Background: an optimization exercise with open tools, aiming at small area. Do not read the settings as production practice. Function was checked by simulation only, so behaviour that the tests miss may differ from the original. Some runs may be left out. An edit can pass the tests and still lose a function that they never use.

File: run.sh
#!/bin/bash
# synth_recipe.tcl (not shown) runs the flow's synth.tcl, then flattens the netlist and writes it again
# the make line also repeats each setting of config.mk as NAME=value (left out here)
make -C /OpenROAD-flow-scripts/flow DESIGN_CONFIG=/design/flow/config.mk WORK_HOME=/design/flow/orfs CLKGATE_MAP_FILE= SYNTH_SCRIPT=/design/flow/synth_recipe.tcl finish
File: constraint.sdc
create_clock -name core_clock -period 16.0 [get_ports {CLOCK_50}]
set_input_delay 3.2000 -clock core_clock [delete_from_list [all_inputs] [get_ports {CLOCK_50}]]
set_output_delay 3.2000 -clock core_clock [all_outputs]
set_load 0.01 [all_outputs]
File: design.v
module b58_cliky
	(
		CLOCK_50,						 
    KEY,
    SW,
    HEX0, HEX1, HEX2, HEX3, HEX4, HEX5, HEX6, HEX7,
		PLOT_X,
		PLOT_Y,
		PLOT_COLOUR,
		PLOT_EN
	);
	input			CLOCK_50;				 
	input   [9:0]   SW;
	input   [3:0]   KEY;
    output 	[6:0]   HEX0, HEX1, HEX2, HEX3, HEX4, HEX5, HEX6, HEX7;
	output	[7:0]	PLOT_X;
	output	[7:0]	PLOT_Y;
	output	[2:0]	PLOT_COLOUR;
	output			PLOT_EN;
   wire resetn;
   assign resetn = SW[0];
	wire [2:0] colour;
	wire [7:0] x;
        wire [7:0] y;
	wire writeEn;
	assign PLOT_X = x;
	assign PLOT_Y = y;
	assign PLOT_COLOUR = colour;
	assign PLOT_EN = writeEn;
   wire [2:0] next_square, curr_square;
   wire [6:0] next_colour;
   wire [2:0] curr_colour;
   wire [3:0] next_mode, curr_mode;
   wire [15:0] score, high_score;
   wire [3:0] lives;
   wire times_up, have_pressed, correct_answer;
   wire [9:0] squares_drawn;
   wire [19:0] current_state, next_state;
   wire [4:0] pressed_key;
   top_clicky top(
   		.clk(CLOCK_50),
   		.resetn(resetn),
   		.restart(SW[9]),
   		.key1(~KEY[3]), .key2(~KEY[2]), .key3(~KEY[1]), .key4(~KEY[0]),
   		.next_square(next_square), 
		.curr_square(curr_square),
   		.next_colour(next_colour), 
   		.curr_colour(curr_colour),
   		.next_mode(next_mode), 
   		.curr_mode(curr_mode),
   		.score(score),
  		.high_score(high_score),
  		.lives(lives),
  		.x(x), 
  		.y(y),  
  		.colour(colour),  
  		.times_up(times_up), 
  		.have_pressed(have_pressed), 
  		.correct_answer(correct_answer),
  		.squares_drawn(squares_drawn),
   		.current_state(current_state), 
   		.next_state(next_state),
   		.pressed_key(pressed_key),
   		.plot(writeEn)  
   		);
      hex_display score_1(
        .IN(score[3:0]),
        .OUT(HEX0)
      );
      hex_display score_2(
        .IN(score[7:4]),
        .OUT(HEX1)
      );
	hex_display high_score_1(
        .IN(high_score[3:0]),
        .OUT(HEX6)
      );
	hex_display high_score_2(
        .IN(high_score[7:4]),
        .OUT(HEX7)
      );
      hex_display lives_count(
        .IN(lives),
        .OUT(HEX4)
      );
	assign HEX5 = 7'b1000111;
	assign HEX3 = 7'b0010010;
	assign HEX2 = 7'b1000110;
endmodule
module hex_display(IN, OUT);
   input [3:0] IN;
	 output reg [6:0] OUT;
	 always @(*)
	 begin
		case(IN[3:0])
			4'b0000: OUT = 7'b1000000;
			4'b0001: OUT = 7'b1111001;
			4'b0010: OUT = 7'b0100100;
			4'b0011: OUT = 7'b0110000;
			4'b0100: OUT = 7'b0011001;
			4'b0101: OUT = 7'b0010010;
			4'b0110: OUT = 7'b0000010;
			4'b0111: OUT = 7'b1111000;
			4'b1000: OUT = 7'b0000000;
			4'b1001: OUT = 7'b0011000;
			4'b1010: OUT = 7'b0001000;
			4'b1011: OUT = 7'b0000011;
			4'b1100: OUT = 7'b1000110;
			4'b1101: OUT = 7'b0100001;
			4'b1110: OUT = 7'b0000110;
			4'b1111: OUT = 7'b0001110;
			default: OUT = 7'b0111111;
		endcase
	end
endmodule
 module top_clicky(
   input clk, resetn, restart,
   input key1, key2, key3, key4,
   output wire [2:0] next_square, curr_square,
   output wire [6:0] next_colour, 
   output wire [2:0] curr_colour,
   output wire [3:0] next_mode,
   output wire [3:0] curr_mode,
   output wire [15:0] score,
   output wire [15:0] high_score,
   output wire [3:0] lives,
   output wire [7:0] x, y,
   output wire [2:0] colour,
   output wire times_up, have_pressed, correct_answer,
   output wire [9:0] squares_drawn,
   output wire [19:0] current_state, next_state,
   output wire [4:0] pressed_key,
   output wire plot
   );
    wire [4:0] ld_w_square;
    wire ld_next_square;
    wire update;
    wire reset, set_answer, drawing_bar;
    clicky_datapath d0(
      .clk(clk),
      .resetn(resetn),
      .start(1'd1),
      .reset(reset),
      .ld_w_square(ld_w_square),
      .ld_next_square(ld_next_square),
      .plot(plot),
      .pressed_key(pressed_key),
      .update(update),
      .set_answer(set_answer),
      .drawing_bar(drawing_bar),
      .times_up(times_up),
      .have_pressed(have_pressed), 
      .correct_answer(correct_answer),
      .squares_drawn(squares_drawn),
      .out_x(x),
      .out_y(y),
      .colour(colour),
      .score(score),
      .high_score(high_score),
      .lives(lives),
      .next_square(next_square),
      .next_colour(next_colour),
      .curr_colour(curr_colour),
      .curr_square(curr_square),
      .next_mode(next_mode),
      .curr_mode(curr_mode)
    );
    clicky_control c0(
      .resetn(resetn),
      .start(1'd1),
      .restart(restart),
      .times_up(times_up),
      .clk(clk),
      .key1(key1), 
      .key2(key2), 
      .key3(key3), 
      .key4(key4),
      .have_pressed(have_pressed), 
      .correct_answer(correct_answer),
      .squares_drawn(squares_drawn),
      .lives(lives), 
      .score(score),
      .ld_w_square(ld_w_square),
      .ld_next_square(ld_next_square),
      .plot(plot),
      .pressed_key(pressed_key),
      .update(update),
      .current_state(current_state), 
      .next_state(next_state),
      .reset(reset),
      .set_answer(set_answer),
      .drawing_bar(drawing_bar)
    );
endmodule
module clicky_control(
    input resetn,
    input start, 
    input restart,
    input times_up,
    input clk,
    input key1, key2, key3, key4,
    input have_pressed, correct_answer,
    input [9:0] squares_drawn,
    input [3:0] lives, 
    input [15:0] score,
    output reg [4:0] ld_w_square,
    output reg ld_next_square,
    output reg plot,
    output reg [4:0] pressed_key,
    output reg update,
    output reg [19:0] current_state, next_state,
    output reg reset,
    output reg set_answer,
    output reg drawing_bar
    );
    localparam
    START		           = 20'd1,
    LOAD_W_SQUARE_1		    =	20'd2,
    DRAW_W_SQUARE_1		    =	20'd3,
    DRAW_W_SQUARE_1_WAIT	    =	20'd4,
    LOAD_W_SQUARE_2		    =	20'd5,
    DRAW_W_SQUARE_2		    =	20'd6,
    DRAW_W_SQUARE_2_WAIT	    =	20'd7,
    LOAD_W_SQUARE_3		    =	20'd8,
    DRAW_W_SQUARE_3		    =	20'd9,
    DRAW_W_SQUARE_3_WAIT	    =	20'd10,
    LOAD_W_SQUARE_4		    =  20'd11,
    DRAW_W_SQUARE_4		    =  20'd12,
    DRAW_W_SQUARE_4_WAIT	    =	20'd13,
    LOAD_NEXT_SQUARE		    =  20'd14,
    DRAW_NEXT_SQUARE		    =	20'd15,
    DRAW_NEXT_SQUARE_WAIT	    =	20'd16,
    LOAD_LEFT_BAR           =    20'd30,
    DRAW_LEFT_BAR           =    20'd31,
    DRAW_LEFT_BAR_WAIT      =    20'd32,
    LOAD_RIGHT_BAR          =    20'd33,
    DRAW_RIGHT_BAR          =    20'd34,
    DRAW_RIGHT_BAR_WAIT     =    20'd35,
    WAIT_ANSWER		    =	20'd17,
    PRESSED_KEY_1_WAIT	    =	20'd19,
    PRESSED_KEY_2_WAIT	    =	20'd21,
    PRESSED_KEY_3_WAIT	    =	20'd23,
    PRESSED_KEY_4_WAIT	    =	20'd25,
    TIMES_UP			    =	20'd26,
    UPDATE_SCORE		    =	20'd27,
    RESTART			   	    =	20'd28,
    RESTART_WAIT	        =   20'd29,
	UPDATE_SCORE_WAIT		=   20'd36;
    always@(*)
    begin: state_table 
            case (current_state)
              START: next_state = start ? LOAD_W_SQUARE_1 : START;
              LOAD_W_SQUARE_1: next_state = DRAW_W_SQUARE_1;
              DRAW_W_SQUARE_1: next_state = (squares_drawn < 10'd256) ? DRAW_W_SQUARE_1 : DRAW_W_SQUARE_1_WAIT;
              DRAW_W_SQUARE_1_WAIT: next_state = LOAD_W_SQUARE_2;
              LOAD_W_SQUARE_2: next_state = DRAW_W_SQUARE_2;
              DRAW_W_SQUARE_2: next_state = (squares_drawn < 10'd256) ? DRAW_W_SQUARE_2 : DRAW_W_SQUARE_2_WAIT;
              DRAW_W_SQUARE_2_WAIT: next_state = LOAD_W_SQUARE_3;
              LOAD_W_SQUARE_3: next_state = DRAW_W_SQUARE_3;
              DRAW_W_SQUARE_3: next_state = (squares_drawn < 10'd256) ? DRAW_W_SQUARE_3 : DRAW_W_SQUARE_3_WAIT;
              DRAW_W_SQUARE_3_WAIT: next_state = LOAD_W_SQUARE_4;
              LOAD_W_SQUARE_4: next_state = DRAW_W_SQUARE_4;
              DRAW_W_SQUARE_4: next_state = (squares_drawn < 10'd256) ? DRAW_W_SQUARE_4 : DRAW_W_SQUARE_4_WAIT;
              DRAW_W_SQUARE_4_WAIT: next_state = LOAD_NEXT_SQUARE;
              LOAD_NEXT_SQUARE: next_state = DRAW_NEXT_SQUARE;
              DRAW_NEXT_SQUARE: next_state = (squares_drawn < 10'd256) ? DRAW_NEXT_SQUARE : DRAW_NEXT_SQUARE_WAIT;
              DRAW_NEXT_SQUARE_WAIT: next_state = LOAD_LEFT_BAR;
              LOAD_LEFT_BAR: next_state = DRAW_LEFT_BAR;
              DRAW_LEFT_BAR: next_state = (squares_drawn < 10'd480) ? DRAW_LEFT_BAR : DRAW_LEFT_BAR_WAIT;
              DRAW_LEFT_BAR_WAIT: next_state = LOAD_RIGHT_BAR;
              LOAD_RIGHT_BAR: next_state = DRAW_RIGHT_BAR;
              DRAW_RIGHT_BAR: next_state = (squares_drawn < 10'd480) ? DRAW_RIGHT_BAR : DRAW_RIGHT_BAR_WAIT;
              DRAW_RIGHT_BAR_WAIT: next_state = WAIT_ANSWER;
              WAIT_ANSWER:
                    begin
		              if (times_up == 1'b1)
                            next_state = TIMES_UP;
                      else if ((key1 == 1'b1) && (have_pressed == 1'b0))
                        	next_state = PRESSED_KEY_1_WAIT;
                      else if ((key2 == 1'b1) && (have_pressed == 1'b0))
                        	next_state = PRESSED_KEY_2_WAIT;
                      else if ((key3 == 1'b1) && (have_pressed == 1'b0))
                        	next_state = PRESSED_KEY_3_WAIT;
                      else if ((key4 == 1'b1) && (have_pressed == 1'b0))
                        	next_state = PRESSED_KEY_4_WAIT;
                      else
                        	next_state = WAIT_ANSWER;	
                    end
		    PRESSED_KEY_1_WAIT:
			begin
				if ((times_up == 1'b0) && (key1 == 1'b0))
					next_state = WAIT_ANSWER;
				else if (times_up == 1'b1)
					next_state = TIMES_UP;
				else
					next_state = PRESSED_KEY_1_WAIT;
			end
            PRESSED_KEY_2_WAIT:
			begin
				if ((times_up == 1'b0) && (key2 == 1'b0))
					next_state = WAIT_ANSWER;
				else if (times_up == 1'b1)
					next_state = TIMES_UP;
				else
					next_state = PRESSED_KEY_2_WAIT;
			end
            PRESSED_KEY_3_WAIT:
			begin
				if ((times_up == 1'b0) && (key3 == 1'b0))
					next_state = WAIT_ANSWER;
				else if (times_up == 1'b1)
					next_state = TIMES_UP;
				else
					next_state = PRESSED_KEY_3_WAIT;
			end
            PRESSED_KEY_4_WAIT:
			begin
				if ((times_up == 1'b0) && (key4 == 1'b0))
					next_state = WAIT_ANSWER;
				else if (times_up == 1'b1)
					next_state = TIMES_UP;
				else
					next_state = PRESSED_KEY_4_WAIT;
			end
                TIMES_UP: next_state = UPDATE_SCORE;
                UPDATE_SCORE: next_state = UPDATE_SCORE_WAIT;
					 UPDATE_SCORE_WAIT: next_state = (lives != 4'd0) ? LOAD_W_SQUARE_1 : RESTART;
                RESTART: next_state = restart ? RESTART_WAIT : RESTART;
                RESTART_WAIT: next_state = restart ? RESTART_WAIT : START;
            default:     next_state = START;
        endcase
    end
    always @(*)
    begin: enable_signals
	    set_answer = 1'b0;
      	reset = 1'b0;
      	ld_w_square = 5'd0;
		ld_next_square = 1'b0;
      	plot = 1'b0;
		pressed_key = 5'd0;
		update = 1'b0;
		drawing_bar = 1'b0;
        case (current_state)
           START:
             	begin
                reset = 1'b1;
                end
           LOAD_W_SQUARE_1: 
                begin
                set_answer = 1'b1;
                ld_w_square = 5'd1;
                end
           LOAD_W_SQUARE_2: 
                begin
                ld_w_square = 5'd2;
                end
           LOAD_W_SQUARE_3: 
                begin
                ld_w_square = 5'd3;
                end
           LOAD_W_SQUARE_4: 
                begin
                ld_w_square = 5'd4;
                end
           LOAD_NEXT_SQUARE: 
                begin
                ld_next_square = 1'b1;
                end
           LOAD_LEFT_BAR:
                begin
                ld_w_square = 5'd5;
                end
           LOAD_RIGHT_BAR:
                begin
                ld_w_square = 5'd6;
                end
           DRAW_W_SQUARE_1:
             	begin
                plot = 1'b1;
                end
           DRAW_W_SQUARE_2:
             	begin
                plot = 1'b1;
                end
           DRAW_W_SQUARE_3:
             	begin
                plot = 1'b1;
                end
           DRAW_W_SQUARE_4:
             	begin
                plot = 1'b1;
                end
           DRAW_NEXT_SQUARE:
             	begin
                plot = 1'b1;
                end
           DRAW_LEFT_BAR:
             	begin
                plot = 1'b1;
                drawing_bar = 1'b1;
                end
           DRAW_RIGHT_BAR:
             	begin
                plot = 1'b1;
                drawing_bar = 1'b1;
                end
           PRESSED_KEY_1_WAIT:
                begin
                pressed_key = 5'd1;
                end
           PRESSED_KEY_2_WAIT:
                begin
                pressed_key = 5'd2;
                end
           PRESSED_KEY_3_WAIT:
                begin
                pressed_key = 5'd3;
                end
           PRESSED_KEY_4_WAIT:
           	    begin
                pressed_key = 5'd4;
                end
           UPDATE_SCORE:
             	begin
                update = 1'b1;
                end
        endcase
    end 
    always@(posedge clk)
    begin: state_FFs
      if(!resetn || !start)
            current_state <= START;
        else
            current_state <= next_state;
    end 
endmodule
module clicky_datapath(
   input clk,
   input resetn,
   input start,
   input reset,
   input [4:0] ld_w_square,
   input ld_next_square,
   input plot,
   input [4:0] pressed_key,
   input update,
   input set_answer,
   input drawing_bar,
   output times_up,
   output reg have_pressed, correct_answer,
   output reg [9:0] squares_drawn,  
   output reg [7:0] out_x, out_y,
   output reg [2:0] colour, 
   output reg [15:0] score,
   output reg [15:0] high_score,
   output reg [3:0] lives,  
   output reg [2:0] next_square,
   output reg [6:0] next_colour,
   output reg [2:0] curr_colour,
   output reg [2:0] curr_square,
   output reg [3:0] next_mode,
   output reg [3:0] curr_mode
    );
    localparam
    w_square_1_x		=	8'd30,
    w_square_1_y		=	8'd52,
    w_square_2_x		=	8'd60,
    w_square_2_y		=	8'd52,
    w_square_3_x		=	8'd90,
    w_square_3_y		=	8'd52,
    w_square_4_x		=	8'd120,
    w_square_4_y		=	8'd52,
    left_bar_x          =   8'd0,
    right_bar_x         =   8'd156,
    bar_y               =   8'd0,
    black			=      3'b000,
    blue			=      3'b001,
    green			=      3'b010,
    cyan			=      3'b011,
    red			    =	   3'b100,
    pink			=      3'b101,
    yellow			=	   3'b110,
    white		    =	   3'b111;
    reg [17:0] max_count;
    reg inc_life, dec_life, inc_speed, dec_speed, inc_score, dec_score;
   rate_divider rate_div(
   			.clk(clk), 
   			.resetn(resetn),
   			.reset(reset), 
   			.max_count(max_count),
   		    .enable(times_up)
   		    );
   reg [7:0] x,y;
   reg [2:0] c;  
   reg [9:0] ct;
   wire [3:0] x_add = ct[3:0];
   wire [3:0] y_add = ct[7:4];
   wire [1:0] x_add_bar = ct[1:0];
   wire [7:0] y_add_bar = ct[9:2];
   always @(posedge clk)
   begin
		if (next_square >= 3'd4)
		    next_square <= 3'd0;
		else
		    next_square <= next_square + 3'd1;
		if (next_colour >= 7'd100)
		    next_colour <= 7'd0;
		else
		    next_colour <= next_colour + 7'd1;
		if (next_mode >= 4'd10)
		    next_mode <= 4'd0;
		else
		    next_mode <= next_mode + 7'd1;
       if (set_answer == 1'b1)
           correct_answer <= 1'b0;
        if (reset == 1'b1)
        begin
        x <= 8'd0;
        y <= 8'd0;
        c <= 3'd0;
        inc_speed <= 0;
        dec_speed <= 0;
        inc_life <= 0;
		  dec_life <= 0;
		  inc_score <= 0;
		  dec_score <= 0;
        have_pressed <= 1'd0;
        lives <= 4'd3;
        score <= 16'd0;
		  max_count <= 18'd18_000;
		  curr_mode <= 0;
        end
        if (update == 1'b1)
        begin
					 if (inc_speed)
    	            max_count <= max_count - (18'd1_000);
                if (dec_speed)
                    max_count <= max_count + (18'd1_000);
                if (inc_score)
					     begin
                    score <= score + 1;
						  if (high_score <= score+1)
								high_score <= score +1;
						  end
                if (dec_score)
                    score <= score - 1;
                if (inc_life)
                    lives <= lives + 1;
                if ((dec_life) & (lives != 0)) 
                    lives <= lives - 1;
					 if ((have_pressed == 1'b0) && ((curr_colour == 3'd0) || (curr_colour == 3'd1)) && (lives != 3'd0))
					     lives <= lives -1;
		    if (curr_mode == 4'd0)      
		    begin
		        if (next_mode == 4'd1)   
		            curr_mode <= 4'd1;
		    end
		    else if (curr_mode == 4'd3)  
		        curr_mode <= 4'd0;
		    else                         
		        curr_mode <= curr_mode + 4'd1;
        end
        if (pressed_key == 5'd1)
            begin
            inc_speed <= 0;
            dec_speed <= 0;
            inc_life <= 0;
            dec_life <= 0;
            inc_score <= 0;
            dec_score <= 0;
            if (curr_mode == 4'd0)
            begin
                if (curr_colour == 3'd4 && curr_square == 3'd1)
                begin
                	inc_speed <= 1'b1;
                end
                else if (curr_colour == 3'd3 && curr_square == 3'd1)
                begin
                        dec_speed <= 1'b1;
                end
                else if (curr_colour == 3'd2 && curr_square == 3'd1)
                begin
                        inc_life <= 1'b1;
                end
                else if (curr_colour == 3'd1)
                begin
                    if (curr_square == 3'd1)
                        inc_score <= 1'b1;
                    else
                        dec_life <= 1'b1;
                end
                else if (curr_colour == 3'd0)
                begin
                    if (curr_square != 3'd1)
                        inc_score <= 1'b1;
                    else
                        dec_life <= 1'b1;
                end
            end
         	else
         	begin
                if (curr_colour == 3'd4 && curr_square == 3'd1)
                begin
                    dec_speed <= 1'b1;
                end
                else if (curr_colour == 3'd3 && curr_square == 3'd1)
                begin
                    inc_speed <= 1'b1;
                end
                else if (curr_colour == 3'd2 && curr_square == 3'd1)
                begin
                     dec_life <= 1'b1;
                end
                else if (curr_colour == 3'd0)
                begin
                    if (curr_square == 3'd1)
                        inc_score <= 1'b1;
                    else
                        dec_life <= 1'b1;
                end
                else if (curr_colour == 3'd1)
                begin
                    if (curr_square != 3'd1)
                        inc_score <= 1'b1;
                    else
                        dec_life <= 1'b1;
                end
         	end    
            have_pressed <= 1'b1;
            end
        if (pressed_key == 5'd2)
            begin
            inc_speed <= 0;
            dec_speed <= 0;
            inc_life <= 0;
            dec_life <= 0;
            inc_score <= 0;
            dec_score <= 0;
            if (curr_mode == 4'd0)
            begin
                if (curr_colour == 3'd4 && curr_square == 3'd2)
                begin
                	inc_speed <= 1'b1;
                end
                else if (curr_colour == 3'd3 && curr_square == 3'd2)
                begin
                        dec_speed <= 1'b1;
                end
                else if (curr_colour == 3'd2 && curr_square == 3'd2)
                begin
                        inc_life <= 1'b1;
                end
                else if (curr_colour == 3'd1)
                begin
                    if (curr_square == 3'd2)
                        inc_score <= 1'b1;
                    else
                        dec_life <= 1'b1;
                end
                else if (curr_colour == 3'd0)
                begin
                    if (curr_square != 3'd2)
                        inc_score <= 1'b1;
                    else
                        dec_life <= 1'b1;
                end
            end
         	else
         	begin
                if (curr_colour == 3'd4 && curr_square == 3'd2)
                begin
                    dec_speed <= 1'b1;
                end
                else if (curr_colour == 3'd3 && curr_square == 3'd2)
                begin
                    inc_speed <= 1'b1;
                end
                else if (curr_colour == 3'd2 && curr_square == 3'd2)
                begin
                     dec_life <= 1'b1;
                end
                else if (curr_colour == 3'd0)
                begin
                    if (curr_square == 3'd2)
                        inc_score <= 1'b1;
                    else
                        dec_life <= 1'b1;
                end
                else if (curr_colour == 3'd1)
                begin
                    if (curr_square != 3'd2)
                        inc_score <= 1'b1;
                    else
                        dec_life <= 1'b1;
                end
         	end    
            have_pressed <= 1'b1;
            end
        if (pressed_key == 5'd3)
            begin
            inc_speed <= 0;
            dec_speed <= 0;
            inc_life <= 0;
            dec_life <= 0;
            inc_score <= 0;
            dec_score <= 0;
            if (curr_mode == 4'd0)
            begin
                if (curr_colour == 3'd4 && curr_square == 3'd3)
                begin
                	inc_speed <= 1'b1;
                end
                else if (curr_colour == 3'd3 && curr_square == 3'd3)
                begin
                        dec_speed <= 1'b1;
                end
                else if (curr_colour == 3'd2 && curr_square == 3'd3)
                begin
                        inc_life <= 1'b1;
                end
                else if (curr_colour == 3'd1)
                begin
                    if (curr_square == 3'd3)
                        inc_score <= 1'b1;
                    else
                        dec_life <= 1'b1;
                end
                else if (curr_colour == 3'd0)
                begin
                    if (curr_square != 3'd3)
                        inc_score <= 1'b1;
                    else
                        dec_life <= 1'b1;
                end
            end
         	else
         	begin
                if (curr_colour == 3'd4 && curr_square == 3'd3)
                begin
                    dec_speed <= 1'b1;
                end
                else if (curr_colour == 3'd3 && curr_square == 3'd3)
                begin
                    inc_speed <= 1'b1;
                end
                else if (curr_colour == 3'd2 && curr_square == 3'd3)
                begin
                     dec_life <= 1'b1;
                end
                else if (curr_colour == 3'd0)
                begin
                    if (curr_square == 3'd3)
                        inc_score <= 1'b1;
                    else
                        dec_life <= 1'b1;
                end
                else if (curr_colour == 3'd1)
                begin
                    if (curr_square != 3'd3)
                        inc_score <= 1'b1;
                    else
                        dec_life <= 1'b1;
                end
         	end    
            have_pressed <= 1'b1;
            end
        if (pressed_key == 5'd4)
            begin
            inc_speed <= 0;
            dec_speed <= 0;
            inc_life <= 0;
            dec_life <= 0;
            inc_score <= 0;
            dec_score <= 0;
            if (curr_mode == 4'd0)
            begin
                if (curr_colour == 3'd4 && curr_square == 3'd4)
                begin
                	inc_speed <= 1'b1;
                end
                else if (curr_colour == 3'd3 && curr_square == 3'd4)
                begin
                        dec_speed <= 1'b1;
                end
                else if (curr_colour == 3'd2 && curr_square == 3'd4)
                begin
                        inc_life <= 1'b1;
                end
                else if (curr_colour == 3'd1)
                begin
                    if (curr_square == 3'd4)
                        inc_score <= 1'b1;
                    else
                        dec_life <= 1'b1;
                end
                else if (curr_colour == 3'd0)
                begin
                    if (curr_square != 3'd4)
                        inc_score <= 1'b1;
                    else
                        dec_life <= 1'b1;
                end
            end
         	else
         	begin
                if (curr_colour == 3'd4 && curr_square == 3'd4)
                begin
                    dec_speed <= 1'b1;
                end
                else if (curr_colour == 3'd3 && curr_square == 3'd4)
                begin
                    inc_speed <= 1'b1;
                end
                else if (curr_colour == 3'd2 && curr_square == 3'd4)
                begin
                     dec_life <= 1'b1;
                end
                else if (curr_colour == 3'd0)
                begin
                    if (curr_square == 3'd4)
                        inc_score <= 1'b1;
                    else
                        dec_life <= 1'b1;
                end
                else if (curr_colour == 3'd1)
                begin
                    if (curr_square != 3'd4)
                        inc_score <= 1'b1;
                    else
                        dec_life <= 1'b1;
                end
         	end    
            have_pressed <= 1'b1;
            end
        if (ld_w_square == 5'd1)
        begin
		      have_pressed <= 1'd0;
            x <= w_square_1_x;
            y <= w_square_1_y;
            c <= white;
				inc_speed <= 0;
            dec_speed <= 0;
            inc_life <= 0;
            dec_life <= 0;
            inc_score <= 0;
            dec_score <= 0;
        end
        else if (ld_w_square == 5'd2)
        begin
            x <= w_square_2_x;
            y <= w_square_2_y;
            c <= white;
        end
        else if (ld_w_square == 5'd3)
        begin
            x <= w_square_3_x;
            y <= w_square_3_y;
            c <= white;
        end
        else if (ld_w_square == 5'd4)
        begin
            x <= w_square_4_x;
            y <= w_square_4_y;
            c <= white;
        end
        else if (ld_w_square == 5'd5)
        begin
            x <= left_bar_x;
            y <= bar_y;
            if (curr_mode == 4'd0)
                c <= black;
            else
                c <= red;
        end
        else if (ld_w_square == 5'd6)
        begin
            x <= right_bar_x;
            y <= bar_y;
            if (curr_mode == 4'd0)
                c <= black;
            else
                c <= red;
        end
       if (ld_next_square == 1'b1)
       begin
	    if (score%5 == 4)
	    begin
	        max_count <= max_count - (18'd1_000);
	    end
	    if (next_colour >= 7'd0 && next_colour <= 7'd44)
	    begin
	            c <= red;
                curr_colour <= 3'd1;
        end
	    else if (next_colour >= 7'd45 && next_colour <= 7'd89)
	    begin
	            c <= yellow;
                curr_colour <= 3'd0;
        end
	    else if (next_colour >= 7'd90 && next_colour <= 7'd94)
	    begin
	            c <= green;
                curr_colour <= 3'd2;
        end
	    else if (next_colour >= 7'd95 && next_colour <= 7'd97)
	    begin
                c <= pink;
                curr_colour <= 3'd4;
        end
	    else if (next_colour >= 7'd98 && next_colour <= 7'd100)
	    begin
		        c <= cyan;
                curr_colour <= 3'd3;
        end
            if (next_square == 3'd1)
            begin
            	x <= w_square_1_x;
            	y <= w_square_1_y;
              	curr_square <= 3'd1;
            end
            else if (next_square == 3'd2)
            begin
            	x <= w_square_2_x;
            	y <= w_square_2_y;
                curr_square <= 3'd2;
            end
            else if (next_square == 3'd3)
            begin
            	x <= w_square_3_x;
            	y <= w_square_3_y;
                curr_square <= 3'd3;
            end
            else if (next_square == 3'd4)
            begin
            	x <= w_square_4_x;
            	y <= w_square_4_y;
                curr_square <= 3'd4;
            end
        end
        if (plot == 1'b0)
            ct <= 0;
        else if (ct == 10'd1023)
            begin
            ct <= 0;
            end
        else if (plot == 1'b1)
            ct <= ct + 1'b1;
        else
            ct <= ct;
        if (plot == 1'b0) 
        begin
            out_x <= 8'b0000_0000;
            out_y <= 8'b0000_0000;
            colour <= 3'b000;
            squares_drawn <= 10'd0;
        end
        else
        begin
            if (drawing_bar == 1'b1)
            begin
                out_x <= x + x_add_bar;
                out_y <= y + y_add_bar;
                colour <= c;
            end
            else
            begin
                out_x <= x + x_add;
                out_y <= y + y_add;
                colour <= c;
            end
            squares_drawn <= squares_drawn + 10'd1;
        end
        if (!resetn)
        begin
            lives <= 4'd3;
            score <= 16'd0;
            have_pressed <= 1'b0;
            correct_answer <= 1'b0;
            next_square <= 3'd1;
            next_colour <= 7'd0;
            squares_drawn <= 10'd0;
            max_count <= 18'd18_000;
            high_score <= 16'd0;
            inc_life <= 0;
            dec_life <= 0;
            inc_speed <= 0;
            dec_speed <= 0;
            inc_score <= 0;
            dec_score <= 0;
            curr_mode <= 0;
            next_mode <= 0;
            curr_colour <= 3'd0;
            curr_square <= 3'd0;
            x <= 8'd0;
            y <= 8'd0;
            c <= 3'd0;
            ct <= 10'd0;
            out_x <= 8'd0;
            out_y <= 8'd0;
            colour <= 3'd0;
        end
    end
endmodule
module rate_divider(
  	input clk,
  	input resetn,
	input reset,
  	input [17:0] max_count, 
  	output reg enable
    );
  	reg [17:0] ct;
    always @(posedge clk)
    begin
		  if (!resetn)
		  begin
		      ct <= 18'd0;
				enable <= 1'b0;
		  end
		  else if (reset)
		  begin
		      ct <= max_count - 1;
				enable <= 1'b0;
		  end
        else if (ct > 0)
        begin
            ct <= ct - 18'd1;
      		enable <= 1'b0;
        end
        else
        begin
            ct <= max_count;
          	enable <= 1'b1;
        end
    end
endmodule
File: config.mk
export PLATFORM = sky130hd
export DESIGN_NAME = b58_cliky
export DESIGN_NICKNAME = b58_cliky
export VERILOG_FILES = /design/flow/design.v
export SDC_FILE = /design/flow/constraint.sdc
export NUM_CORES = 4
export LEC_CHECK = 0
export CAP_MARGIN = 20
export CORE_MARGIN = 2
export CORE_UTILIZATION = 40
export PLACE_DENSITY = 0.6
export SLEW_MARGIN = 20
==> metrics.csv, run 1 <==
stage,metric,value,unit
setup_path,cp-start-kind,register,
synth,synth_cell_types,126,
global_route,use_met1,27.97,%
synth,netlist.area_leader.share,23.14,%
setup_path,rr_worst_depth,46,
sta,max_slew_margin,21.22,%
floorplan,die_area,47810,um2
placement,io_buffers,61,
final_layout,post-route-cell-area,20200,um2
floorplan,io_pins,91,
synth,yosysMostFrequentCell,nor2_1,
detailed_routing,dr_wl_met2,24940,um
synth,ys.flop_type,dfxtp_1,
sta,skew,9.627,ps
synth,synth_top_family_by_area,simple AND/OR/NAND/NOR gates,
placement,place_hpwl,38210,um
setup_path,crit_family,simple AND/OR/NAND/NOR gates,
setup_path,r2r_slack,1140,ps
sta,tns,0,ps
final_layout,inv_count,118,
synth,synthTopCellsByCount,"nor2_1 (315), nand2_1 (271), dfxtp_1 (213), a21oi_1 (160), o21ai_0 (151)",
clock_tree,postCtsSetupBuffers,0,
global_route,grt_pass1_wl,85950,um
sta,hold_violations,0,
final_layout,antenna_cells,0,
final_layout,instances_no_fill,3125,
clock_tree,cts_resized,0,
sta,worst_pin_slew,1182,ps
synth,syn_area,18430,um2
global_route,antenna_found_initial,0,
setup_path,cp-startpoint,top.d0.score[13],
setup_path,timing.rr.start,top.d0.score[13],
outcome,outcome,no timing/DRC/antenna violations,
final_layout,num-fill-cells,4555,
clock_tree,clockBufferDepth,3,
final_layout,final_common_cell,nor2_1,
detailed_routing,dr_wl_met3,3069,um
synth,synth_edf_count,0,
min_path,whs_path_depth,2,
sta,holdWs,435.5,ps
sta,rsz0062_at_grt,false,
sta,fin_crit,14860,ps
final_layout,mostFrequentLayoutCells,"nor2_1 (314), nand2_1 (271), dfxtp_1 (213), a21oi_1 (160), o21ai_0 (151)",
clock_tree,hold_buffers,0,
clock_tree,h-tree-depth,1,
floorplan,nWellTaps,600,
clock_tree,clkLatencyLatePin,580,ps
synth,yosys.area.top_type,dfxtp_1,
min_path,holdPathEnd,top.d0.x[0],
detailed_routing,top_layer,met4,
clock_tree,root_buffer,clkbuf_16,
final_layout,multi_input_gates,2068,
global_route,grt_use_met3,2.338,%
placement,gp_congestion,0.9114,
final_layout,nClkBuffers,33,
final_layout,buf_share,3.556,%
run,drv_cap,0,
synth,synthAdderAreaFrac,6.165,%
sta,setup_slack,1144,ps
global_route,grt_use_total,21.35,%
final_layout,reg_top3,"top.d0.max_count (18), top.d0.rate_div.ct (18)",
detailed_routing,m1WireLength,23210,um
synth,synthXorXnorAreaFrac,6.029,%
synth,yosys-top-cells-area,"dfxtp_1 (23%), nor2_1 (6.4%), ha_1 (5.8%)",
setup_path,slowest_delay,760,ps
final_layout,multi_input_area,13020,um2
placement,placed_cell_area,19190,um2
setup_path,critPathCapture,top.d0.max_count[11],
setup_path,cp-end-kind,register,
setup_path,crit_cells,46,
setup_path,crit_required,16510,ps
clock_tree,cts.clk_slew.worst_paths,60,ps
global_route,grt_max_degree,55,
detailed_routing,antenna_left,0,
synth,avgSynthCellArea,7.238,um2
synth,yosysSeqAreaShare,23.14,%
synth,async_flop_share,0,%
synth,syn_inst,2546,
synth,synth_compound_area_share,25.91,%
sta,clock.fmax,67.31,MHz
clock_tree,cts_tree,done,
synth,ys_ff_latch,213,
synth,synthMuxAreaShare,3.476,%
min_path,hold_class,reg2reg,
final_layout,clock_area_share,4.956,%
setup_path,crit_type,reg2reg,
detailed_routing,drt_iter0_markers,1549,
sta,final-setup-viol-count,0,
final_layout,multi_input_area_share,64.47,%
global_route,grt-ovfl-total,0,
final_layout,buffers_excl_clock,76,
global_route,top_usage_layer,met2,
floorplan,die_h,218.6,um
### M2 wires, run 1

Cells faint in the background.
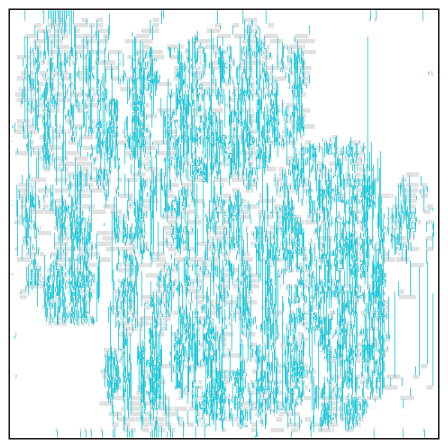
The longest straight run is 86.7 um. The wires run mostly vertical. The layer holds 48% of the routed length. The layer carries 24.9 mm of wire. 2187 nets have wire on it.
final WL: 52270 um
GR Util met2: 36.84%
DR vias: 18406

### The clock tree on the layout, run 1

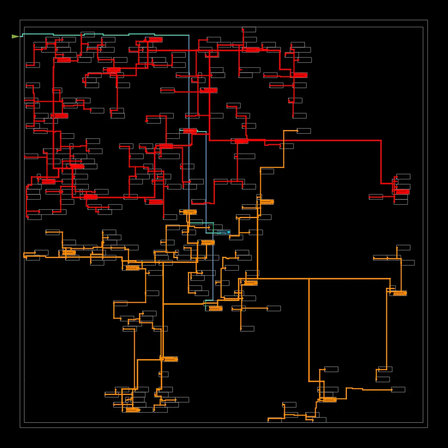
sequential cells: 213
CTS Sinks: 213
TritonCTS buffer count: 27

### Local utilization, run 1

Scale bar: 50 um. The die is cut into 22 by 22 equal tiles; black is low, pale yellow is high, 0 to 100% covered.
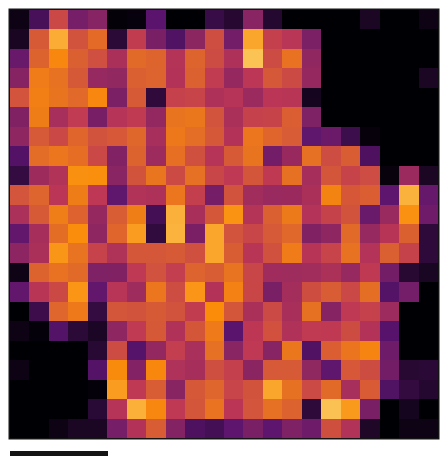
The emptiest ninth of the die: north-east. The mean over all tiles is 41%. The fullest tile reaches 87%.
Core Area: 45380 um2
starting density of the core: 40.61%
fin util: 44.51%

### The routed nets, run 1

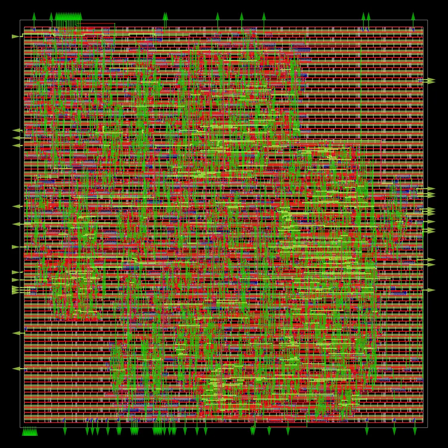

==> run 2: a larger rewrite; changed files in full <==
==> design.v <==
module b58_cliky
	(
		CLOCK_50,
		KEY,
		SW,
		HEX0, HEX1, HEX2, HEX3, HEX4, HEX5, HEX6, HEX7,
		PLOT_X,
		PLOT_Y,
		PLOT_COLOUR,
		PLOT_EN
	);
	input			CLOCK_50;
	input   [9:0]   SW;
	input   [3:0]   KEY;
	output 	[6:0]   HEX0, HEX1, HEX2, HEX3, HEX4, HEX5, HEX6, HEX7;
	output	[7:0]	PLOT_X;
	output	[7:0]	PLOT_Y;
	output	[2:0]	PLOT_COLOUR;
	output			PLOT_EN;
	wire clk     = CLOCK_50;
	wire resetn  = SW[0];
	wire restart = SW[9];
	wire key1 = ~KEY[3], key2 = ~KEY[2], key3 = ~KEY[1], key4 = ~KEY[0];
	localparam [1:0] PH_MISC = 2'b00, PH_LOAD = 2'b01, PH_DRAW = 2'b11, PH_WAIT = 2'b10;
	localparam [2:0] M_START = 3'd0, M_ANSWER = 3'd1, M_PRESSED = 3'd2, M_TIMESUP = 3'd3,
	                 M_UPDATE = 3'd4, M_UPWAIT = 3'd5, M_RESTART = 3'd6, M_RSWAIT = 3'd7;
	reg [1:0] ph;
	reg [2:0] id;
	reg [8:0]  q;           
	reg        pv;          
	reg [2:0]  c5;          
	reg [6:0]  ncol;        
	reg [3:0]  nmode;       
	reg [2:0]  cc;          
	reg        sqv;         
	reg [1:0]  sqi;         
	reg        p0;          
	reg [1:0]  mode;        
	reg        hp;          
	reg [1:0]  kreg;        
	reg [3:0]  lives;
	reg [15:0] score;
	reg [2:0]  r5;          
	reg [15:0] high_score;
	reg [14:0] m;           
	reg [17:0] tct;         
	reg        skip;
	reg        times_up;
	wire misc = (ph == PH_MISC);
	wire st_start   = misc & (id == M_START);
	wire st_answer  = misc & (id == M_ANSWER);
	wire st_pressed = misc & (id == M_PRESSED);
	wire st_update  = misc & (id == M_UPDATE);
	wire plot       = (ph == PH_DRAW);
	wire ld_next    = (ph == PH_LOAD) & (id == 3'd4);
	wire is_bar  = id[2] & (id[1] | id[0]);
	wire draw_done = q[7] & q[6] & (&q[4:0]) & (is_bar ? q[8] : q[5]);
	wire anykey = key1 | key2 | key3 | key4;
	wire [1:0] kprio = key1 ? 2'd0 : key2 ? 2'd1 : key3 ? 2'd2 : 2'd3;
	reg  ksel;
	always @(*)
		case (kreg)
			2'd0: ksel = key1;
			2'd1: ksel = key2;
			2'd2: ksel = key3;
			default: ksel = key4;
		endcase
	reg [1:0] nph;
	reg [2:0] nid;
	always @(*) begin
		nph = ph;
		nid = id;
		case (ph)
			PH_LOAD: nph = PH_DRAW;
			PH_DRAW: if (draw_done) nph = PH_WAIT;
			PH_WAIT: begin
				if (id == 3'd6) begin
					nph = PH_MISC;
					nid = M_ANSWER;
				end else begin
					nph = PH_LOAD;
					nid = id + 3'd1;
				end
			end
			default: begin
				case (id)
					M_START: begin nph = PH_LOAD; nid = 3'd0; end
					M_ANSWER: begin
						if (times_up) nid = M_TIMESUP;
						else if (anykey & ~hp) nid = M_PRESSED;
					end
					M_PRESSED: begin
						if (times_up) nid = M_TIMESUP;
						else if (~ksel) nid = M_ANSWER;
					end
					M_TIMESUP: nid = M_UPDATE;
					M_UPDATE:  nid = M_UPWAIT;
					M_UPWAIT: begin
						if (lives != 4'd0) begin nph = PH_LOAD; nid = 3'd0; end
						else nid = M_RESTART;
					end
					M_RESTART: if (restart) nid = M_RSWAIT;
					default:   if (~restart) nid = M_START;
				endcase
			end
		endcase
	end
	always @(posedge clk) begin
		if (!resetn) begin
			ph <= PH_MISC;
			id <= M_START;
		end else begin
			ph <= nph;
			id <= nid;
		end
	end
	wire red    = (cc == 3'b100);
	wire yellow = (cc == 3'b110);
	wire green  = (cc == 3'b010);
	wire pink   = (cc == 3'b101);
	wire cyan   = (cc == 3'b011);
	wire ry     = red | yellow;
	wire mode_on = (mode != 2'd0);
	wire match  = sqv & (sqi == kreg);
	wire inc_score = hp & ry & (match ^ yellow ^ mode_on);
	wire dec_life  = (~hp & ry) | (hp & ry & ~(match ^ yellow ^ mode_on)) | (hp & match & green & mode_on);
	wire inc_life  = hp & match & green & ~mode_on;
	wire inc_speed = hp & match & (mode_on ? cyan : pink);
	wire dec_speed = hp & match & (mode_on ? pink : cyan);
	wire [15:0] score_inc = score + 16'd1;
	wire hs_eq = (high_score == score);
	wire dec_speed_sel = st_update & dec_speed;
	wire [14:0] m_step = m + (dec_speed_sel ? 15'd125 : 15'h7F83);
	wire m_upd = (st_update & (inc_speed | dec_speed)) | (ld_next & (r5 == 3'd4));
	wire rst_any = ~resetn | st_start;
	always @(posedge clk) begin
		c5    <= (!resetn || c5 == 3'd4) ? 3'd0 : c5 + 3'd1;
		ncol  <= (!resetn || ncol == 7'd100) ? 7'd0 : ncol + 7'd1;
		nmode <= (!resetn || nmode == 4'd10) ? 4'd0 : nmode + 4'd1;
		if (st_start) begin
			tct <= {m, 3'b000};
			skip <= 1'b1;
			times_up <= 1'b0;
		end else if (tct == {17'd0, skip}) begin
			tct <= {m, 3'b000};
			skip <= 1'b0;
			times_up <= 1'b1;
		end else begin
			tct <= tct - 18'd1;
			times_up <= 1'b0;
		end
		if (rst_any)
			m <= 15'd2250;
		else if (m_upd)
			m <= m_step;
		if (st_answer & ~hp)
			kreg <= kprio;
		if (st_start | (ph == PH_LOAD && id == 3'd0))
			hp <= 1'b0;
		else if (st_pressed)
			hp <= 1'b1;
		if (!resetn)
			sqv <= 1'b0;
		else if (ld_next && !c5[2])
			sqv <= 1'b1;
		if (ld_next) begin
			if (!c5[2])
				sqi <= c5[1:0];
			p0 <= c5[2];
			if (ncol <= 7'd44)      cc <= 3'b100;
			else if (ncol <= 7'd89) cc <= 3'b110;
			else if (ncol <= 7'd94) cc <= 3'b010;
			else if (ncol <= 7'd97) cc <= 3'b101;
			else                    cc <= 3'b011;
		end
		if (rst_any) begin
			score <= 16'd0;
			r5 <= 3'd0;
			lives <= 4'd3;
		end else if (st_update) begin
			if (inc_score) begin
				score <= score_inc;
				r5 <= (r5 == 3'd4) ? 3'd0 : r5 + 3'd1;
			end
			if (inc_life)
				lives <= lives + 4'd1;
			else if (dec_life && lives != 4'd0)
				lives <= lives - 4'd1;
		end
		if (!resetn)
			high_score <= 16'd0;
		else if (st_update && inc_score && hs_eq)
			high_score <= score_inc;
		if (st_start)
			mode <= 2'd0;
		else if (st_update) begin
			if (mode == 2'd0) begin
				if (nmode == 4'd1)
					mode <= 2'd1;
			end else
				mode <= mode + 2'd1;
		end
		pv <= plot & resetn;
		q  <= pv ? q + 9'd1 : 9'd0;
	end
	wire [1:0] pos = id[2] ? (p0 ? 2'd3 : sqi) : id[1:0];
	reg  [7:0] sq_x;
	always @(*)
		case (pos)
			2'd0: sq_x = 8'd30;
			2'd1: sq_x = 8'd60;
			2'd2: sq_x = 8'd90;
			default: sq_x = 8'd120;
		endcase
	wire [7:0] px = is_bar ? (id[1] ? {6'b100111, q[1:0]} : {6'b000000, q[1:0]})
	                       : sq_x + {4'd0, q[3:0]};
	wire [7:0] py = is_bar ? {1'b0, q[8:2]} : 8'd52 + {4'd0, q[7:4]};
	wire [2:0] pc = ~id[2] ? 3'b111 : (~is_bar ? cc : (mode_on ? 3'b100 : 3'b000));
	assign PLOT_EN     = plot;
	assign PLOT_X      = pv ? px : 8'd0;
	assign PLOT_Y      = pv ? py : 8'd0;
	assign PLOT_COLOUR = pv ? pc : 3'd0;
	hex_display score_1(.IN(score[3:0]), .OUT(HEX0));
	hex_display score_2(.IN(score[7:4]), .OUT(HEX1));
	hex_display high_score_1(.IN(high_score[3:0]), .OUT(HEX6));
	hex_display high_score_2(.IN(high_score[7:4]), .OUT(HEX7));
	hex_display lives_count(.IN(lives), .OUT(HEX4));
	assign HEX5 = 7'b1000111;
	assign HEX3 = 7'b0010010;
	assign HEX2 = 7'b1000110;
endmodule
module hex_display(IN, OUT);
	input [3:0] IN;
	output reg [6:0] OUT;
	always @(*)
		case (IN)
			4'h0: OUT = 7'b1000000;
			4'h1: OUT = 7'b1111001;
			4'h2: OUT = 7'b0100100;
			4'h3: OUT = 7'b0110000;
			4'h4: OUT = 7'b0011001;
			4'h5: OUT = 7'b0010010;
			4'h6: OUT = 7'b0000010;
			4'h7: OUT = 7'b1111000;
			4'h8: OUT = 7'b0000000;
			4'h9: OUT = 7'b0011000;
			4'hA: OUT = 7'b0001000;
			4'hB: OUT = 7'b0000011;
			4'hC: OUT = 7'b1000110;
			4'hD: OUT = 7'b0100001;
			4'hE: OUT = 7'b0000110;
			default: OUT = 7'b0001110;
		endcase
endmodule
### The routed nets, run 2

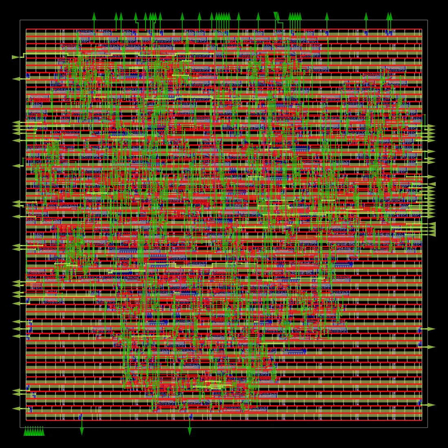
DR WL/cell: 13.34 um
WL met1: 8905 um

### M2 wires, run 2

Cells faint in the background.
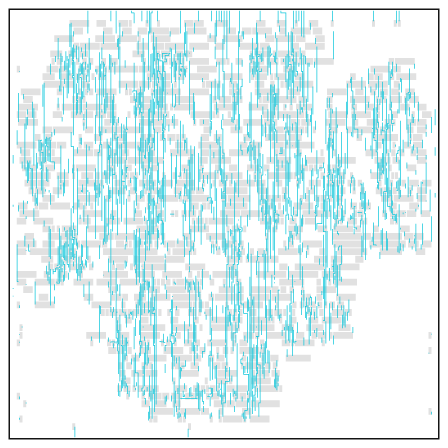
DR vias: 7138
GR Util met2: 27.00%

==> metrics.csv, run 2 <==
stage,metric,value,unit
outcome,outcome,no timing/DRC/antenna violations,
clock_tree,h-tree-depth,4,
synth,yosys.area_share.simple,20.26,%
synth,synthTopCellsByCount,"dfxtp_1 (142), nor2_1 (140), nand2_1 (88), a21oi_1 (74)",
min_path,holdPathEnd,skip,
global_route,top_usage_layer,met2,
synth,synth_compound_area_share,15.36,%
sta,holdWs,464.4,ps
clock_tree,cts_tree,done,
global_route,grt_use_met3,3.686,%
final_layout,clock_area_share,6.022,%
clock_tree,cts.clk_slew.worst_paths,60,ps
clock_tree,clkLatencyLatePin,430,ps
floorplan,die_h,153.0,um
min_path,whs_path_depth,2,
detailed_routing,wl,18510,um
final_layout,reg_top3,"tct (18), high_score (16), score (16)",
detailed_routing,antenna_left,0,
placement,io_buffers,60,
clock_tree,hold_buffers,0,
setup_path,crit_required,12800,ps
setup_path,cp-start-kind,register,
final_layout,multi_input_gates,799,
setup_path,rr_worst_depth,15,
setup_path,crit_type,reg2out,
synth,yosys.area.top_type,dfxtp_1,
floorplan,nWellTaps,280,
setup_path,timing.rr.start,sqi[1],
setup_path,cp-end-kind,output pin,
sta,rsz0062_at_grt,false,
synth,ys.flop_type,dfxtp_1,
synth,synthXorXnorAreaFrac,9.182,%
setup_path,crit_family,adder cells,
sta,clock.fmax,152.0,MHz
global_route,grt_max_degree,32,
synth,syn_area,8885,um2
synth,avgSynthCellArea,8.414,um2
final_layout,buf_share,6.255,%
global_route,antenna_found_initial,0,
setup_path,crit_cells,9,
synth,async_flop_share,0,%
min_path,hold_class,reg2reg,
final_layout,antenna_cells,0,
synth,yosysMostFrequentCell,dfxtp_1,
sta,setup_slack,9420,ps
final_layout,final_common_cell,dfxtp_1,
synth,synth_top_family_by_area,simple AND/OR/NAND/NOR gates,
clock_tree,postCtsSetupBuffers,0,
synth,ys_ff_latch,150,
setup_path,critPathCapture,PLOT_X[5],
placement,place_hpwl,13100,um
final_layout,buffers_excl_clock,65,
sta,final-setup-viol-count,0,
sta,tns,0,ps
final_layout,mostFrequentLayoutCells,"dfxtp_1 (142), nor2_1 (140), nand2_1 (88), a21oi_1 (74), clkdlybuf4s50_1 (60)",
setup_path,cp_slowest_cell,dfxtp_1,
synth,yosys-top-cells-area,"dfxtp_1 (32%), ha_1 (8.3%), nor2_1 (5.9%)",
synth,netlist.area_leader.share,32.00,%
sta,max_slew_margin,31.00,%
floorplan,io_pins,91,
global_route,use_met1,20.95,%
clock_tree,clock-sinks,150,
detailed_routing,drt_iter0_markers,411,
floorplan,die_area,23420,um2
synth,synthAdderAreaFrac,8.985,%
sta,skew,10.44,ps
clock_tree,cts_buffers,17,
sta,hold_violations,0,
clock_tree,clockBufferDepth,2,
sta,worst_pin_slew,1031,ps
placement,placed_cell_area,9584,um2
setup_path,cp-startpoint,id[2],
detailed_routing,top_layer,met4,
sta,fin_crit,6580,ps
final_layout,nClkBuffers,19,
final_layout,instances_no_fill,1387,
final_layout,inv_count,61,
synth,syn_inst,1056,
synth,yosysSeqAreaShare,34.70,%
synth,synth_edf_count,8,
setup_path,r2r_slack,11530,ps
final_layout,multi_input_area_share,51.83,%
final_layout,multi_input_area,5288,um2
### Local utilization, run 2

Scale bar: 50 um. The die is cut into 15 by 15 equal tiles; black is low, pale yellow is high, 0 to 100% covered.
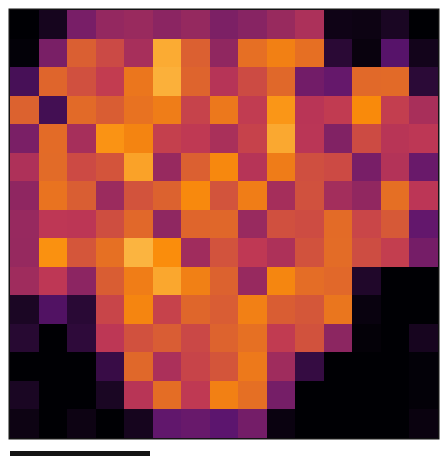
fin util: 46.75%
Core Area: 21820 um2
starting density of the core: 40.71%

### The clock tree on the layout, run 2

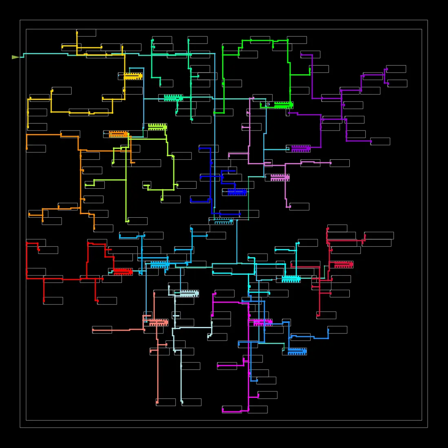

==> run 3, diff against run 2 <==
--- a/design.v
+++ b/design.v
@@ -231,24 +231,10 @@
 endmodule
 module hex_display(IN, OUT);
 	input [3:0] IN;
-	output reg [6:0] OUT;
-	always @(*)
-		case (IN)
-			4'h0: OUT = 7'b1000000;
-			4'h1: OUT = 7'b1111001;
-			4'h2: OUT = 7'b0100100;
-			4'h3: OUT = 7'b0110000;
-			4'h4: OUT = 7'b0011001;
-			4'h5: OUT = 7'b0010010;
-			4'h6: OUT = 7'b0000010;
-			4'h7: OUT = 7'b1111000;
-			4'h8: OUT = 7'b0000000;
-			4'h9: OUT = 7'b0011000;
-			4'hA: OUT = 7'b0001000;
-			4'hB: OUT = 7'b0000011;
-			4'hC: OUT = 7'b1000110;
-			4'hD: OUT = 7'b0100001;
-			4'hE: OUT = 7'b0000110;
-			default: OUT = 7'b0001110;
-		endcase
+	output [6:0] OUT;
+	wire [111:0] tbl = {7'b0001110, 7'b0000110, 7'b0100001, 7'b1000110,
+	                    7'b0000011, 7'b0001000, 7'b0011000, 7'b0000000,
+	                    7'b1111000, 7'b0000010, 7'b0010010, 7'b0011001,
+	                    7'b0110000, 7'b0100100, 7'b1111001, 7'b1000000};
+	assign OUT = tbl[IN * 7 +: 7];
 endmodule
--- a/config.mk
+++ b/config.mk
@@ -8,5 +8,6 @@
 export CAP_MARGIN = 20
 export CORE_MARGIN = 2
 export CORE_UTILIZATION = 40
+export CTS_BUF_LIST = sky130_fd_sc_hd__clkbuf_4
 export PLACE_DENSITY = 0.6
 export SLEW_MARGIN = 20
### The clock tree on the layout, run 3

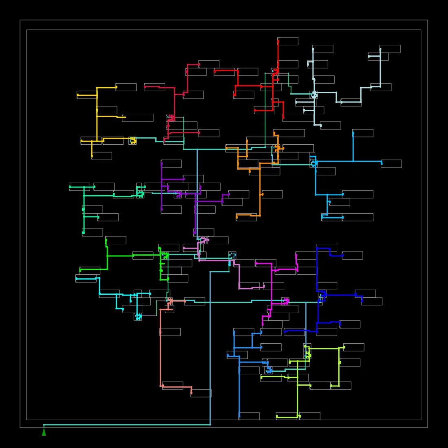
H-tree levels: 4
CTS Sinks: 115

### Placement by cell class, run 3

Fill, decap, tap and diode cells in grey.
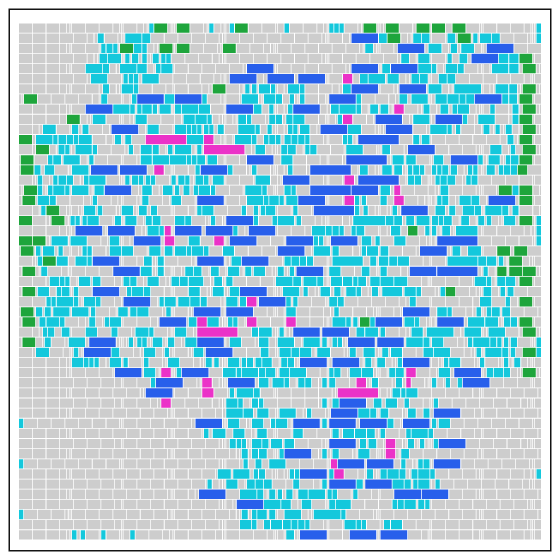
Key: magenta = clock drivers and dummy loads [cells 31, share of their area 3.7%]; cyan = remaining logic cells [cells 820, share of their area 61%]; green = remaining buffers and delay cells [cells 65, share of their area 7.5%]; blue = registers [cells 115, share of their area 28%]
fraction of area in registers: 26.87%
fin util: 45.56%
# rows: 51
final instance area: 8867 um2
Core Area: 19460 um2

==> metrics.csv, run 3 <==
stage,metric,value,unit
clock_tree,cts_buffers,17,
synth,yosys.area.top_type,dfxtp_1,
final_layout,buf_share,7.196,%
sta,fin_crit,6747,ps
clock_tree,cts_tree,done,
setup_path,cp-end-kind,output pin,
floorplan,die_h,144.9,um
clock_tree,root_buffer,clkbuf_4,
synth,yosys-top-cells-area,"dfxtp_1 (27%), ha_1 (9.1%), xnor2_1 (7.2%)",
sta,clock.fmax,148.2,MHz
setup_path,rr_worst_depth,13,
sta,tns,0,ps
final_layout,nClkBuffers,20,
setup_path,slowest_delay,690,ps
sta,hold_violations,0,
detailed_routing,m1WireLength,8291,um
final_layout,buffers_excl_clock,65,
final_layout,multi_input_area_share,56.70,%
synth,synth_edf_count,8,
synth,synthXorXnorAreaFrac,10.31,%
synth,ys_ff_latch,115,
synth,synth_cell_types,66,
floorplan,die_area,21010,um2
placement,placed_cell_area,8552,um2
outcome,outcome,no timing/DRC/antenna violations,
final_layout,multi_input_area,5027,um2
floorplan,initial_core_util,40.82,%
global_route,grt_util_met2,26.81,%
setup_path,crit_required,12800,ps
synth,avgSynthCellArea,8.001,um2
final_layout,reg_top3,"tct (18), high_score (16), score (16)",
global_route,use_met1,21.04,%
final_layout,clock_area_share,3.528,%
synth,yosysSeqAreaShare,29.98,%
synth,synth_compound_area_share,16.47,%
clock_tree,clockBufferDepth,2,
clock_tree,cts.clk_slew.worst_paths,110,ps
min_path,whs_path_depth,2,
sta,max_slew_margin,37.30,%
detailed_routing,top_layer,met4,
global_route,antenna_found_initial,1,
sta,setup_slack,9253,ps
placement,place_hpwl,11770,um
sta,holdWs,462.4,ps
placement,io_buffers,60,
global_route,top_usage_layer,met2,
setup_path,crit_family,adder cells,
final_layout,final_common_cell,nor2_1,
final_layout,inv_count,46,
detailed_routing,wl,16760,um
global_route,grt_max_degree,34,
setup_path,r2r_slack,11990,ps
setup_path,timing.rr.start,id[2],
sta,worst_pin_slew,940.5,ps
synth,yosys.area_share.simple,22.72,%
global_route,grt-ovfl-total,0,
clock_tree,clkLatencyLatePin,530,ps
sta,rsz0062_at_grt,false,
synth,yosysMostFrequentCell,nor2_1,
synth,synthTopCellsByCount,"nor2_1 (116), dfxtp_1 (107), nand2_1 (100), xnor2_1 (65), ha_1 (58)",
setup_path,crit_type,reg2out,
synth,synth_top_family_by_area,simple AND/OR/NAND/NOR gates,
clock_tree,hold_buffers,0,
final_layout,num-fill-cells,1970,
synth,netlist.area_leader.share,26.96,%
setup_path,cp-start-kind,register,
synth,syn_inst,993,
detailed_routing,wl_per_cell,12.92,um
synth,ys.flop_type,dfxtp_1,
min_path,hold_class,reg2reg,
floorplan,nWellTaps,265,
detailed_routing,dr_wl_met2,7718,um
final_layout,multi_input_gates,774,
synth,synthAdderAreaFrac,9.890,%
final_layout,antenna_cells,1,
setup_path,crit_cells,9,
floorplan,io_pins,91,
synth,async_flop_share,0,%
### The routed nets, run 3

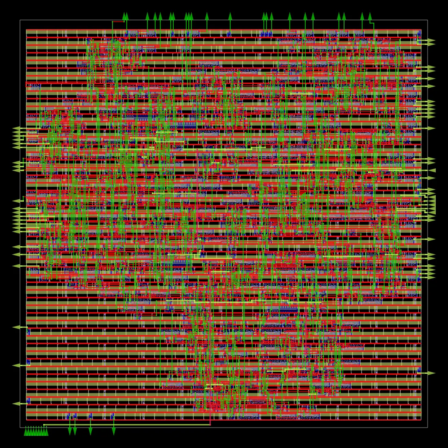
met3 wire length: 638 um
DR vias: 6520

### Local utilization, run 3

Scale bar: 50 um. The die is cut into 14 by 14 equal tiles; black is low, pale yellow is high, 0 to 100% covered.
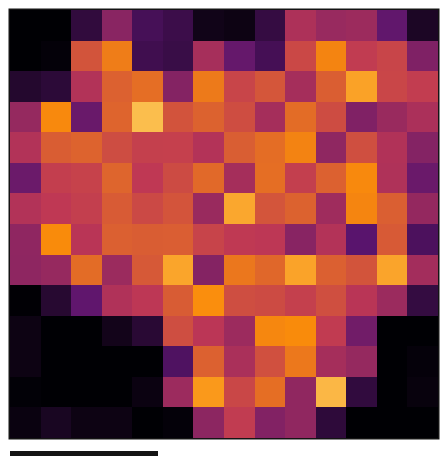

==> run 4, diff against run 3 <==
--- a/config.mk
+++ b/config.mk
@@ -8,6 +8,5 @@
 export CAP_MARGIN = 20
 export CORE_MARGIN = 2
 export CORE_UTILIZATION = 40
-export CTS_BUF_LIST = sky130_fd_sc_hd__clkbuf_4
 export PLACE_DENSITY = 0.6
 export SLEW_MARGIN = 20
### Local utilization, run 4

Scale bar: 50 um. The die is cut into 14 by 14 equal tiles; black is low, pale yellow is high, 0 to 100% covered.
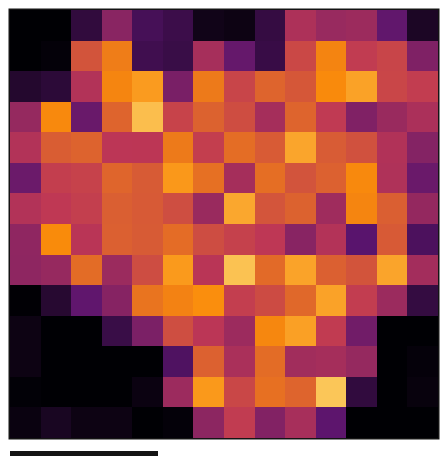
starting density of the core: 40.82%
fin util: 47.07%

### The clock tree on the layout, run 4

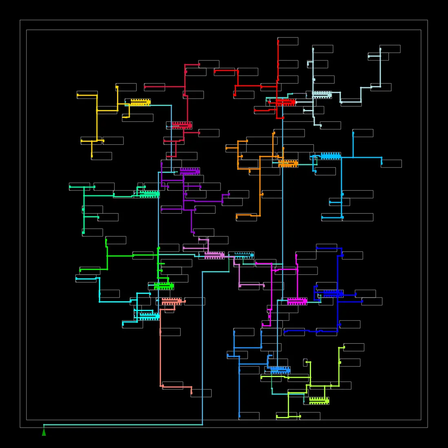
sequential cells: 115
Root Buffer: clkbuf_16
TritonCTS buffer count: 17

==> metrics.csv, run 4 <==
stage,metric,value,unit
outcome,outcome,no timing/DRC/antenna violations,
final_layout,multi_input_area_share,54.88,%
synth,synthMuxAreaShare,2.835,%
detailed_routing,m1WireLength,8208,um
setup_path,cp_slowest_cell,dfxtp_1,
setup_path,r2r_slack,12020,ps
synth,yosys-top-cells-area,"dfxtp_1 (27%), ha_1 (9.1%), xnor2_1 (7.2%)",
floorplan,io_pins,91,
sta,worst_pin_slew,949.8,ps
clock_tree,hold_buffers,0,
floorplan,core-area,19460,um2
synth,synthAdderAreaFrac,9.890,%
setup_path,crit_type,reg2out,
synth,yosys.area_share.simple,22.72,%
final_layout,final_common_cell,nor2_1,
final_layout,instances_no_fill,1296,
min_path,whs_path_depth,2,
synth,async_flop_share,0,%
synth,ys.flop_type,dfxtp_1,
global_route,use_met1,21.22,%
min_path,holdPathEnd,skip,
placement,place_hpwl,11770,um
final_layout,post-route-cell-area,9161,um2
synth,synth_top_family_by_area,simple AND/OR/NAND/NOR gates,
floorplan,die_h,144.9,um
setup_path,cp-end-kind,output pin,
placement,gp_congestion,0.7982,
sta,hold_violations,0,
final_layout,antenna_cells,0,
sta,fin_crit,6620,ps
sta,clock.fmax,151.1,MHz
min_path,hold_class,reg2reg,
synth,yosysSeqAreaShare,29.98,%
final_layout,sh_seq_area,26.00,%
setup_path,crit_required,12800,ps
clock_tree,clkLatencyLatePin,420,ps
synth,yosys.area.top_type,dfxtp_1,
detailed_routing,dr_wl_met2,7806,um
clock_tree,cts_tree,done,
global_route,grt_max_degree,34,
synth,yosysMostFrequentCell,nor2_1,
detailed_routing,drt_iter0_markers,330,
setup_path,cp-start-kind,register,
placement,placed_cell_area,8552,um2
final_layout,mostFrequentLayoutCells,"nor2_1 (116), dfxtp_1 (107), nand2_1 (100), xnor2_1 (65), clkdlybuf4s50_1 (60)",
final_layout,reg_top3,"tct (18), high_score (16), score (16)",
detailed_routing,antenna_left,0,
placement,io_buffers,60,
clock_tree,postCtsSetupBuffers,0,
final_layout,multi_input_area,5027,um2
synth,avgSynthCellArea,8.001,um2
synth,syn_inst,993,
clock_tree,clockBufferDepth,2,
setup_path,critPathCapture,PLOT_X[5],
global_route,grt_use_met3,3.270,%
global_route,top_usage_layer,met2,
sta,rsz0062_at_grt,false,
sta,skew,9.444,ps
### M2 wires, run 4

Cells faint in the background.
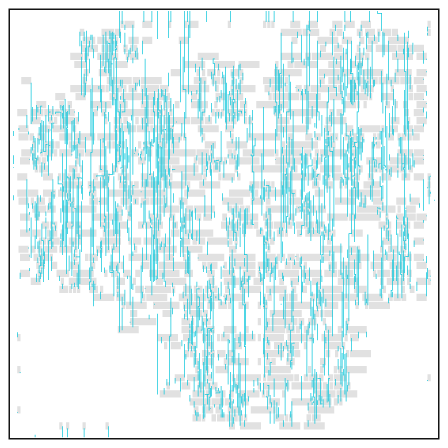
The wires run mostly vertical. 833 nets have wire on it. The layer carries 7810 um of wire.
DR vias: 6526
final WL: 16870 um
GR Util met2: 27.07%

### The routed nets, run 4

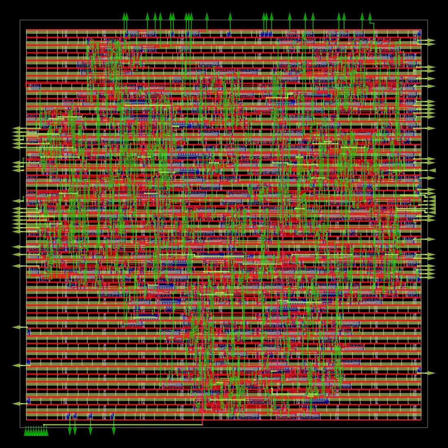

==> run 5, diff against run 4 <==
--- a/design.v
+++ b/design.v
@@ -46,6 +46,45 @@
 	reg [17:0] tct;         
 	reg        skip;
 	reg        times_up;
+	function [17:0] inc18;
+		input [17:0] x;
+		integer i;
+		reg c;
+		begin
+			c = 1'b1;
+			for (i = 0; i < 18; i = i + 1) begin
+				inc18[i] = x[i] ^ c;
+				c = c & x[i];
+			end
+		end
+	endfunction
+	function [17:0] dec18;
+		input [17:0] x;
+		integer i;
+		reg b;
+		begin
+			b = 1'b1;
+			for (i = 0; i < 18; i = i + 1) begin
+				dec18[i] = x[i] ^ b;
+				b = b & ~x[i];
+			end
+		end
+	endfunction
+	function [14:0] step125;
+		input [14:0] x;
+		input up;
+		integer i;
+		reg [14:0] a;
+		reg c;
+		begin
+			a = up ? 15'd125 : 15'h7F83;
+			c = 1'b0;
+			for (i = 0; i < 15; i = i + 1) begin
+				step125[i] = x[i] ^ a[i] ^ c;
+				c = (x[i] & a[i]) | (x[i] & c) | (a[i] & c);
+			end
+		end
+	endfunction
 	wire misc = (ph == PH_MISC);
 	wire st_start   = misc & (id == M_START);
 	wire st_answer  = misc & (id == M_ANSWER);
@@ -127,16 +166,24 @@
 	wire inc_life  = hp & match & green & ~mode_on;
 	wire inc_speed = hp & match & (mode_on ? cyan : pink);
 	wire dec_speed = hp & match & (mode_on ? pink : cyan);
-	wire [15:0] score_inc = score + 16'd1;
+	wire [17:0] score_inc18 = inc18({2'b00, score});
+	wire [15:0] score_inc = score_inc18[15:0];
 	wire hs_eq = (high_score == score);
 	wire dec_speed_sel = st_update & dec_speed;
-	wire [14:0] m_step = m + (dec_speed_sel ? 15'd125 : 15'h7F83);
+	wire [14:0] m_step = step125(m, dec_speed_sel);
 	wire m_upd = (st_update & (inc_speed | dec_speed)) | (ld_next & (r5 == 3'd4));
 	wire rst_any = ~resetn | st_start;
+	wire [17:0] c5_inc    = inc18({15'd0, c5});
+	wire [17:0] ncol_inc  = inc18({11'd0, ncol});
+	wire [17:0] nmode_inc = inc18({14'd0, nmode});
+	wire [17:0] r5_inc    = inc18({15'd0, r5});
+	wire [17:0] lives_inc = inc18({14'd0, lives});
+	wire [17:0] lives_dec = dec18({14'd0, lives});
+	wire [17:0] q_inc     = inc18({9'd0, q});
 	always @(posedge clk) begin
-		c5    <= (!resetn || c5 == 3'd4) ? 3'd0 : c5 + 3'd1;
-		ncol  <= (!resetn || ncol == 7'd100) ? 7'd0 : ncol + 7'd1;
-		nmode <= (!resetn || nmode == 4'd10) ? 4'd0 : nmode + 4'd1;
+		c5    <= (!resetn || c5 == 3'd4) ? 3'd0 : c5_inc[2:0];
+		ncol  <= (!resetn || ncol == 7'd100) ? 7'd0 : ncol_inc[6:0];
+		nmode <= (!resetn || nmode == 4'd10) ? 4'd0 : nmode_inc[3:0];
 		if (st_start) begin
 			tct <= {m, 3'b000};
 			skip <= 1'b1;
@@ -146,7 +193,7 @@
 			skip <= 1'b0;
 			times_up <= 1'b1;
 		end else begin
-			tct <= tct - 18'd1;
+			tct <= dec18(tct);
 			times_up <= 1'b0;
 		end
 		if (rst_any)
@@ -180,12 +227,12 @@
 		end else if (st_update) begin
 			if (inc_score) begin
 				score <= score_inc;
-				r5 <= (r5 == 3'd4) ? 3'd0 : r5 + 3'd1;
+				r5 <= (r5 == 3'd4) ? 3'd0 : r5_inc[2:0];
 			end
 			if (inc_life)
-				lives <= lives + 4'd1;
+				lives <= lives_inc[3:0];
 			else if (dec_life && lives != 4'd0)
-				lives <= lives - 4'd1;
+				lives <= lives_dec[3:0];
 		end
 		if (!resetn)
 			high_score <= 16'd0;
@@ -201,7 +248,7 @@
 				mode <= mode + 2'd1;
 		end
 		pv <= plot & resetn;
-		q  <= pv ? q + 9'd1 : 9'd0;
+		q  <= pv ? q_inc[8:0] : 9'd0;
 	end
 	wire [1:0] pos = id[2] ? (p0 ? 2'd3 : sqi) : id[1:0];
 	reg  [7:0] sq_x;
==> flow/run.sh (new file) <==
#!/bin/bash
# Own layout flow: the standard ORFS flow (standard.sh) with
#  - synthesis through flow/my_synth.tcl: the standard synthesis script with
#    an area-oriented ABC mapping (flow/abc_small.script) and no full/half
#    adder extraction; registers are inferred and mapped as in the standard
#    synthesis;
#  - port buffers of the smallest buffer cell (buf_1) instead of the default;
#  - clock tree of clkbuf_4 cells, without dummy loads.
# Each tool's output goes to the ORFS logs under orfs/logs; make's own output
# goes to flow_make.log in this folder.
set -euo pipefail
W=$PWD
bash standard.sh \
  SYNTH_SCRIPT=$W/flow/my_synth.tcl \
  "BUFFER_PORTS_ARGS=-buffer_cell sky130_fd_sc_hd__buf_1" \
  "CTS_ARGS=-sink_clustering_enable -repair_clock_nets -buf_list sky130_fd_sc_hd__clkbuf_8 -dont_use_dummy_load" \
  finish > flow_make.log 2>&1
==> flow/abc_small.script (new file) <==
strash
&get -n
&deepsyn -T 60
&put
dch -f
amap
topo
==> flow/my_synth.tcl (new file) <==
# The standard synthesis (synth_recipe.tcl) with two changes to the
# combinational mapping only: no full/half-adder extraction, and an
# area-oriented ABC script. Registers are inferred and mapped exactly as in
# the standard synthesis.
proc synth {args} { yosys synth -nofsm -noshare {*}$args }
proc extract_fa {args} { }
set ::my_abc_script [file join [file dirname [file normalize [info script]]] abc_small.script]
proc abc {args} {
  set out {}
  set skip 0
  foreach a $args {
    if {$skip} { lappend out $::my_abc_script; set skip 0; continue }
    if {$a eq "-script"} { set skip 1 }
    lappend out $a
  }
  yosys abc {*}$out
}
source $::env(SCRIPTS_DIR)/synth.tcl
# left out here: clear keep_hierarchy, flatten, clean up, hide names made inside functions, write 1_2_yosys.v
==> standard.sh (new file) <==
#!/bin/bash
# synth_recipe.tcl (not shown) runs the flow's synth.tcl, then flattens the netlist and writes it again
# the make line also repeats each setting of config.mk as NAME=value (left out here)
make -C /OpenROAD-flow-scripts/flow DESIGN_CONFIG=/design/flow/config.mk WORK_HOME=/design/flow/orfs CLKGATE_MAP_FILE= SYNTH_SCRIPT=/design/flow/synth_recipe.tcl "${@:-finish}"
removed: run.sh
### The routed nets, run 5

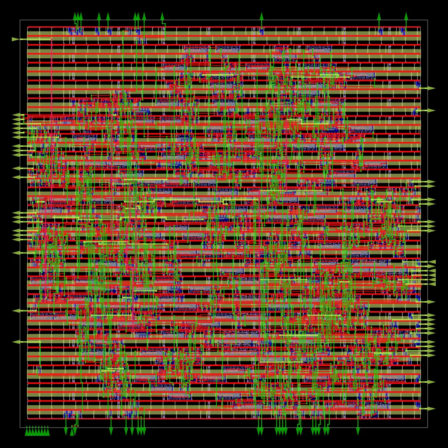
DR top layer: met4
WL met1: 6473 um
met3 wire length: 521 um

### Local utilization, run 5

Scale bar: 20 um. The die is cut into 12 by 12 equal tiles; black is low, pale yellow is high, 0 to 100% covered.
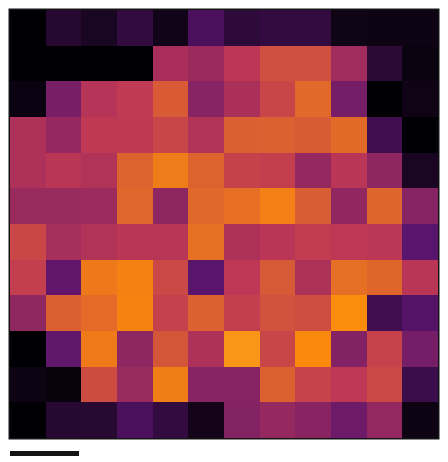
The densest ninth of the die: centre. The fullest tile reaches 77%. 6.2% of the tiles are nearly empty.
starting density of the core: 40.46%
Core Area: 14370 um2
fin util: 44.73%

==> metrics.csv, run 5 <==
stage,metric,value,unit
outcome,outcome,no timing/DRC/antenna violations,
global_route,grt_pass1_wl,22340,um
sta,tns,0,ps
floorplan,io_pins,91,
detailed_routing,drt_iter0_markers,384,
setup_path,critPathCapture,PLOT_X[6],
sta,hold_violations,0,
final_layout,antenna_cells,0,
synth,yosys.area_share.simple,24.15,%
setup_path,cp-start-kind,register,
sta,holdWs,411.3,ps
sta,final-setup-viol-count,0,
synth,yosys.area.top_type,dfxtp_1,
final_layout,clock_area_share,3.640,%
synth,synthXorXnorAreaFrac,0,%
final_layout,nClkBuffers,17,
min_path,whs_path_depth,1,
synth,synthTopCellsByCount,"nor2_1 (201), clkinv_1 (116), dfxtp_1 (107), a21oi_1 (55)",
global_route,grt_max_degree,30,
sta,skew,12.94,ps
detailed_routing,dr_wl_met2,5766,um
final_layout,seq_cells,115,
sta,setup_slack,9575,ps
setup_path,r2r_slack,11230,ps
floorplan,nWellTaps,184,
final_layout,multi_input_gates,580,
synth,synth_top_family_by_area,compound AO/OA/AOI/OAI gates,
global_route,grt_util_met2,27.26,%
sta,rsz0062_at_grt,false,
setup_path,crit_family,compound AO/OA/AOI/OAI gates,
global_route,grt_use_met3,4.510,%
clock_tree,cts.clk_slew.worst_paths,60,ps
detailed_routing,wl_per_cell,12.13,um
synth,netlist.area_leader.share,36.85,%
min_path,hold_class,reg2reg,
clock_tree,cts_buffers,17,
final_layout,reg_top3,"tct (18), high_score (16), score (16)",
setup_path,cp-end-kind,output pin,
setup_path,timing.rr.start,kreg[1],
synth,yosysSeqAreaShare,40.98,%
detailed_routing,wl,13030,um
final_layout,final_common_cell,nor2_1,
synth,async_flop_share,0,%
synth,synth_edf_count,8,
detailed_routing,num_vias,5535,
final_layout,multi_input_area_share,45.20,%
clock_tree,hold_buffers,0,
synth,syn_area,5813,um2
final_layout,buf_share,3.738,%
placement,place_hpwl,9714,um
final_layout,multi_input_area,2905,um2
synth,synthAdderAreaFrac,0,%
clock_tree,postCtsSetupBuffers,0,
global_route,grt-ovfl-total,0,
final_layout,instances_no_fill,1074,
synth,synth_cell_types,43,
clock_tree,clock-sinks,115,
floorplan,die_h,124.6,um
placement,placed_cell_area,6193,um2
floorplan,rows,44,
global_route,grt_use_total,17.24,%
final_layout,inv_count,116,
synth,synth_compound_area_share,24.41,%
clock_tree,clkLatencyLatePin,430,ps
final_layout,post-route-cell-area,6427,um2
final_layout,mostFrequentLayoutCells,"nor2_1 (201), clkinv_1 (116), dfxtp_1 (107), buf_1 (60), a21oi_1 (55)",
clock_tree,cts_resized,0,
sta,max_slew_margin,33.53,%
setup_path,crit_cells,9,
setup_path,cp-startpoint,id[2],
setup_path,cp_slowest_cell,o32ai_1,
final_layout,num-fill-cells,1511,
placement,gp_congestion,0.8105,
final_layout,sh_seq_area,37.06,%
placement,io_buffers,60,
setup_path,crit_required,12800,ps
detailed_routing,antenna_left,0,
global_route,use_met1,22.75,%
clock_tree,h-tree-depth,4,
synth,avgSynthCellArea,7.150,um2
clock_tree,clockBufferDepth,2,
### The clock tree on the layout, run 5

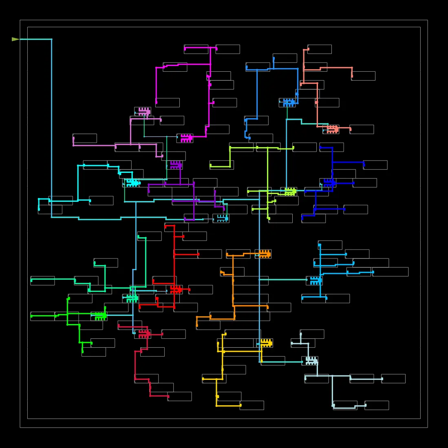
Root Buffer: clkbuf_8

### Placement by cell class, run 5

Fill, decap, tap and diode cells in grey.
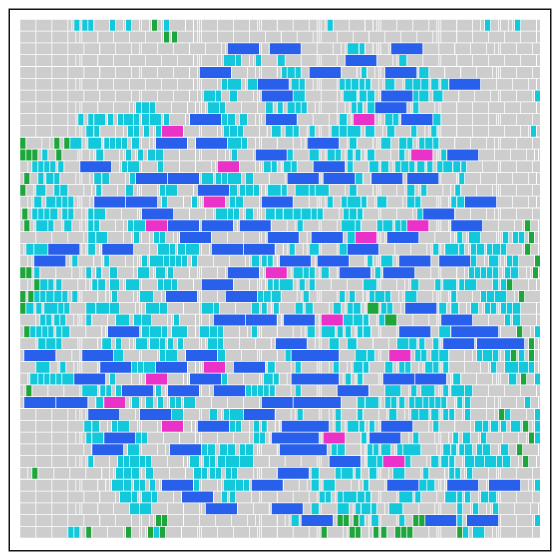

==> run 6, diff against run 5 <==
--- a/flow/run.sh
+++ b/flow/run.sh
@@ -13,5 +13,5 @@
 bash standard.sh \
   SYNTH_SCRIPT=$W/flow/my_synth.tcl \
   "BUFFER_PORTS_ARGS=-buffer_cell sky130_fd_sc_hd__buf_1" \
-  "CTS_ARGS=-sink_clustering_enable -repair_clock_nets -buf_list sky130_fd_sc_hd__clkbuf_8 -dont_use_dummy_load" \
+  "CTS_ARGS=-sink_clustering_enable -repair_clock_nets -buf_list sky130_fd_sc_hd__clkbuf_4 -sink_clustering_size 30 -sink_clustering_max_diameter 100 -dont_use_dummy_load" \
   finish > flow_make.log 2>&1
### Placement by cell class, run 6

Fill, decap, tap and diode cells in grey.
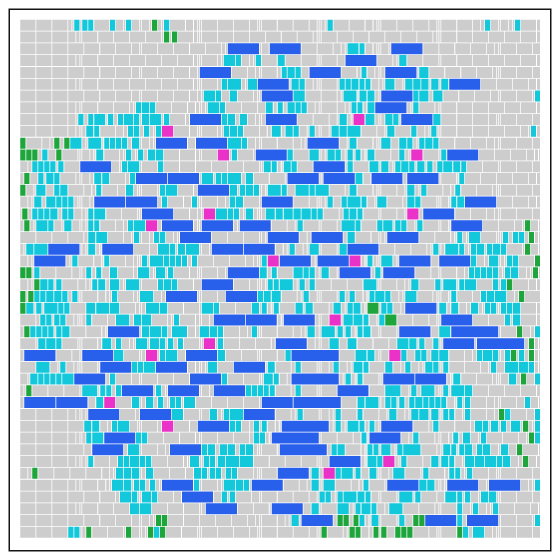
fin util: 44.01%
# rows: 44

### The clock tree on the layout, run 6

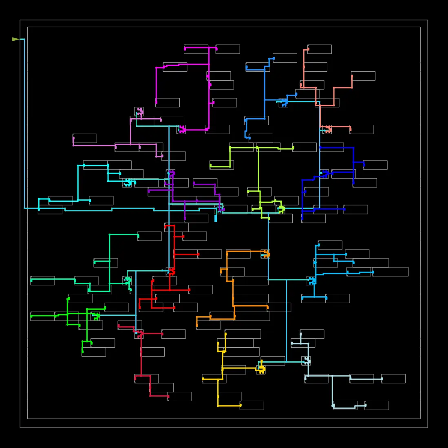
Root Buffer: clkbuf_4

### Close-up of the layout, run 6

Scale bar: 5 um. Region (21, 83) to (41, 103) um. Cells in grey, sequential cells in the stronger grey; small squares are vias.
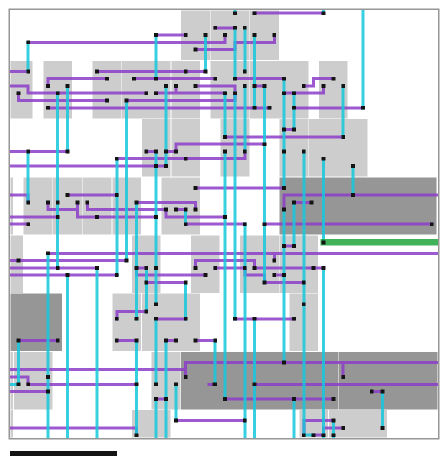
Key: purple = M1; green = M3; cyan = M2
Sequential cells in the window: 3. Most frequent: nor2_1 (12), clkinv_1 (5), o21ai_0 (4). 32 logic cells have their middle in the window. Netlist names of flops here include score (3).

==> metrics.csv, run 6 <==
stage,metric,value,unit
setup_path,crit_family,compound AO/OA/AOI/OAI gates,
final_layout,clock_area_share,2.018,%
sta,final-setup-viol-count,0,
global_route,use_met1,22.75,%
final_layout,multi_input_area_share,45.94,%
floorplan,initial_core_util,40.46,%
final_layout,inv_count,116,
detailed_routing,dr_wl_met3,489,um
clock_tree,cts_tree,done,
global_route,grt_use_met3,3.995,%
synth,async_flop_share,0,%
global_route,grt_max_degree,30,
floorplan,nWellTaps,184,
synth,synth_top_family_by_area,compound AO/OA/AOI/OAI gates,
global_route,grt-ovfl-total,0,
detailed_routing,antenna_left,0,
detailed_routing,top_layer,met4,
final_layout,num-fill-cells,1515,
synth,synth_cell_types,43,
sta,finalCritPeriodShare,40.61,%
setup_path,cp-end-kind,output pin,
setup_path,cp_slowest_cell,o32ai_1,
placement,io_buffers,60,
min_path,whs_path_depth,1,
final_layout,post-route-cell-area,6324,um2
detailed_routing,m1WireLength,6498,um
setup_path,r2r_slack,11220,ps
synth,syn_inst,813,
setup_path,crit_cells,9,
detailed_routing,drc,0,
sta,holdWs,415.0,ps
synth,synth_compound_area_share,24.41,%
clock_tree,clock-sinks,115,
detailed_routing,num_vias,5547,
placement,placed_cell_area,6193,um2
floorplan,die_area,15510,um2
setup_path,worst-path-max-fanout,10,
setup_path,crit_type,reg2out,
detailed_routing,dr_wl_met2,5787,um
setup_path,rr_worst_depth,24,
sta,rsz0062_at_grt,false,
setup_path,cp-startpoint,id[2],
placement,gp_congestion,0.8105,
final_layout,sh_seq_area,37.67,%
final_layout,multi_input_area,2905,um2
sta,worst_pin_slew,984.6,ps
clock_tree,h-tree-depth,4,
synth,avgSynthCellArea,7.150,um2
final_layout,final_common_cell,nor2_1,
floorplan,io_pins,91,
global_route,grt_use_total,17.23,%
final_layout,instances_no_fill,1075,
setup_path,crit_required,12800,ps
final_layout,multi_input_gates,580,
detailed_routing,wl_per_cell,12.13,um
synth,synthAdderAreaFrac,0,%
synth,synthTopCellsByCount,"nor2_1 (201), clkinv_1 (116), dfxtp_1 (107), a21oi_1 (55)",
floorplan,die_h,124.6,um
synth,yosys.area_share.simple,24.15,%
sta,clock.fmax,153.9,MHz
global_route,grt_pass1_wl,22350,um
final_layout,antenna_cells,1,
clock_tree,cts.clk_slew.worst_paths,90,ps
synth,ys_ff_latch,115,
placement,place_hpwl,9714,um
clock_tree,cts_buffers,17,
setup_path,critPathCapture,PLOT_X[6],
final_layout,nClkBuffers,17,
sta,fin_crit,6497,ps
min_path,holdPathEnd,q[0],
clock_tree,hold_buffers,0,
synth,synthXorXnorAreaFrac,0,%
setup_path,timing.rr.start,kreg[1],
sta,max_slew_margin,33.50,%
synth,yosys-top-cells-area,"dfxtp_1 (37%), nor2_1 (13%), clkinv_1 (7.5%)",
clock_tree,cts_resized,0,
global_route,antenna_found_initial,1,
detailed_routing,wl,13040,um
setup_path,slowest_delay,690,ps
sta,hold_violations,0,
setup_path,path_cells,clkinv_1 -> o32ai_1 -> clkinv_1 -> o22ai_1 -> o22ai_1 -> a21oi_1 -> nor2_1 -> nor3_1 -> buf_1,
run,drv_cap,0,
synth,yosysSeqAreaShare,40.98,%
clock_tree,postCtsSetupBuffers,0,
sta,tns,0,ps
sta,skew,19.28,ps
final_layout,seq_cells,115,
detailed_routing,drt_iter0_markers,318,
global_route,grt_util_met2,27.23,%
clock_tree,clkLatencyLatePin,510,ps
final_layout,buf_share,3.799,%
global_route,top_usage_layer,met2,
min_path,hold_class,reg2reg,
synth,syn_area,5813,um2
detailed_routing,via_per_inst,5.160,
clock_tree,clockBufferDepth,2,
sta,setup_slack,9503,ps
outcome,outcome,no timing/DRC/antenna violations,
floorplan,core-area,14370,um2
final_layout,buffers_excl_clock,62,
synth,synthMuxAreaShare,0,%
synth,yosysMostFrequentCell,nor2_1,
synth,yosys.area.top_type,dfxtp_1,
synth,netlist.area_leader.share,36.85,%
setup_path,cp-start-kind,register,
synth,synth_edf_count,8,
final_layout,mostFrequentLayoutCells,"nor2_1 (201), clkinv_1 (116), dfxtp_1 (107), buf_1 (60), a21oi_1 (55)",
synth,ys.flop_type,dfxtp_1,
final_layout,reg_top3,"tct (18), high_score (16), score (16)",
==> run 7, diff against run 6 <==
--- a/flow/run.sh
+++ b/flow/run.sh
@@ -13,5 +13,5 @@
 bash standard.sh \
   SYNTH_SCRIPT=$W/flow/my_synth.tcl \
   "BUFFER_PORTS_ARGS=-buffer_cell sky130_fd_sc_hd__buf_1" \
-  "CTS_ARGS=-sink_clustering_enable -repair_clock_nets -buf_list sky130_fd_sc_hd__clkbuf_4 -sink_clustering_size 30 -sink_clustering_max_diameter 100 -dont_use_dummy_load" \
+  "CTS_ARGS=-sink_clustering_enable -repair_clock_nets -buf_list sky130_fd_sc_hd__clkbuf_4 -dont_use_dummy_load" \
   finish > flow_make.log 2>&1
### M2 wires, run 7

Cells faint in the background.
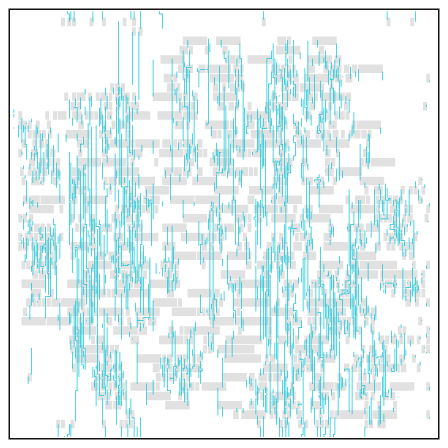
The wires run mostly vertical. The layer holds 44% of the routed length. The longest straight run is 42.2 um. The layer carries 5790 um of wire.
GR Util met2: 27.23%
final WL: 13040 um
DR vias: 5547

### The routed nets, run 7

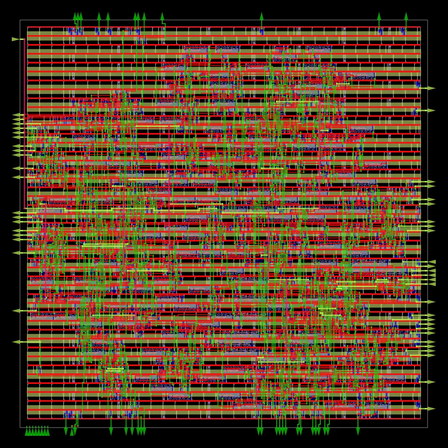
DR WL met2: 5787 um
DR WL/cell: 12.13 um

### Local utilization, run 7

Scale bar: 20 um. The die is cut into 12 by 12 equal tiles; black is low, pale yellow is high, 0 to 100% covered.
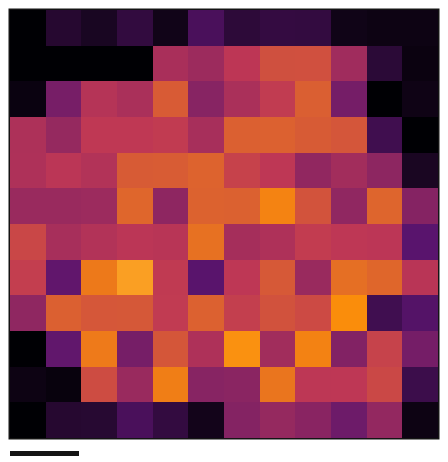

==> metrics.csv, run 7 <==
stage,metric,value,unit
outcome,outcome,no timing/DRC/antenna violations,
detailed_routing,antenna_left,0,
final_layout,mostFrequentLayoutCells,"nor2_1 (201), clkinv_1 (116), dfxtp_1 (107), buf_1 (60), a21oi_1 (55)",
final_layout,seq_cells,115,
synth,avgSynthCellArea,7.150,um2
placement,gp_congestion,0.8105,
min_path,hold_class,reg2reg,
synth,yosys-top-cells-area,"dfxtp_1 (37%), nor2_1 (13%), clkinv_1 (7.5%)",
setup_path,slowest_delay,690,ps
detailed_routing,dr_wl_met3,489,um
final_layout,nClkBuffers,17,
setup_path,crit_required,12800,ps
run,drv_cap,0,
setup_path,crit_family,compound AO/OA/AOI/OAI gates,
clock_tree,cts_tree,done,
sta,holdWs,415.0,ps
floorplan,die_h,124.6,um
sta,hold_violations,0,
floorplan,core-area,14370,um2
setup_path,cp-end-kind,output pin,
synth,synthAdderAreaFrac,0,%
min_path,holdPathEnd,q[0],
clock_tree,clock-sinks,115,
global_route,use_met1,22.75,%
placement,dp.cells,1057,
sta,rsz0062_at_grt,false,
global_route,grt-ovfl-total,0,
clock_tree,cts.clk_slew.worst_paths,90,ps
sta,setup_slack,9503,ps
setup_path,critPathCapture,PLOT_X[6],
floorplan,io_pins,91,
setup_path,r2r_slack,11220,ps
detailed_routing,via_per_inst,5.160,
clock_tree,cts_buffers,17,
synth,yosysMostFrequentCell,nor2_1,
sta,tns,0,ps
clock_tree,postCtsSetupBuffers,0,
global_route,grt_use_met3,3.995,%
detailed_routing,drt_iter0_markers,318,
final_layout,sh_seq_area,37.67,%
setup_path,cp_slowest_cell,o32ai_1,
placement,placed_cell_area,6193,um2
setup_path,rr_worst_depth,24,
min_path,whs_path_depth,1,
final_layout,antenna_cells,1,
synth,yosys.area.top_type,dfxtp_1,
setup_path,cp-start-kind,register,
detailed_routing,m1WireLength,6498,um
floorplan,die_area,15510,um2
global_route,grt_use_total,17.23,%
final_layout,multi_input_gates,580,
setup_path,timing.rr.start,kreg[1],
detailed_routing,drc,0,
clock_tree,clockBufferDepth,2,
clock_tree,cts_resized,0,
placement,place_hpwl,9714,um
synth,yosysSeqAreaShare,40.98,%
final_layout,post-route-cell-area,6324,um2
setup_path,worst-path-max-fanout,10,
sta,skew,19.28,ps
final_layout,final_common_cell,nor2_1,
synth,syn_inst,813,
synth,synth_compound_area_share,24.41,%
floorplan,rows,44,
synth,synthXorXnorAreaFrac,0,%
synth,synthMuxAreaShare,0,%
setup_path,path_cells,clkinv_1 -> o32ai_1 -> clkinv_1 -> o22ai_1 -> o22ai_1 -> a21oi_1 -> nor2_1 -> nor3_1 -> buf_1,
setup_path,cp-startpoint,id[2],
final_layout,clock_area_share,2.018,%
global_route,grt_max_degree,30,
global_route,top_usage_layer,met2,
final_layout,buf_share,3.799,%
final_layout,buffers_excl_clock,62,
sta,fin_crit,6497,ps
final_layout,num-fill-cells,1515,
clock_tree,hold_buffers,0,
synth,netlist.area_leader.share,36.85,%
floorplan,nWellTaps,184,
final_layout,ff_latch_area,2382,um2
clock_tree,clkLatencyLatePin,510,ps
synth,yosys.area_share.simple,24.15,%
synth,async_flop_share,0,%
final_layout,final_util,44.01,%
placement,io_buffers,60,
synth,syn_area,5813,um2
final_layout,multi_input_area_share,45.94,%
synth,synth_top_family_by_area,compound AO/OA/AOI/OAI gates,
detailed_routing,top_layer,met4,
final_layout,multi_input_area,2905,um2
synth,synth_edf_count,8,
final_layout,instances_no_fill,1075,
clock_tree,root_buffer,clkbuf_4,
global_route,grt_pass1_wl,22350,um
setup_path,crit_cells,9,
sta,final-setup-viol-count,0,
sta,worst_pin_slew,984.6,ps
global_route,antenna_found_initial,1,
synth,ys_ff_latch,115,
sta,clock.fmax,153.9,MHz
sta,max_slew_margin,33.50,%
synth,synthTopCellsByCount,"nor2_1 (201), clkinv_1 (116), dfxtp_1 (107), a21oi_1 (55)",
synth,ys.flop_type,dfxtp_1,
floorplan,initial_core_util,40.46,%
final_layout,reg_top3,"tct (18), high_score (16), score (16)",
clock_tree,h-tree-depth,4,
setup_path,crit_type,reg2out,
synth,synth_cell_types,43,
final_layout,inv_count,116,
sta,finalCritPeriodShare,40.61,%
setup_path,timing.rr.end,high_score[15],
==> run 8, diff against run 7 <==
--- a/design.v
+++ b/design.v
@@ -70,17 +70,28 @@
 			end
 		end
 	endfunction
-	function [14:0] step125;
+	function [17:0] incc18;
+		input [17:0] x;
+		input cin;
+		integer i;
+		reg c;
+		begin
+			c = cin;
+			for (i = 0; i < 18; i = i + 1) begin
+				incc18[i] = x[i] ^ c;
+				c = c & x[i];
+			end
+		end
+	endfunction
+	function [14:0] add15;
 		input [14:0] x;
-		input up;
-		integer i;
-		reg [14:0] a;
+		input [14:0] a;
+		integer i;
 		reg c;
 		begin
-			a = up ? 15'd125 : 15'h7F83;
 			c = 1'b0;
 			for (i = 0; i < 15; i = i + 1) begin
-				step125[i] = x[i] ^ a[i] ^ c;
+				add15[i] = x[i] ^ a[i] ^ c;
 				c = (x[i] & a[i]) | (x[i] & c) | (a[i] & c);
 			end
 		end
@@ -166,19 +177,22 @@
 	wire inc_life  = hp & match & green & ~mode_on;
 	wire inc_speed = hp & match & (mode_on ? cyan : pink);
 	wire dec_speed = hp & match & (mode_on ? pink : cyan);
-	wire [17:0] score_inc18 = inc18({2'b00, score});
-	wire [15:0] score_inc = score_inc18[15:0];
 	wire hs_eq = (high_score == score);
-	wire dec_speed_sel = st_update & dec_speed;
-	wire [14:0] m_step = step125(m, dec_speed_sel);
-	wire m_upd = (st_update & (inc_speed | dec_speed)) | (ld_next & (r5 == 3'd4));
+	wire m_up = st_update & dec_speed;
+	wire m_dn = (st_update & inc_speed) | (ld_next & (r5 == 3'd4));
+	wire [14:0] m_add = {{8{m_dn}}, {5{m_up}}, m_dn, m_up | m_dn};
+	wire [14:0] m_next = add15(m, m_add);
 	wire rst_any = ~resetn | st_start;
 	wire [17:0] c5_inc    = inc18({15'd0, c5});
 	wire [17:0] ncol_inc  = inc18({11'd0, ncol});
 	wire [17:0] nmode_inc = inc18({14'd0, nmode});
 	wire [17:0] r5_inc    = inc18({15'd0, r5});
-	wire [17:0] lives_inc = inc18({14'd0, lives});
-	wire [17:0] lives_dec = dec18({14'd0, lives});
+	wire score_en = st_update & inc_score;
+	wire [17:0] score_nx  = incc18({2'b00, score}, score_en);
+	wire [15:0] score_d   = rst_any ? 16'd0 : score_nx[15:0];
+	wire life_dn = st_update & dec_life & ~inc_life & (lives != 4'd0);
+	wire life_up = st_update & inc_life;
+	wire [14:0] lives_nx  = add15({11'd0, lives}, {11'd0, life_dn, life_dn, life_dn, life_dn | life_up});
 	wire [17:0] q_inc     = inc18({9'd0, q});
 	always @(posedge clk) begin
 		c5    <= (!resetn || c5 == 3'd4) ? 3'd0 : c5_inc[2:0];
@@ -196,10 +210,7 @@
 			tct <= dec18(tct);
 			times_up <= 1'b0;
 		end
-		if (rst_any)
-			m <= 15'd2250;
-		else if (m_upd)
-			m <= m_step;
+		m <= rst_any ? 15'd2250 : m_next;
 		if (st_answer & ~hp)
 			kreg <= kprio;
 		if (st_start | (ph == PH_LOAD && id == 3'd0))
@@ -220,24 +231,14 @@
 			else if (ncol <= 7'd97) cc <= 3'b101;
 			else                    cc <= 3'b011;
 		end
-		if (rst_any) begin
-			score <= 16'd0;
+		score <= score_d;
+		lives <= rst_any ? 4'd3 : lives_nx[3:0];
+		if (rst_any)
 			r5 <= 3'd0;
-			lives <= 4'd3;
-		end else if (st_update) begin
-			if (inc_score) begin
-				score <= score_inc;
-				r5 <= (r5 == 3'd4) ? 3'd0 : r5_inc[2:0];
-			end
-			if (inc_life)
-				lives <= lives_inc[3:0];
-			else if (dec_life && lives != 4'd0)
-				lives <= lives_dec[3:0];
-		end
-		if (!resetn)
-			high_score <= 16'd0;
-		else if (st_update && inc_score && hs_eq)
-			high_score <= score_inc;
+		else if (score_en)
+			r5 <= (r5 == 3'd4) ? 3'd0 : r5_inc[2:0];
+		if (!resetn || (score_en && hs_eq))
+			high_score <= score_d;
 		if (st_start)
 			mode <= 2'd0;
 		else if (st_update) begin
--- a/flow/run.sh
+++ b/flow/run.sh
@@ -14,4 +14,5 @@
   SYNTH_SCRIPT=$W/flow/my_synth.tcl \
   "BUFFER_PORTS_ARGS=-buffer_cell sky130_fd_sc_hd__buf_1" \
   "CTS_ARGS=-sink_clustering_enable -repair_clock_nets -buf_list sky130_fd_sc_hd__clkbuf_4 -dont_use_dummy_load" \
+  SKIP_REPAIR_TIE_FANOUT=1 \
   finish > flow_make.log 2>&1
==> flow/abc_small.script (replaced) <==
strash
&get -n
&deepsyn -T 120
&put
dch -f
amap
topo
### The clock tree on the layout, run 8

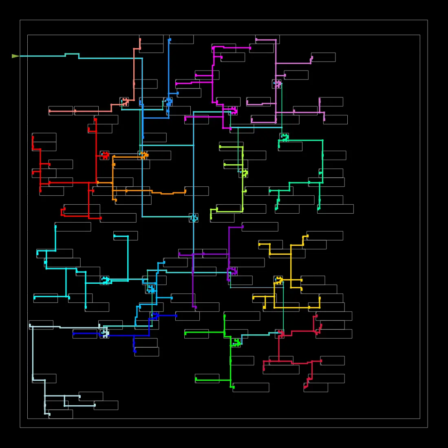

### M2 wires, run 8

Cells faint in the background.
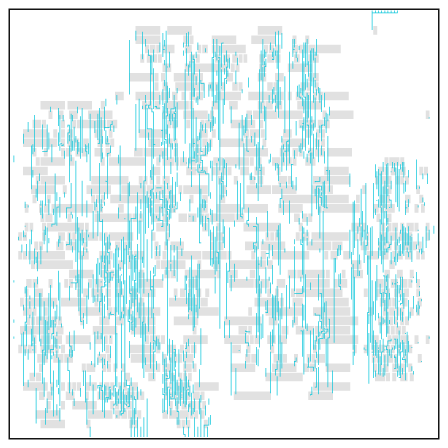
final WL: 13200 um
DR vias: 5438
GR Util met2: 28.29%

### Local utilization, run 8

Scale bar: 20 um. The die is cut into 12 by 12 equal tiles; black is low, pale yellow is high, 0 to 100% covered.
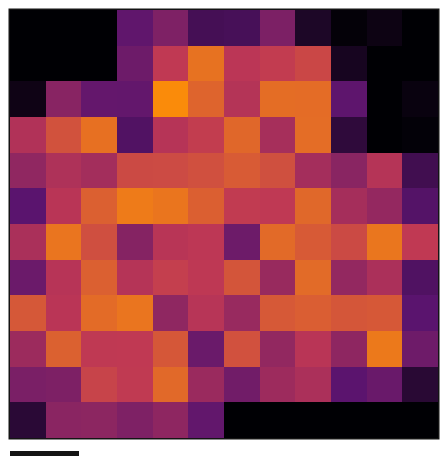
The mean over all tiles is 39%. The densest ninth of the die: centre. The fullest tile reaches 75%. The emptiest ninth of the die: north-east.
starting density of the core: 41.33%
Core Area: 13990 um2
fin util: 44.50%

==> metrics.csv, run 8 <==
stage,metric,value,unit
min_path,holdPathEnd,q[0],
synth,yosys.area_share.simple,19.87,%
setup_path,worst-path-max-fanout,11,
final_layout,buf_share,3.980,%
synth,synth_compound_area_share,25.75,%
detailed_routing,drt_iter0_markers,245,
final_layout,sh_seq_area,40.84,%
global_route,grt-ovfl-total,0,
sta,tns,0,ps
outcome,outcome,no timing/DRC/antenna violations,
sta,rsz0062_at_grt,false,
setup_path,r2r_slack,11250,ps
placement,placed_cell_area,6097,um2
global_route,grt_max_degree,25,
synth,avgSynthCellArea,7.548,um2
detailed_routing,wl_per_cell,13.15,um
detailed_routing,via_per_inst,5.416,
synth,synthTopCellsByCount,"nor2_1 (156), clkinv_1 (112), dfxtp_1 (91), a21oi_1 (67), nand2_1 (64)",
synth,yosysSeqAreaShare,43.97,%
placement,io_buffers,60,
final_layout,buffers_excl_clock,63,
setup_path,crit_required,12800,ps
run,drv_cap,0,
setup_path,crit_family,compound AO/OA/AOI/OAI gates,
synth,synthMuxAreaShare,0,%
final_layout,final_common_cell,nor2_1,
sta,finalCritPeriodShare,38.06,%
setup_path,timing.rr.start,mode[0],
clock_tree,cts_buffers,17,
setup_path,cp-start-kind,register,
detailed_routing,dr_wl_met3,646,um
setup_path,path_cells,nor2_1 -> a21oi_1 -> clkinv_1 -> o22ai_1 -> o22ai_1 -> nand2_1 -> nand2_1 -> a221oi_1 -> buf_1,
setup_path,crit_cells,9,
global_route,grt_pass1_wl,22310,um
synth,syn_inst,766,
setup_path,crit_type,reg2out,
floorplan,io_pins,91,
floorplan,nWellTaps,180,
setup_path,slowest_delay,570,ps
sta,skew,45.59,ps
clock_tree,cts_tree,done,
sta,holdWs,425.1,ps
synth,syn_area,5782,um2
synth,async_flop_share,0,%
floorplan,die_area,15430,um2
synth,synth_top_family_by_area,compound AO/OA/AOI/OAI gates,
sta,fin_crit,6090,ps
synth,synth_edf_count,24,
synth,synthAdderAreaFrac,0,%
setup_path,timing.rr.end,high_score[15],
synth,yosysMostFrequentCell,nor2_1,
final_layout,seq_cells,115,
sta,worst_pin_slew,830.8,ps
sta,max_slew_margin,44.01,%
synth,synthXorXnorAreaFrac,0.1515,%
final_layout,num-fill-cells,1441,
final_layout,multi_input_area,2661,um2
global_route,top_usage_layer,met2,
synth,yosys.area.top_type,dfxtp_1,
clock_tree,clockBufferDepth,2,
final_layout,nClkBuffers,17,
sta,final-setup-viol-count,0,
detailed_routing,top_layer,met4,
min_path,hold_class,reg2reg,
clock_tree,clock-sinks,115,
detailed_routing,antenna_left,0,
global_route,antenna_found_initial,0,
synth,synth_cell_types,43,
final_layout,clock_area_share,2.050,%
clock_tree,hold_buffers,0,
sta,hold_violations,0,
clock_tree,h-tree-depth,4,
synth,ys_ff_latch,115,
global_route,grt_use_total,17.28,%
final_layout,mostFrequentLayoutCells,"nor2_1 (156), clkinv_1 (112), dfxtp_1 (91), a21oi_1 (67), nand2_1 (64)",
placement,place_hpwl,9879,um
synth,netlist.area_leader.share,31.51,%
sta,clock.fmax,164.2,MHz
final_layout,multi_input_gates,517,
placement,gp_congestion,0.8775,
floorplan,rows,43,
clock_tree,cts_resized,0,
detailed_routing,m1WireLength,6246,um
clock_tree,root_buffer,clkbuf_4,
final_layout,post-route-cell-area,6225,um2
detailed_routing,dr_wl_met2,6113,um
setup_path,cp-startpoint,id[2],
final_layout,inv_count,112,
synth,ys.flop_type,dfxtp_1,
setup_path,critPathCapture,PLOT_X[6],
final_layout,multi_input_area_share,42.75,%
setup_path,cp-end-kind,output pin,
final_layout,antenna_cells,0,
final_layout,ff_latch_area,2542,um2
sta,setup_slack,9910,ps
detailed_routing,drc,0,
setup_path,cp_slowest_cell,dfxtp_1,
clock_tree,cts.clk_slew.worst_paths,90,ps
synth,yosys-top-cells-area,"dfxtp_1 (32%), edfxtp_1 (12%), nor2_1 (10%)",
### The routed nets, run 8

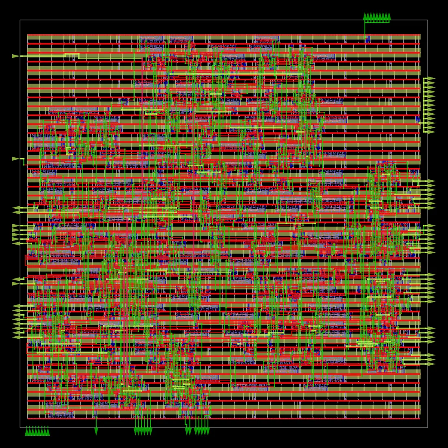

==> run 9, diff against run 8 <==
--- a/flow/run.sh
+++ b/flow/run.sh
@@ -14,5 +14,4 @@
   SYNTH_SCRIPT=$W/flow/my_synth.tcl \
   "BUFFER_PORTS_ARGS=-buffer_cell sky130_fd_sc_hd__buf_1" \
   "CTS_ARGS=-sink_clustering_enable -repair_clock_nets -buf_list sky130_fd_sc_hd__clkbuf_4 -dont_use_dummy_load" \
-  SKIP_REPAIR_TIE_FANOUT=1 \
   finish > flow_make.log 2>&1
### The routed nets, run 9

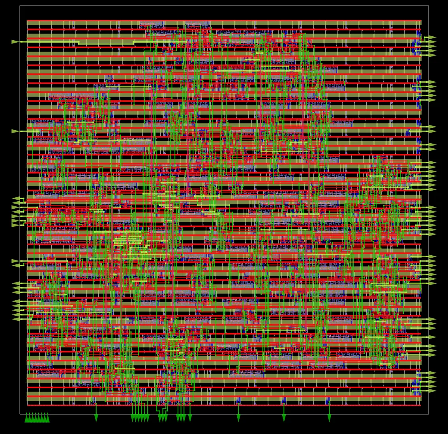
final WL: 13130 um
DR vias: 5518
GRT Total Usage: 17.32%
DR WL/cell: 12.83 um

### Close-up of the layout, run 9

Scale bar: 5 um. Region (21, 83) to (41, 103) um. Cells in grey, sequential cells in the stronger grey; small squares are vias.
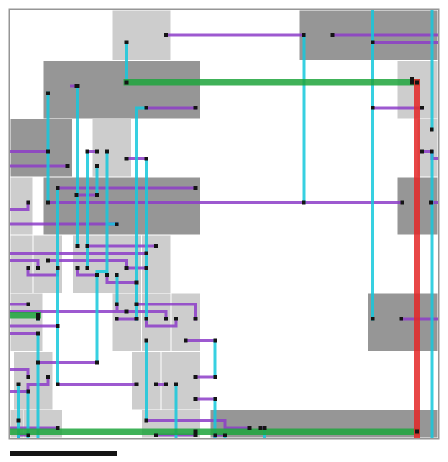
Key: red = M4; purple = M1; cyan = M2; green = M3
Netlist names of flops here include ncol (2), skip (1). 19 logic cells have their middle in the window. Sequential cells in the window: 3.

==> metrics.csv, run 9 <==
stage,metric,value,unit
final_layout,instances_no_fill,1024,
min_path,hold_class,reg2reg,
setup_path,cp-end-kind,output pin,
synth,ys_ff_latch,115,
sta,fin_crit,6140,ps
setup_path,rr_worst_depth,26,
sta,rsz0062_at_grt,false,
global_route,antenna_found_initial,0,
sta,worst_pin_slew,815.6,ps
sta,skew,24.66,ps
clock_tree,cts_tree,done,
final_layout,multi_input_area,2736,um2
setup_path,path_cells,nor2_1 -> a21oi_1 -> clkinv_1 -> o22ai_1 -> o22ai_1 -> nand2_1 -> nand2_1 -> a221oi_1 -> buf_1,
detailed_routing,dr_wl_met3,767,um
global_route,top_usage_layer,met2,
setup_path,crit_type,reg2out,
floorplan,rows,43,
sta,max_slew_margin,45.03,%
synth,synth_edf_count,24,
final_layout,final_common_cell,nor2_1,
floorplan,nWellTaps,180,
setup_path,r2r_slack,11100,ps
clock_tree,root_buffer,clkbuf_4,
setup_path,slowest_delay,570,ps
setup_path,timing.rr.end,high_score[15],
final_layout,nClkBuffers,17,
clock_tree,clock-sinks,115,
final_layout,final_nets,861,
final_layout,num-fill-cells,1407,
synth,yosysMostFrequentCell,nor2_1,
synth,avgSynthCellArea,7.548,um2
global_route,grt-ovfl-total,0,
sta,clock.fmax,162.9,MHz
outcome,outcome,no timing/DRC/antenna violations,
detailed_routing,drc,0,
min_path,holdPathEnd,q[0],
setup_path,cp-startpoint,id[2],
final_layout,inv_count,112,
final_layout,buf_share,3.932,%
placement,io_buffers,60,
synth,synthAdderAreaFrac,0,%
setup_path,cp_slowest_cell,dfxtp_1,
clock_tree,cts.clk_slew.worst_paths,90,ps
final_layout,post-route-cell-area,6300,um2
setup_path,crit_cells,9,
synth,synthMuxAreaShare,0,%
detailed_routing,m1WireLength,6010,um
sta,tns,0,ps
synth,yosys-top-cells-area,"dfxtp_1 (32%), edfxtp_1 (12%), nor2_1 (10%)",
detailed_routing,top_layer,met4,
run,drv_cap,0,
placement,place_hpwl,9898,um
synth,syn_area,5782,um2
sta,final-setup-viol-count,0,
final_layout,seq_cells,115,
final_layout,reg_top3,"tct (18), high_score (16), score (16)",
detailed_routing,antenna_left,0,
floorplan,io_pins,91,
floorplan,die_area,15430,um2
clock_tree,h-tree-depth,4,
min_path,whs_path_depth,1,
global_route,grt_pass1_wl,22430,um
final_layout,ff_latch_area,2542,um2
clock_tree,clkLatencyLatePin,530,ps
synth,yosys.area_share.simple,19.87,%
synth,netlist.area_leader.share,31.51,%
clock_tree,cts_resized,0,
final_layout,clock_area_share,2.026,%
global_route,grt_max_degree,25,
placement,dp.cells,1007,
setup_path,crit_required,12800,ps
clock_tree,hold_buffers,0,
setup_path,worst-path-max-fanout,11,
synth,synthXorXnorAreaFrac,0.1515,%
detailed_routing,via_per_inst,5.389,
final_layout,final_util,45.04,%
clock_tree,clockBufferDepth,2,
final_layout,sh_seq_area,40.36,%
setup_path,cp-start-kind,register,
synth,synth_top_family_by_area,compound AO/OA/AOI/OAI gates,
synth,async_flop_share,0,%
floorplan,initial_core_util,41.33,%
placement,gp_congestion,0.9165,
synth,synthTopCellsByCount,"nor2_1 (156), clkinv_1 (112), dfxtp_1 (91), a21oi_1 (67), nand2_1 (64)",
final_layout,multi_input_area_share,43.44,%
floorplan,core-area,13990,um2
synth,syn_inst,766,
final_layout,mostFrequentLayoutCells,"nor2_1 (156), clkinv_1 (112), dfxtp_1 (91), a21oi_1 (67), nand2_1 (64)",
synth,synth_compound_area_share,25.75,%
global_route,use_met1,21.71,%
final_layout,antenna_cells,0,
setup_path,crit_family,compound AO/OA/AOI/OAI gates,
synth,yosys.area.top_type,dfxtp_1,
detailed_routing,drt_iter0_markers,211,
clock_tree,cts_buffers,17,
synth,synth_cell_types,43,
sta,finalCritPeriodShare,38.37,%
synth,yosysSeqAreaShare,43.97,%
detailed_routing,dr_wl_met2,6036,um
placement,placed_cell_area,6172,um2
setup_path,timing.rr.start,mode[1],
final_layout,multi_input_gates,537,
clock_tree,postCtsSetupBuffers,0,
global_route,grt_use_met3,4.518,%
floorplan,die_h,124.2,um
synth,ys.flop_type,dfxtp_1,
sta,setup_slack,9860,ps
setup_path,critPathCapture,PLOT_X[6],
sta,holdWs,424.3,ps
### M2 wires, run 9

Cells faint in the background.
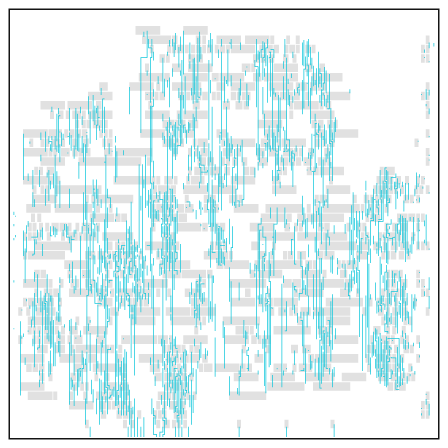
GR Util met2: 28.06%

### Local utilization, run 9

Scale bar: 20 um. The die is cut into 12 by 12 equal tiles; black is low, pale yellow is high, 0 to 100% covered.
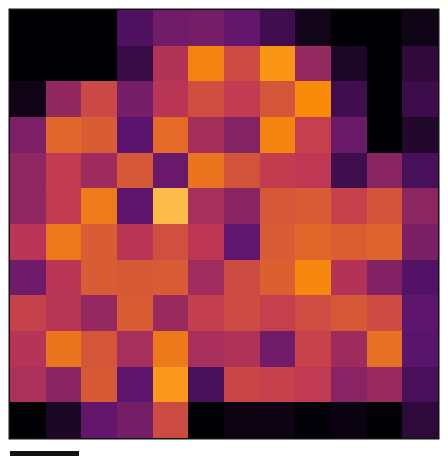

==> run 10, diff against run 9 <==
--- a/design.v
+++ b/design.v
@@ -27,7 +27,6 @@
 	reg [1:0] ph;
 	reg [2:0] id;
 	reg [8:0]  q;           
-	reg        pv;          
 	reg [2:0]  c5;          
 	reg [6:0]  ncol;        
 	reg [3:0]  nmode;       
@@ -104,7 +103,8 @@
 	wire plot       = (ph == PH_DRAW);
 	wire ld_next    = (ph == PH_LOAD) & (id == 3'd4);
 	wire is_bar  = id[2] & (id[1] | id[0]);
-	wire draw_done = q[7] & q[6] & (&q[4:0]) & (is_bar ? q[8] : q[5]);
+	wire draw_done = q[7] & q[6] & (&q[4:0]) & (is_bar ? (q[8] & ~q[5]) : (q[5] & ~q[8]));
+	wire pv = ~&q;         
 	wire anykey = key1 | key2 | key3 | key4;
 	wire [1:0] kprio = key1 ? 2'd0 : key2 ? 2'd1 : key3 ? 2'd2 : 2'd3;
 	reg  ksel;
@@ -248,8 +248,7 @@
 			end else
 				mode <= mode + 2'd1;
 		end
-		pv <= plot & resetn;
-		q  <= pv ? q_inc[8:0] : 9'd0;
+		q  <= (plot & resetn) ? q_inc[8:0] : 9'h1FF;
 	end
 	wire [1:0] pos = id[2] ? (p0 ? 2'd3 : sqi) : id[1:0];
 	reg  [7:0] sq_x;
--- a/flow/run.sh
+++ b/flow/run.sh
@@ -14,4 +14,5 @@
   SYNTH_SCRIPT=$W/flow/my_synth.tcl \
   "BUFFER_PORTS_ARGS=-buffer_cell sky130_fd_sc_hd__buf_1" \
   "CTS_ARGS=-sink_clustering_enable -repair_clock_nets -buf_list sky130_fd_sc_hd__clkbuf_4 -dont_use_dummy_load" \
+  SKIP_REPAIR_TIE_FANOUT=1 \
   finish > flow_make.log 2>&1
### Local utilization, run 10

Scale bar: 20 um. The die is cut into 12 by 12 equal tiles; black is low, pale yellow is high, 0 to 100% covered.
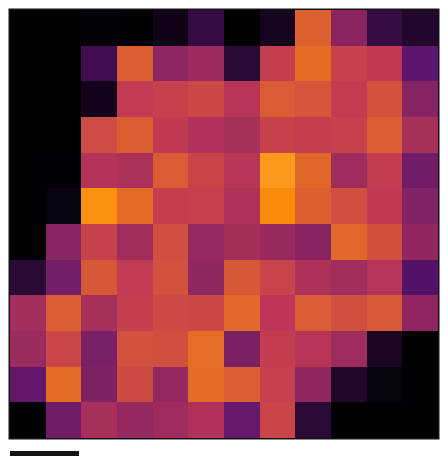
Core Area: 14370 um2
starting density of the core: 40.41%

### Placement by cell class, run 10

Fill, decap, tap and diode cells in grey.
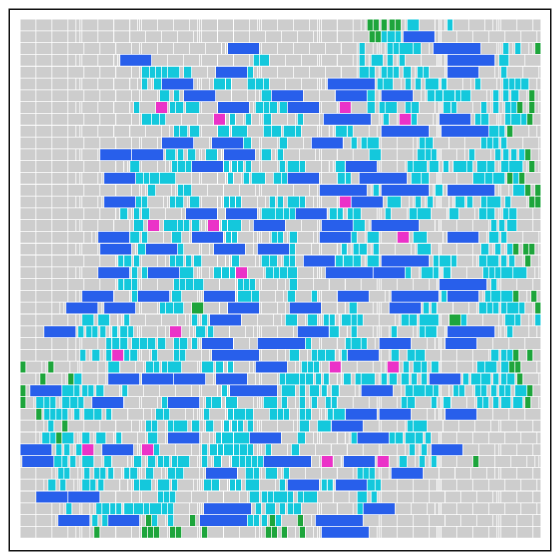
Key: cyan = remaining logic cells [cells 650, share of their area 52%]; magenta = clock-net drivers [cells 17, share of their area 2.1%]; green = remaining buffers and delay cells [cells 62, share of their area 4.0%]; blue = registers [cells 114, share of their area 42%]
final instance area: 6245 um2
fin util: 43.46%
fraction of area in registers: 40.39%

==> metrics.csv, run 10 <==
stage,metric,value,unit
setup_path,cp-startpoint,id[2],
run,drv_cap,0,
outcome,outcome,no timing/DRC/antenna violations,
clock_tree,cts_tree,done,
synth,yosys.area_share.simple,22.88,%
detailed_routing,dr_wl_met2,5582,um
final_layout,ff_latch_area,2522,um2
final_layout,nClkBuffers,17,
placement,dp.cells,1010,
global_route,top_usage_layer,met2,
setup_path,timing.rr.end,high_score[15],
synth,synthMuxAreaShare,0,%
global_route,use_met1,23.10,%
setup_path,crit_type,reg2out,
clock_tree,postCtsSetupBuffers,0,
synth,synthTopCellsByCount,"nor2_1 (191), clkinv_1 (114), dfxtp_1 (90), nand2_1 (55), o21ai_0 (55)",
setup_path,r2r_slack,11260,ps
synth,ys.flop_type,dfxtp_1,
final_layout,multi_input_gates,536,
detailed_routing,top_layer,met4,
synth,yosysSeqAreaShare,43.44,%
min_path,holdPathEnd,q[0],
final_layout,reg_top3,"tct (18), high_score (16), score (16)",
floorplan,die_h,124.5,um
sta,clock.fmax,154.1,MHz
setup_path,crit_cells,13,
final_layout,clock_area_share,2.044,%
synth,yosys-top-cells-area,"dfxtp_1 (31%), edfxtp_1 (12%), nor2_1 (12%)",
setup_path,crit_required,12800,ps
final_layout,final_common_cell,nor2_1,
final_layout,inv_count,114,
global_route,grt_pass1_wl,21500,um
sta,worst_pin_slew,936.0,ps
setup_path,worst-path-max-fanout,12,
detailed_routing,drt_iter0_markers,283,
final_layout,buf_share,3.847,%
global_route,antenna_found_initial,0,
clock_tree,cts_buffers,17,
clock_tree,clock-sinks,114,
sta,skew,31.02,ps
placement,io_buffers,60,
clock_tree,root_buffer,clkbuf_4,
placement,place_hpwl,9606,um
sta,holdWs,404.8,ps
synth,async_flop_share,0,%
final_layout,instances_no_fill,1027,
global_route,grt_util_met2,25.59,%
synth,yosysMostFrequentCell,nor2_1,
setup_path,rr_worst_depth,15,
clock_tree,clkLatencyLatePin,520,ps
floorplan,nWellTaps,184,
floorplan,io_pins,91,
detailed_routing,wl_per_cell,12.59,um
clock_tree,h-tree-depth,4,
setup_path,critPathCapture,PLOT_X[4],
final_layout,seq_cells,114,
synth,synth_cell_types,38,
setup_path,cp-end-kind,output pin,
synth,yosys.area.top_type,dfxtp_1,
detailed_routing,drc,0,
synth,avgSynthCellArea,7.388,um2
final_layout,multi_input_area,2696,um2
synth,synth_top_family_by_area,compound AO/OA/AOI/OAI gates,
sta,setup_slack,9512,ps
synth,syn_area,5807,um2
synth,synth_edf_count,24,
setup_path,cp_slowest_cell,o31ai_1,
min_path,hold_class,reg2reg,
floorplan,rows,44,
### The routed nets, run 10

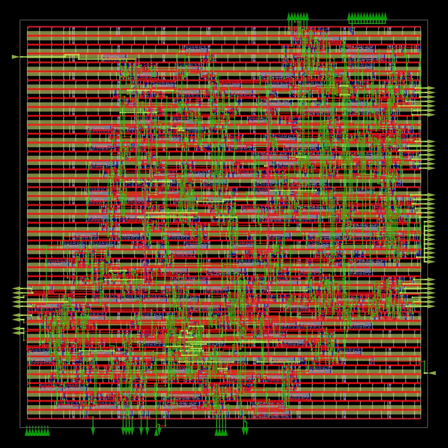
final WL: 12930 um
WL met1: 6679 um
met3 wire length: 474 um
GRT Total Usage: 16.76%
DR vias: 5312


==> screenshots <==
Placement by cell class.
Fill, decap, tap and diode cells in grey.
panel A
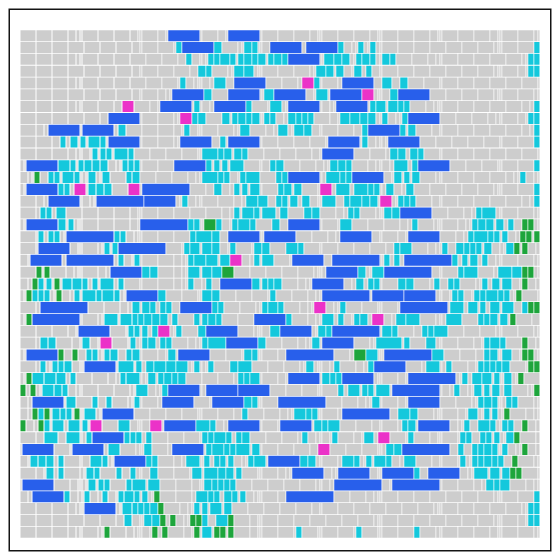
panel B
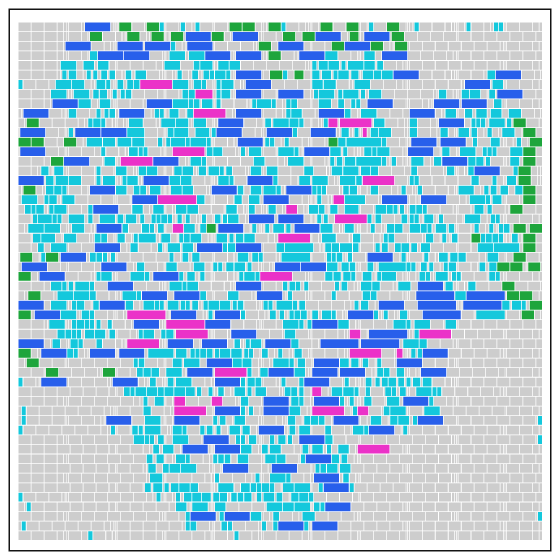
panel C
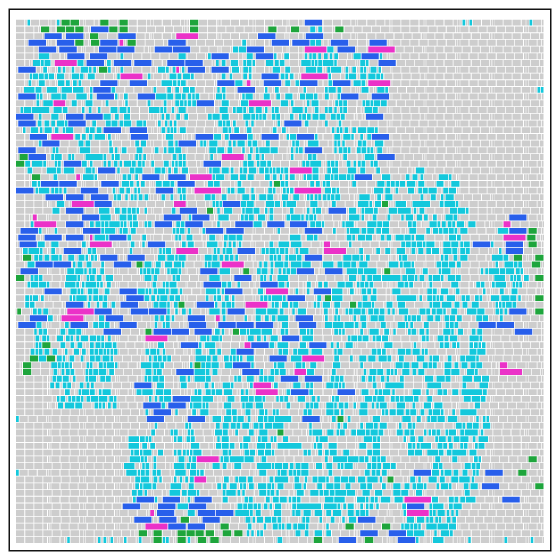
panel D
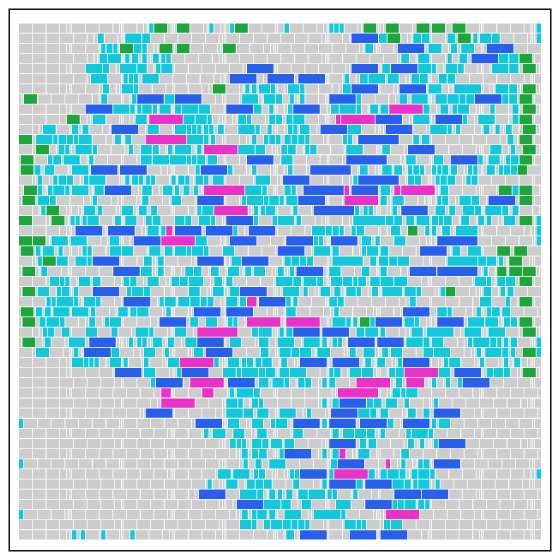
The one with the most sequential cells is panel C.
The one with the most cells is panel C.
- run 9 = panel A
- run 2 = panel B
- run 1 = panel C
- run 4 = panel D

Key to panel A:
Key: blue = registers [cells 115, share of their area 42%]; green = remaining buffers and delay cells [cells 63, share of their area 4.1%]; magenta = clock-net drivers [cells 17, share of their area 2.1%]; cyan = remaining logic cells [cells 649, share of their area 52%]

==> re-timing with driven ports <==
The results above use ideal ports. As a check the final layouts listed here were re-extracted and re-timed, cells and wires unchanged. Step 1: set_driving_cell puts a clkbuf_16 on CLOCK_50 and a buf_2 on each other input, an assumption about the parent block. Step 2 also shifts input and output timing later by t, the mid clock arrival at the registers, as if the neighbouring blocks saw the same clock. Three values: ideal ports, drivers, drivers and shift; two values: the first two.
| run | shift t [ns] | setup slack, ns | slew at the worst register clock pin (ns) | pins driven straight from the clock port |
|---|---|---|---|---|
| run 1 | 0.634 | 1.144 / 1.144 / 1.144 | 0.06 / 0.06 | 1 |
| run 2 | 0.472 | 9.420 / 9.373 / 9.345 | 0.07 / 0.07 | 1 |
| run 3 | 0.559 | 9.253 / 9.217 / 9.777 | 0.11 / 0.11 | 1 |
| run 4 | 0.455 | 9.380 / 9.339 / 9.794 | 0.05 / 0.05 | 1 |
| run 5 | 0.456 | 9.575 / 9.540 / 9.996 | 0.06 / 0.06 | 1 |
| run 6 | 0.536 | 9.503 / 9.469 / 10.005 | 0.09 / 0.09 | 1 |
| run 7 | 0.536 | 9.503 / 9.469 / 10.005 | 0.09 / 0.09 | 1 |
| run 8 | 0.523 | 9.910 / 9.879 / 10.388 | 0.11 / 0.11 | 1 |
| run 9 | 0.553 | 9.860 / 9.829 / 10.382 | 0.10 / 0.10 | 1 |
| run 10 | 0.540 | 9.512 / 9.479 / 9.462 | 0.10 / 0.10 | 1 |
After both steps setup and hold are still met in every run listed. The setup slack of run 2, which loses most, moves by -0.047 ns with the drivers and by -0.075 ns with both steps.
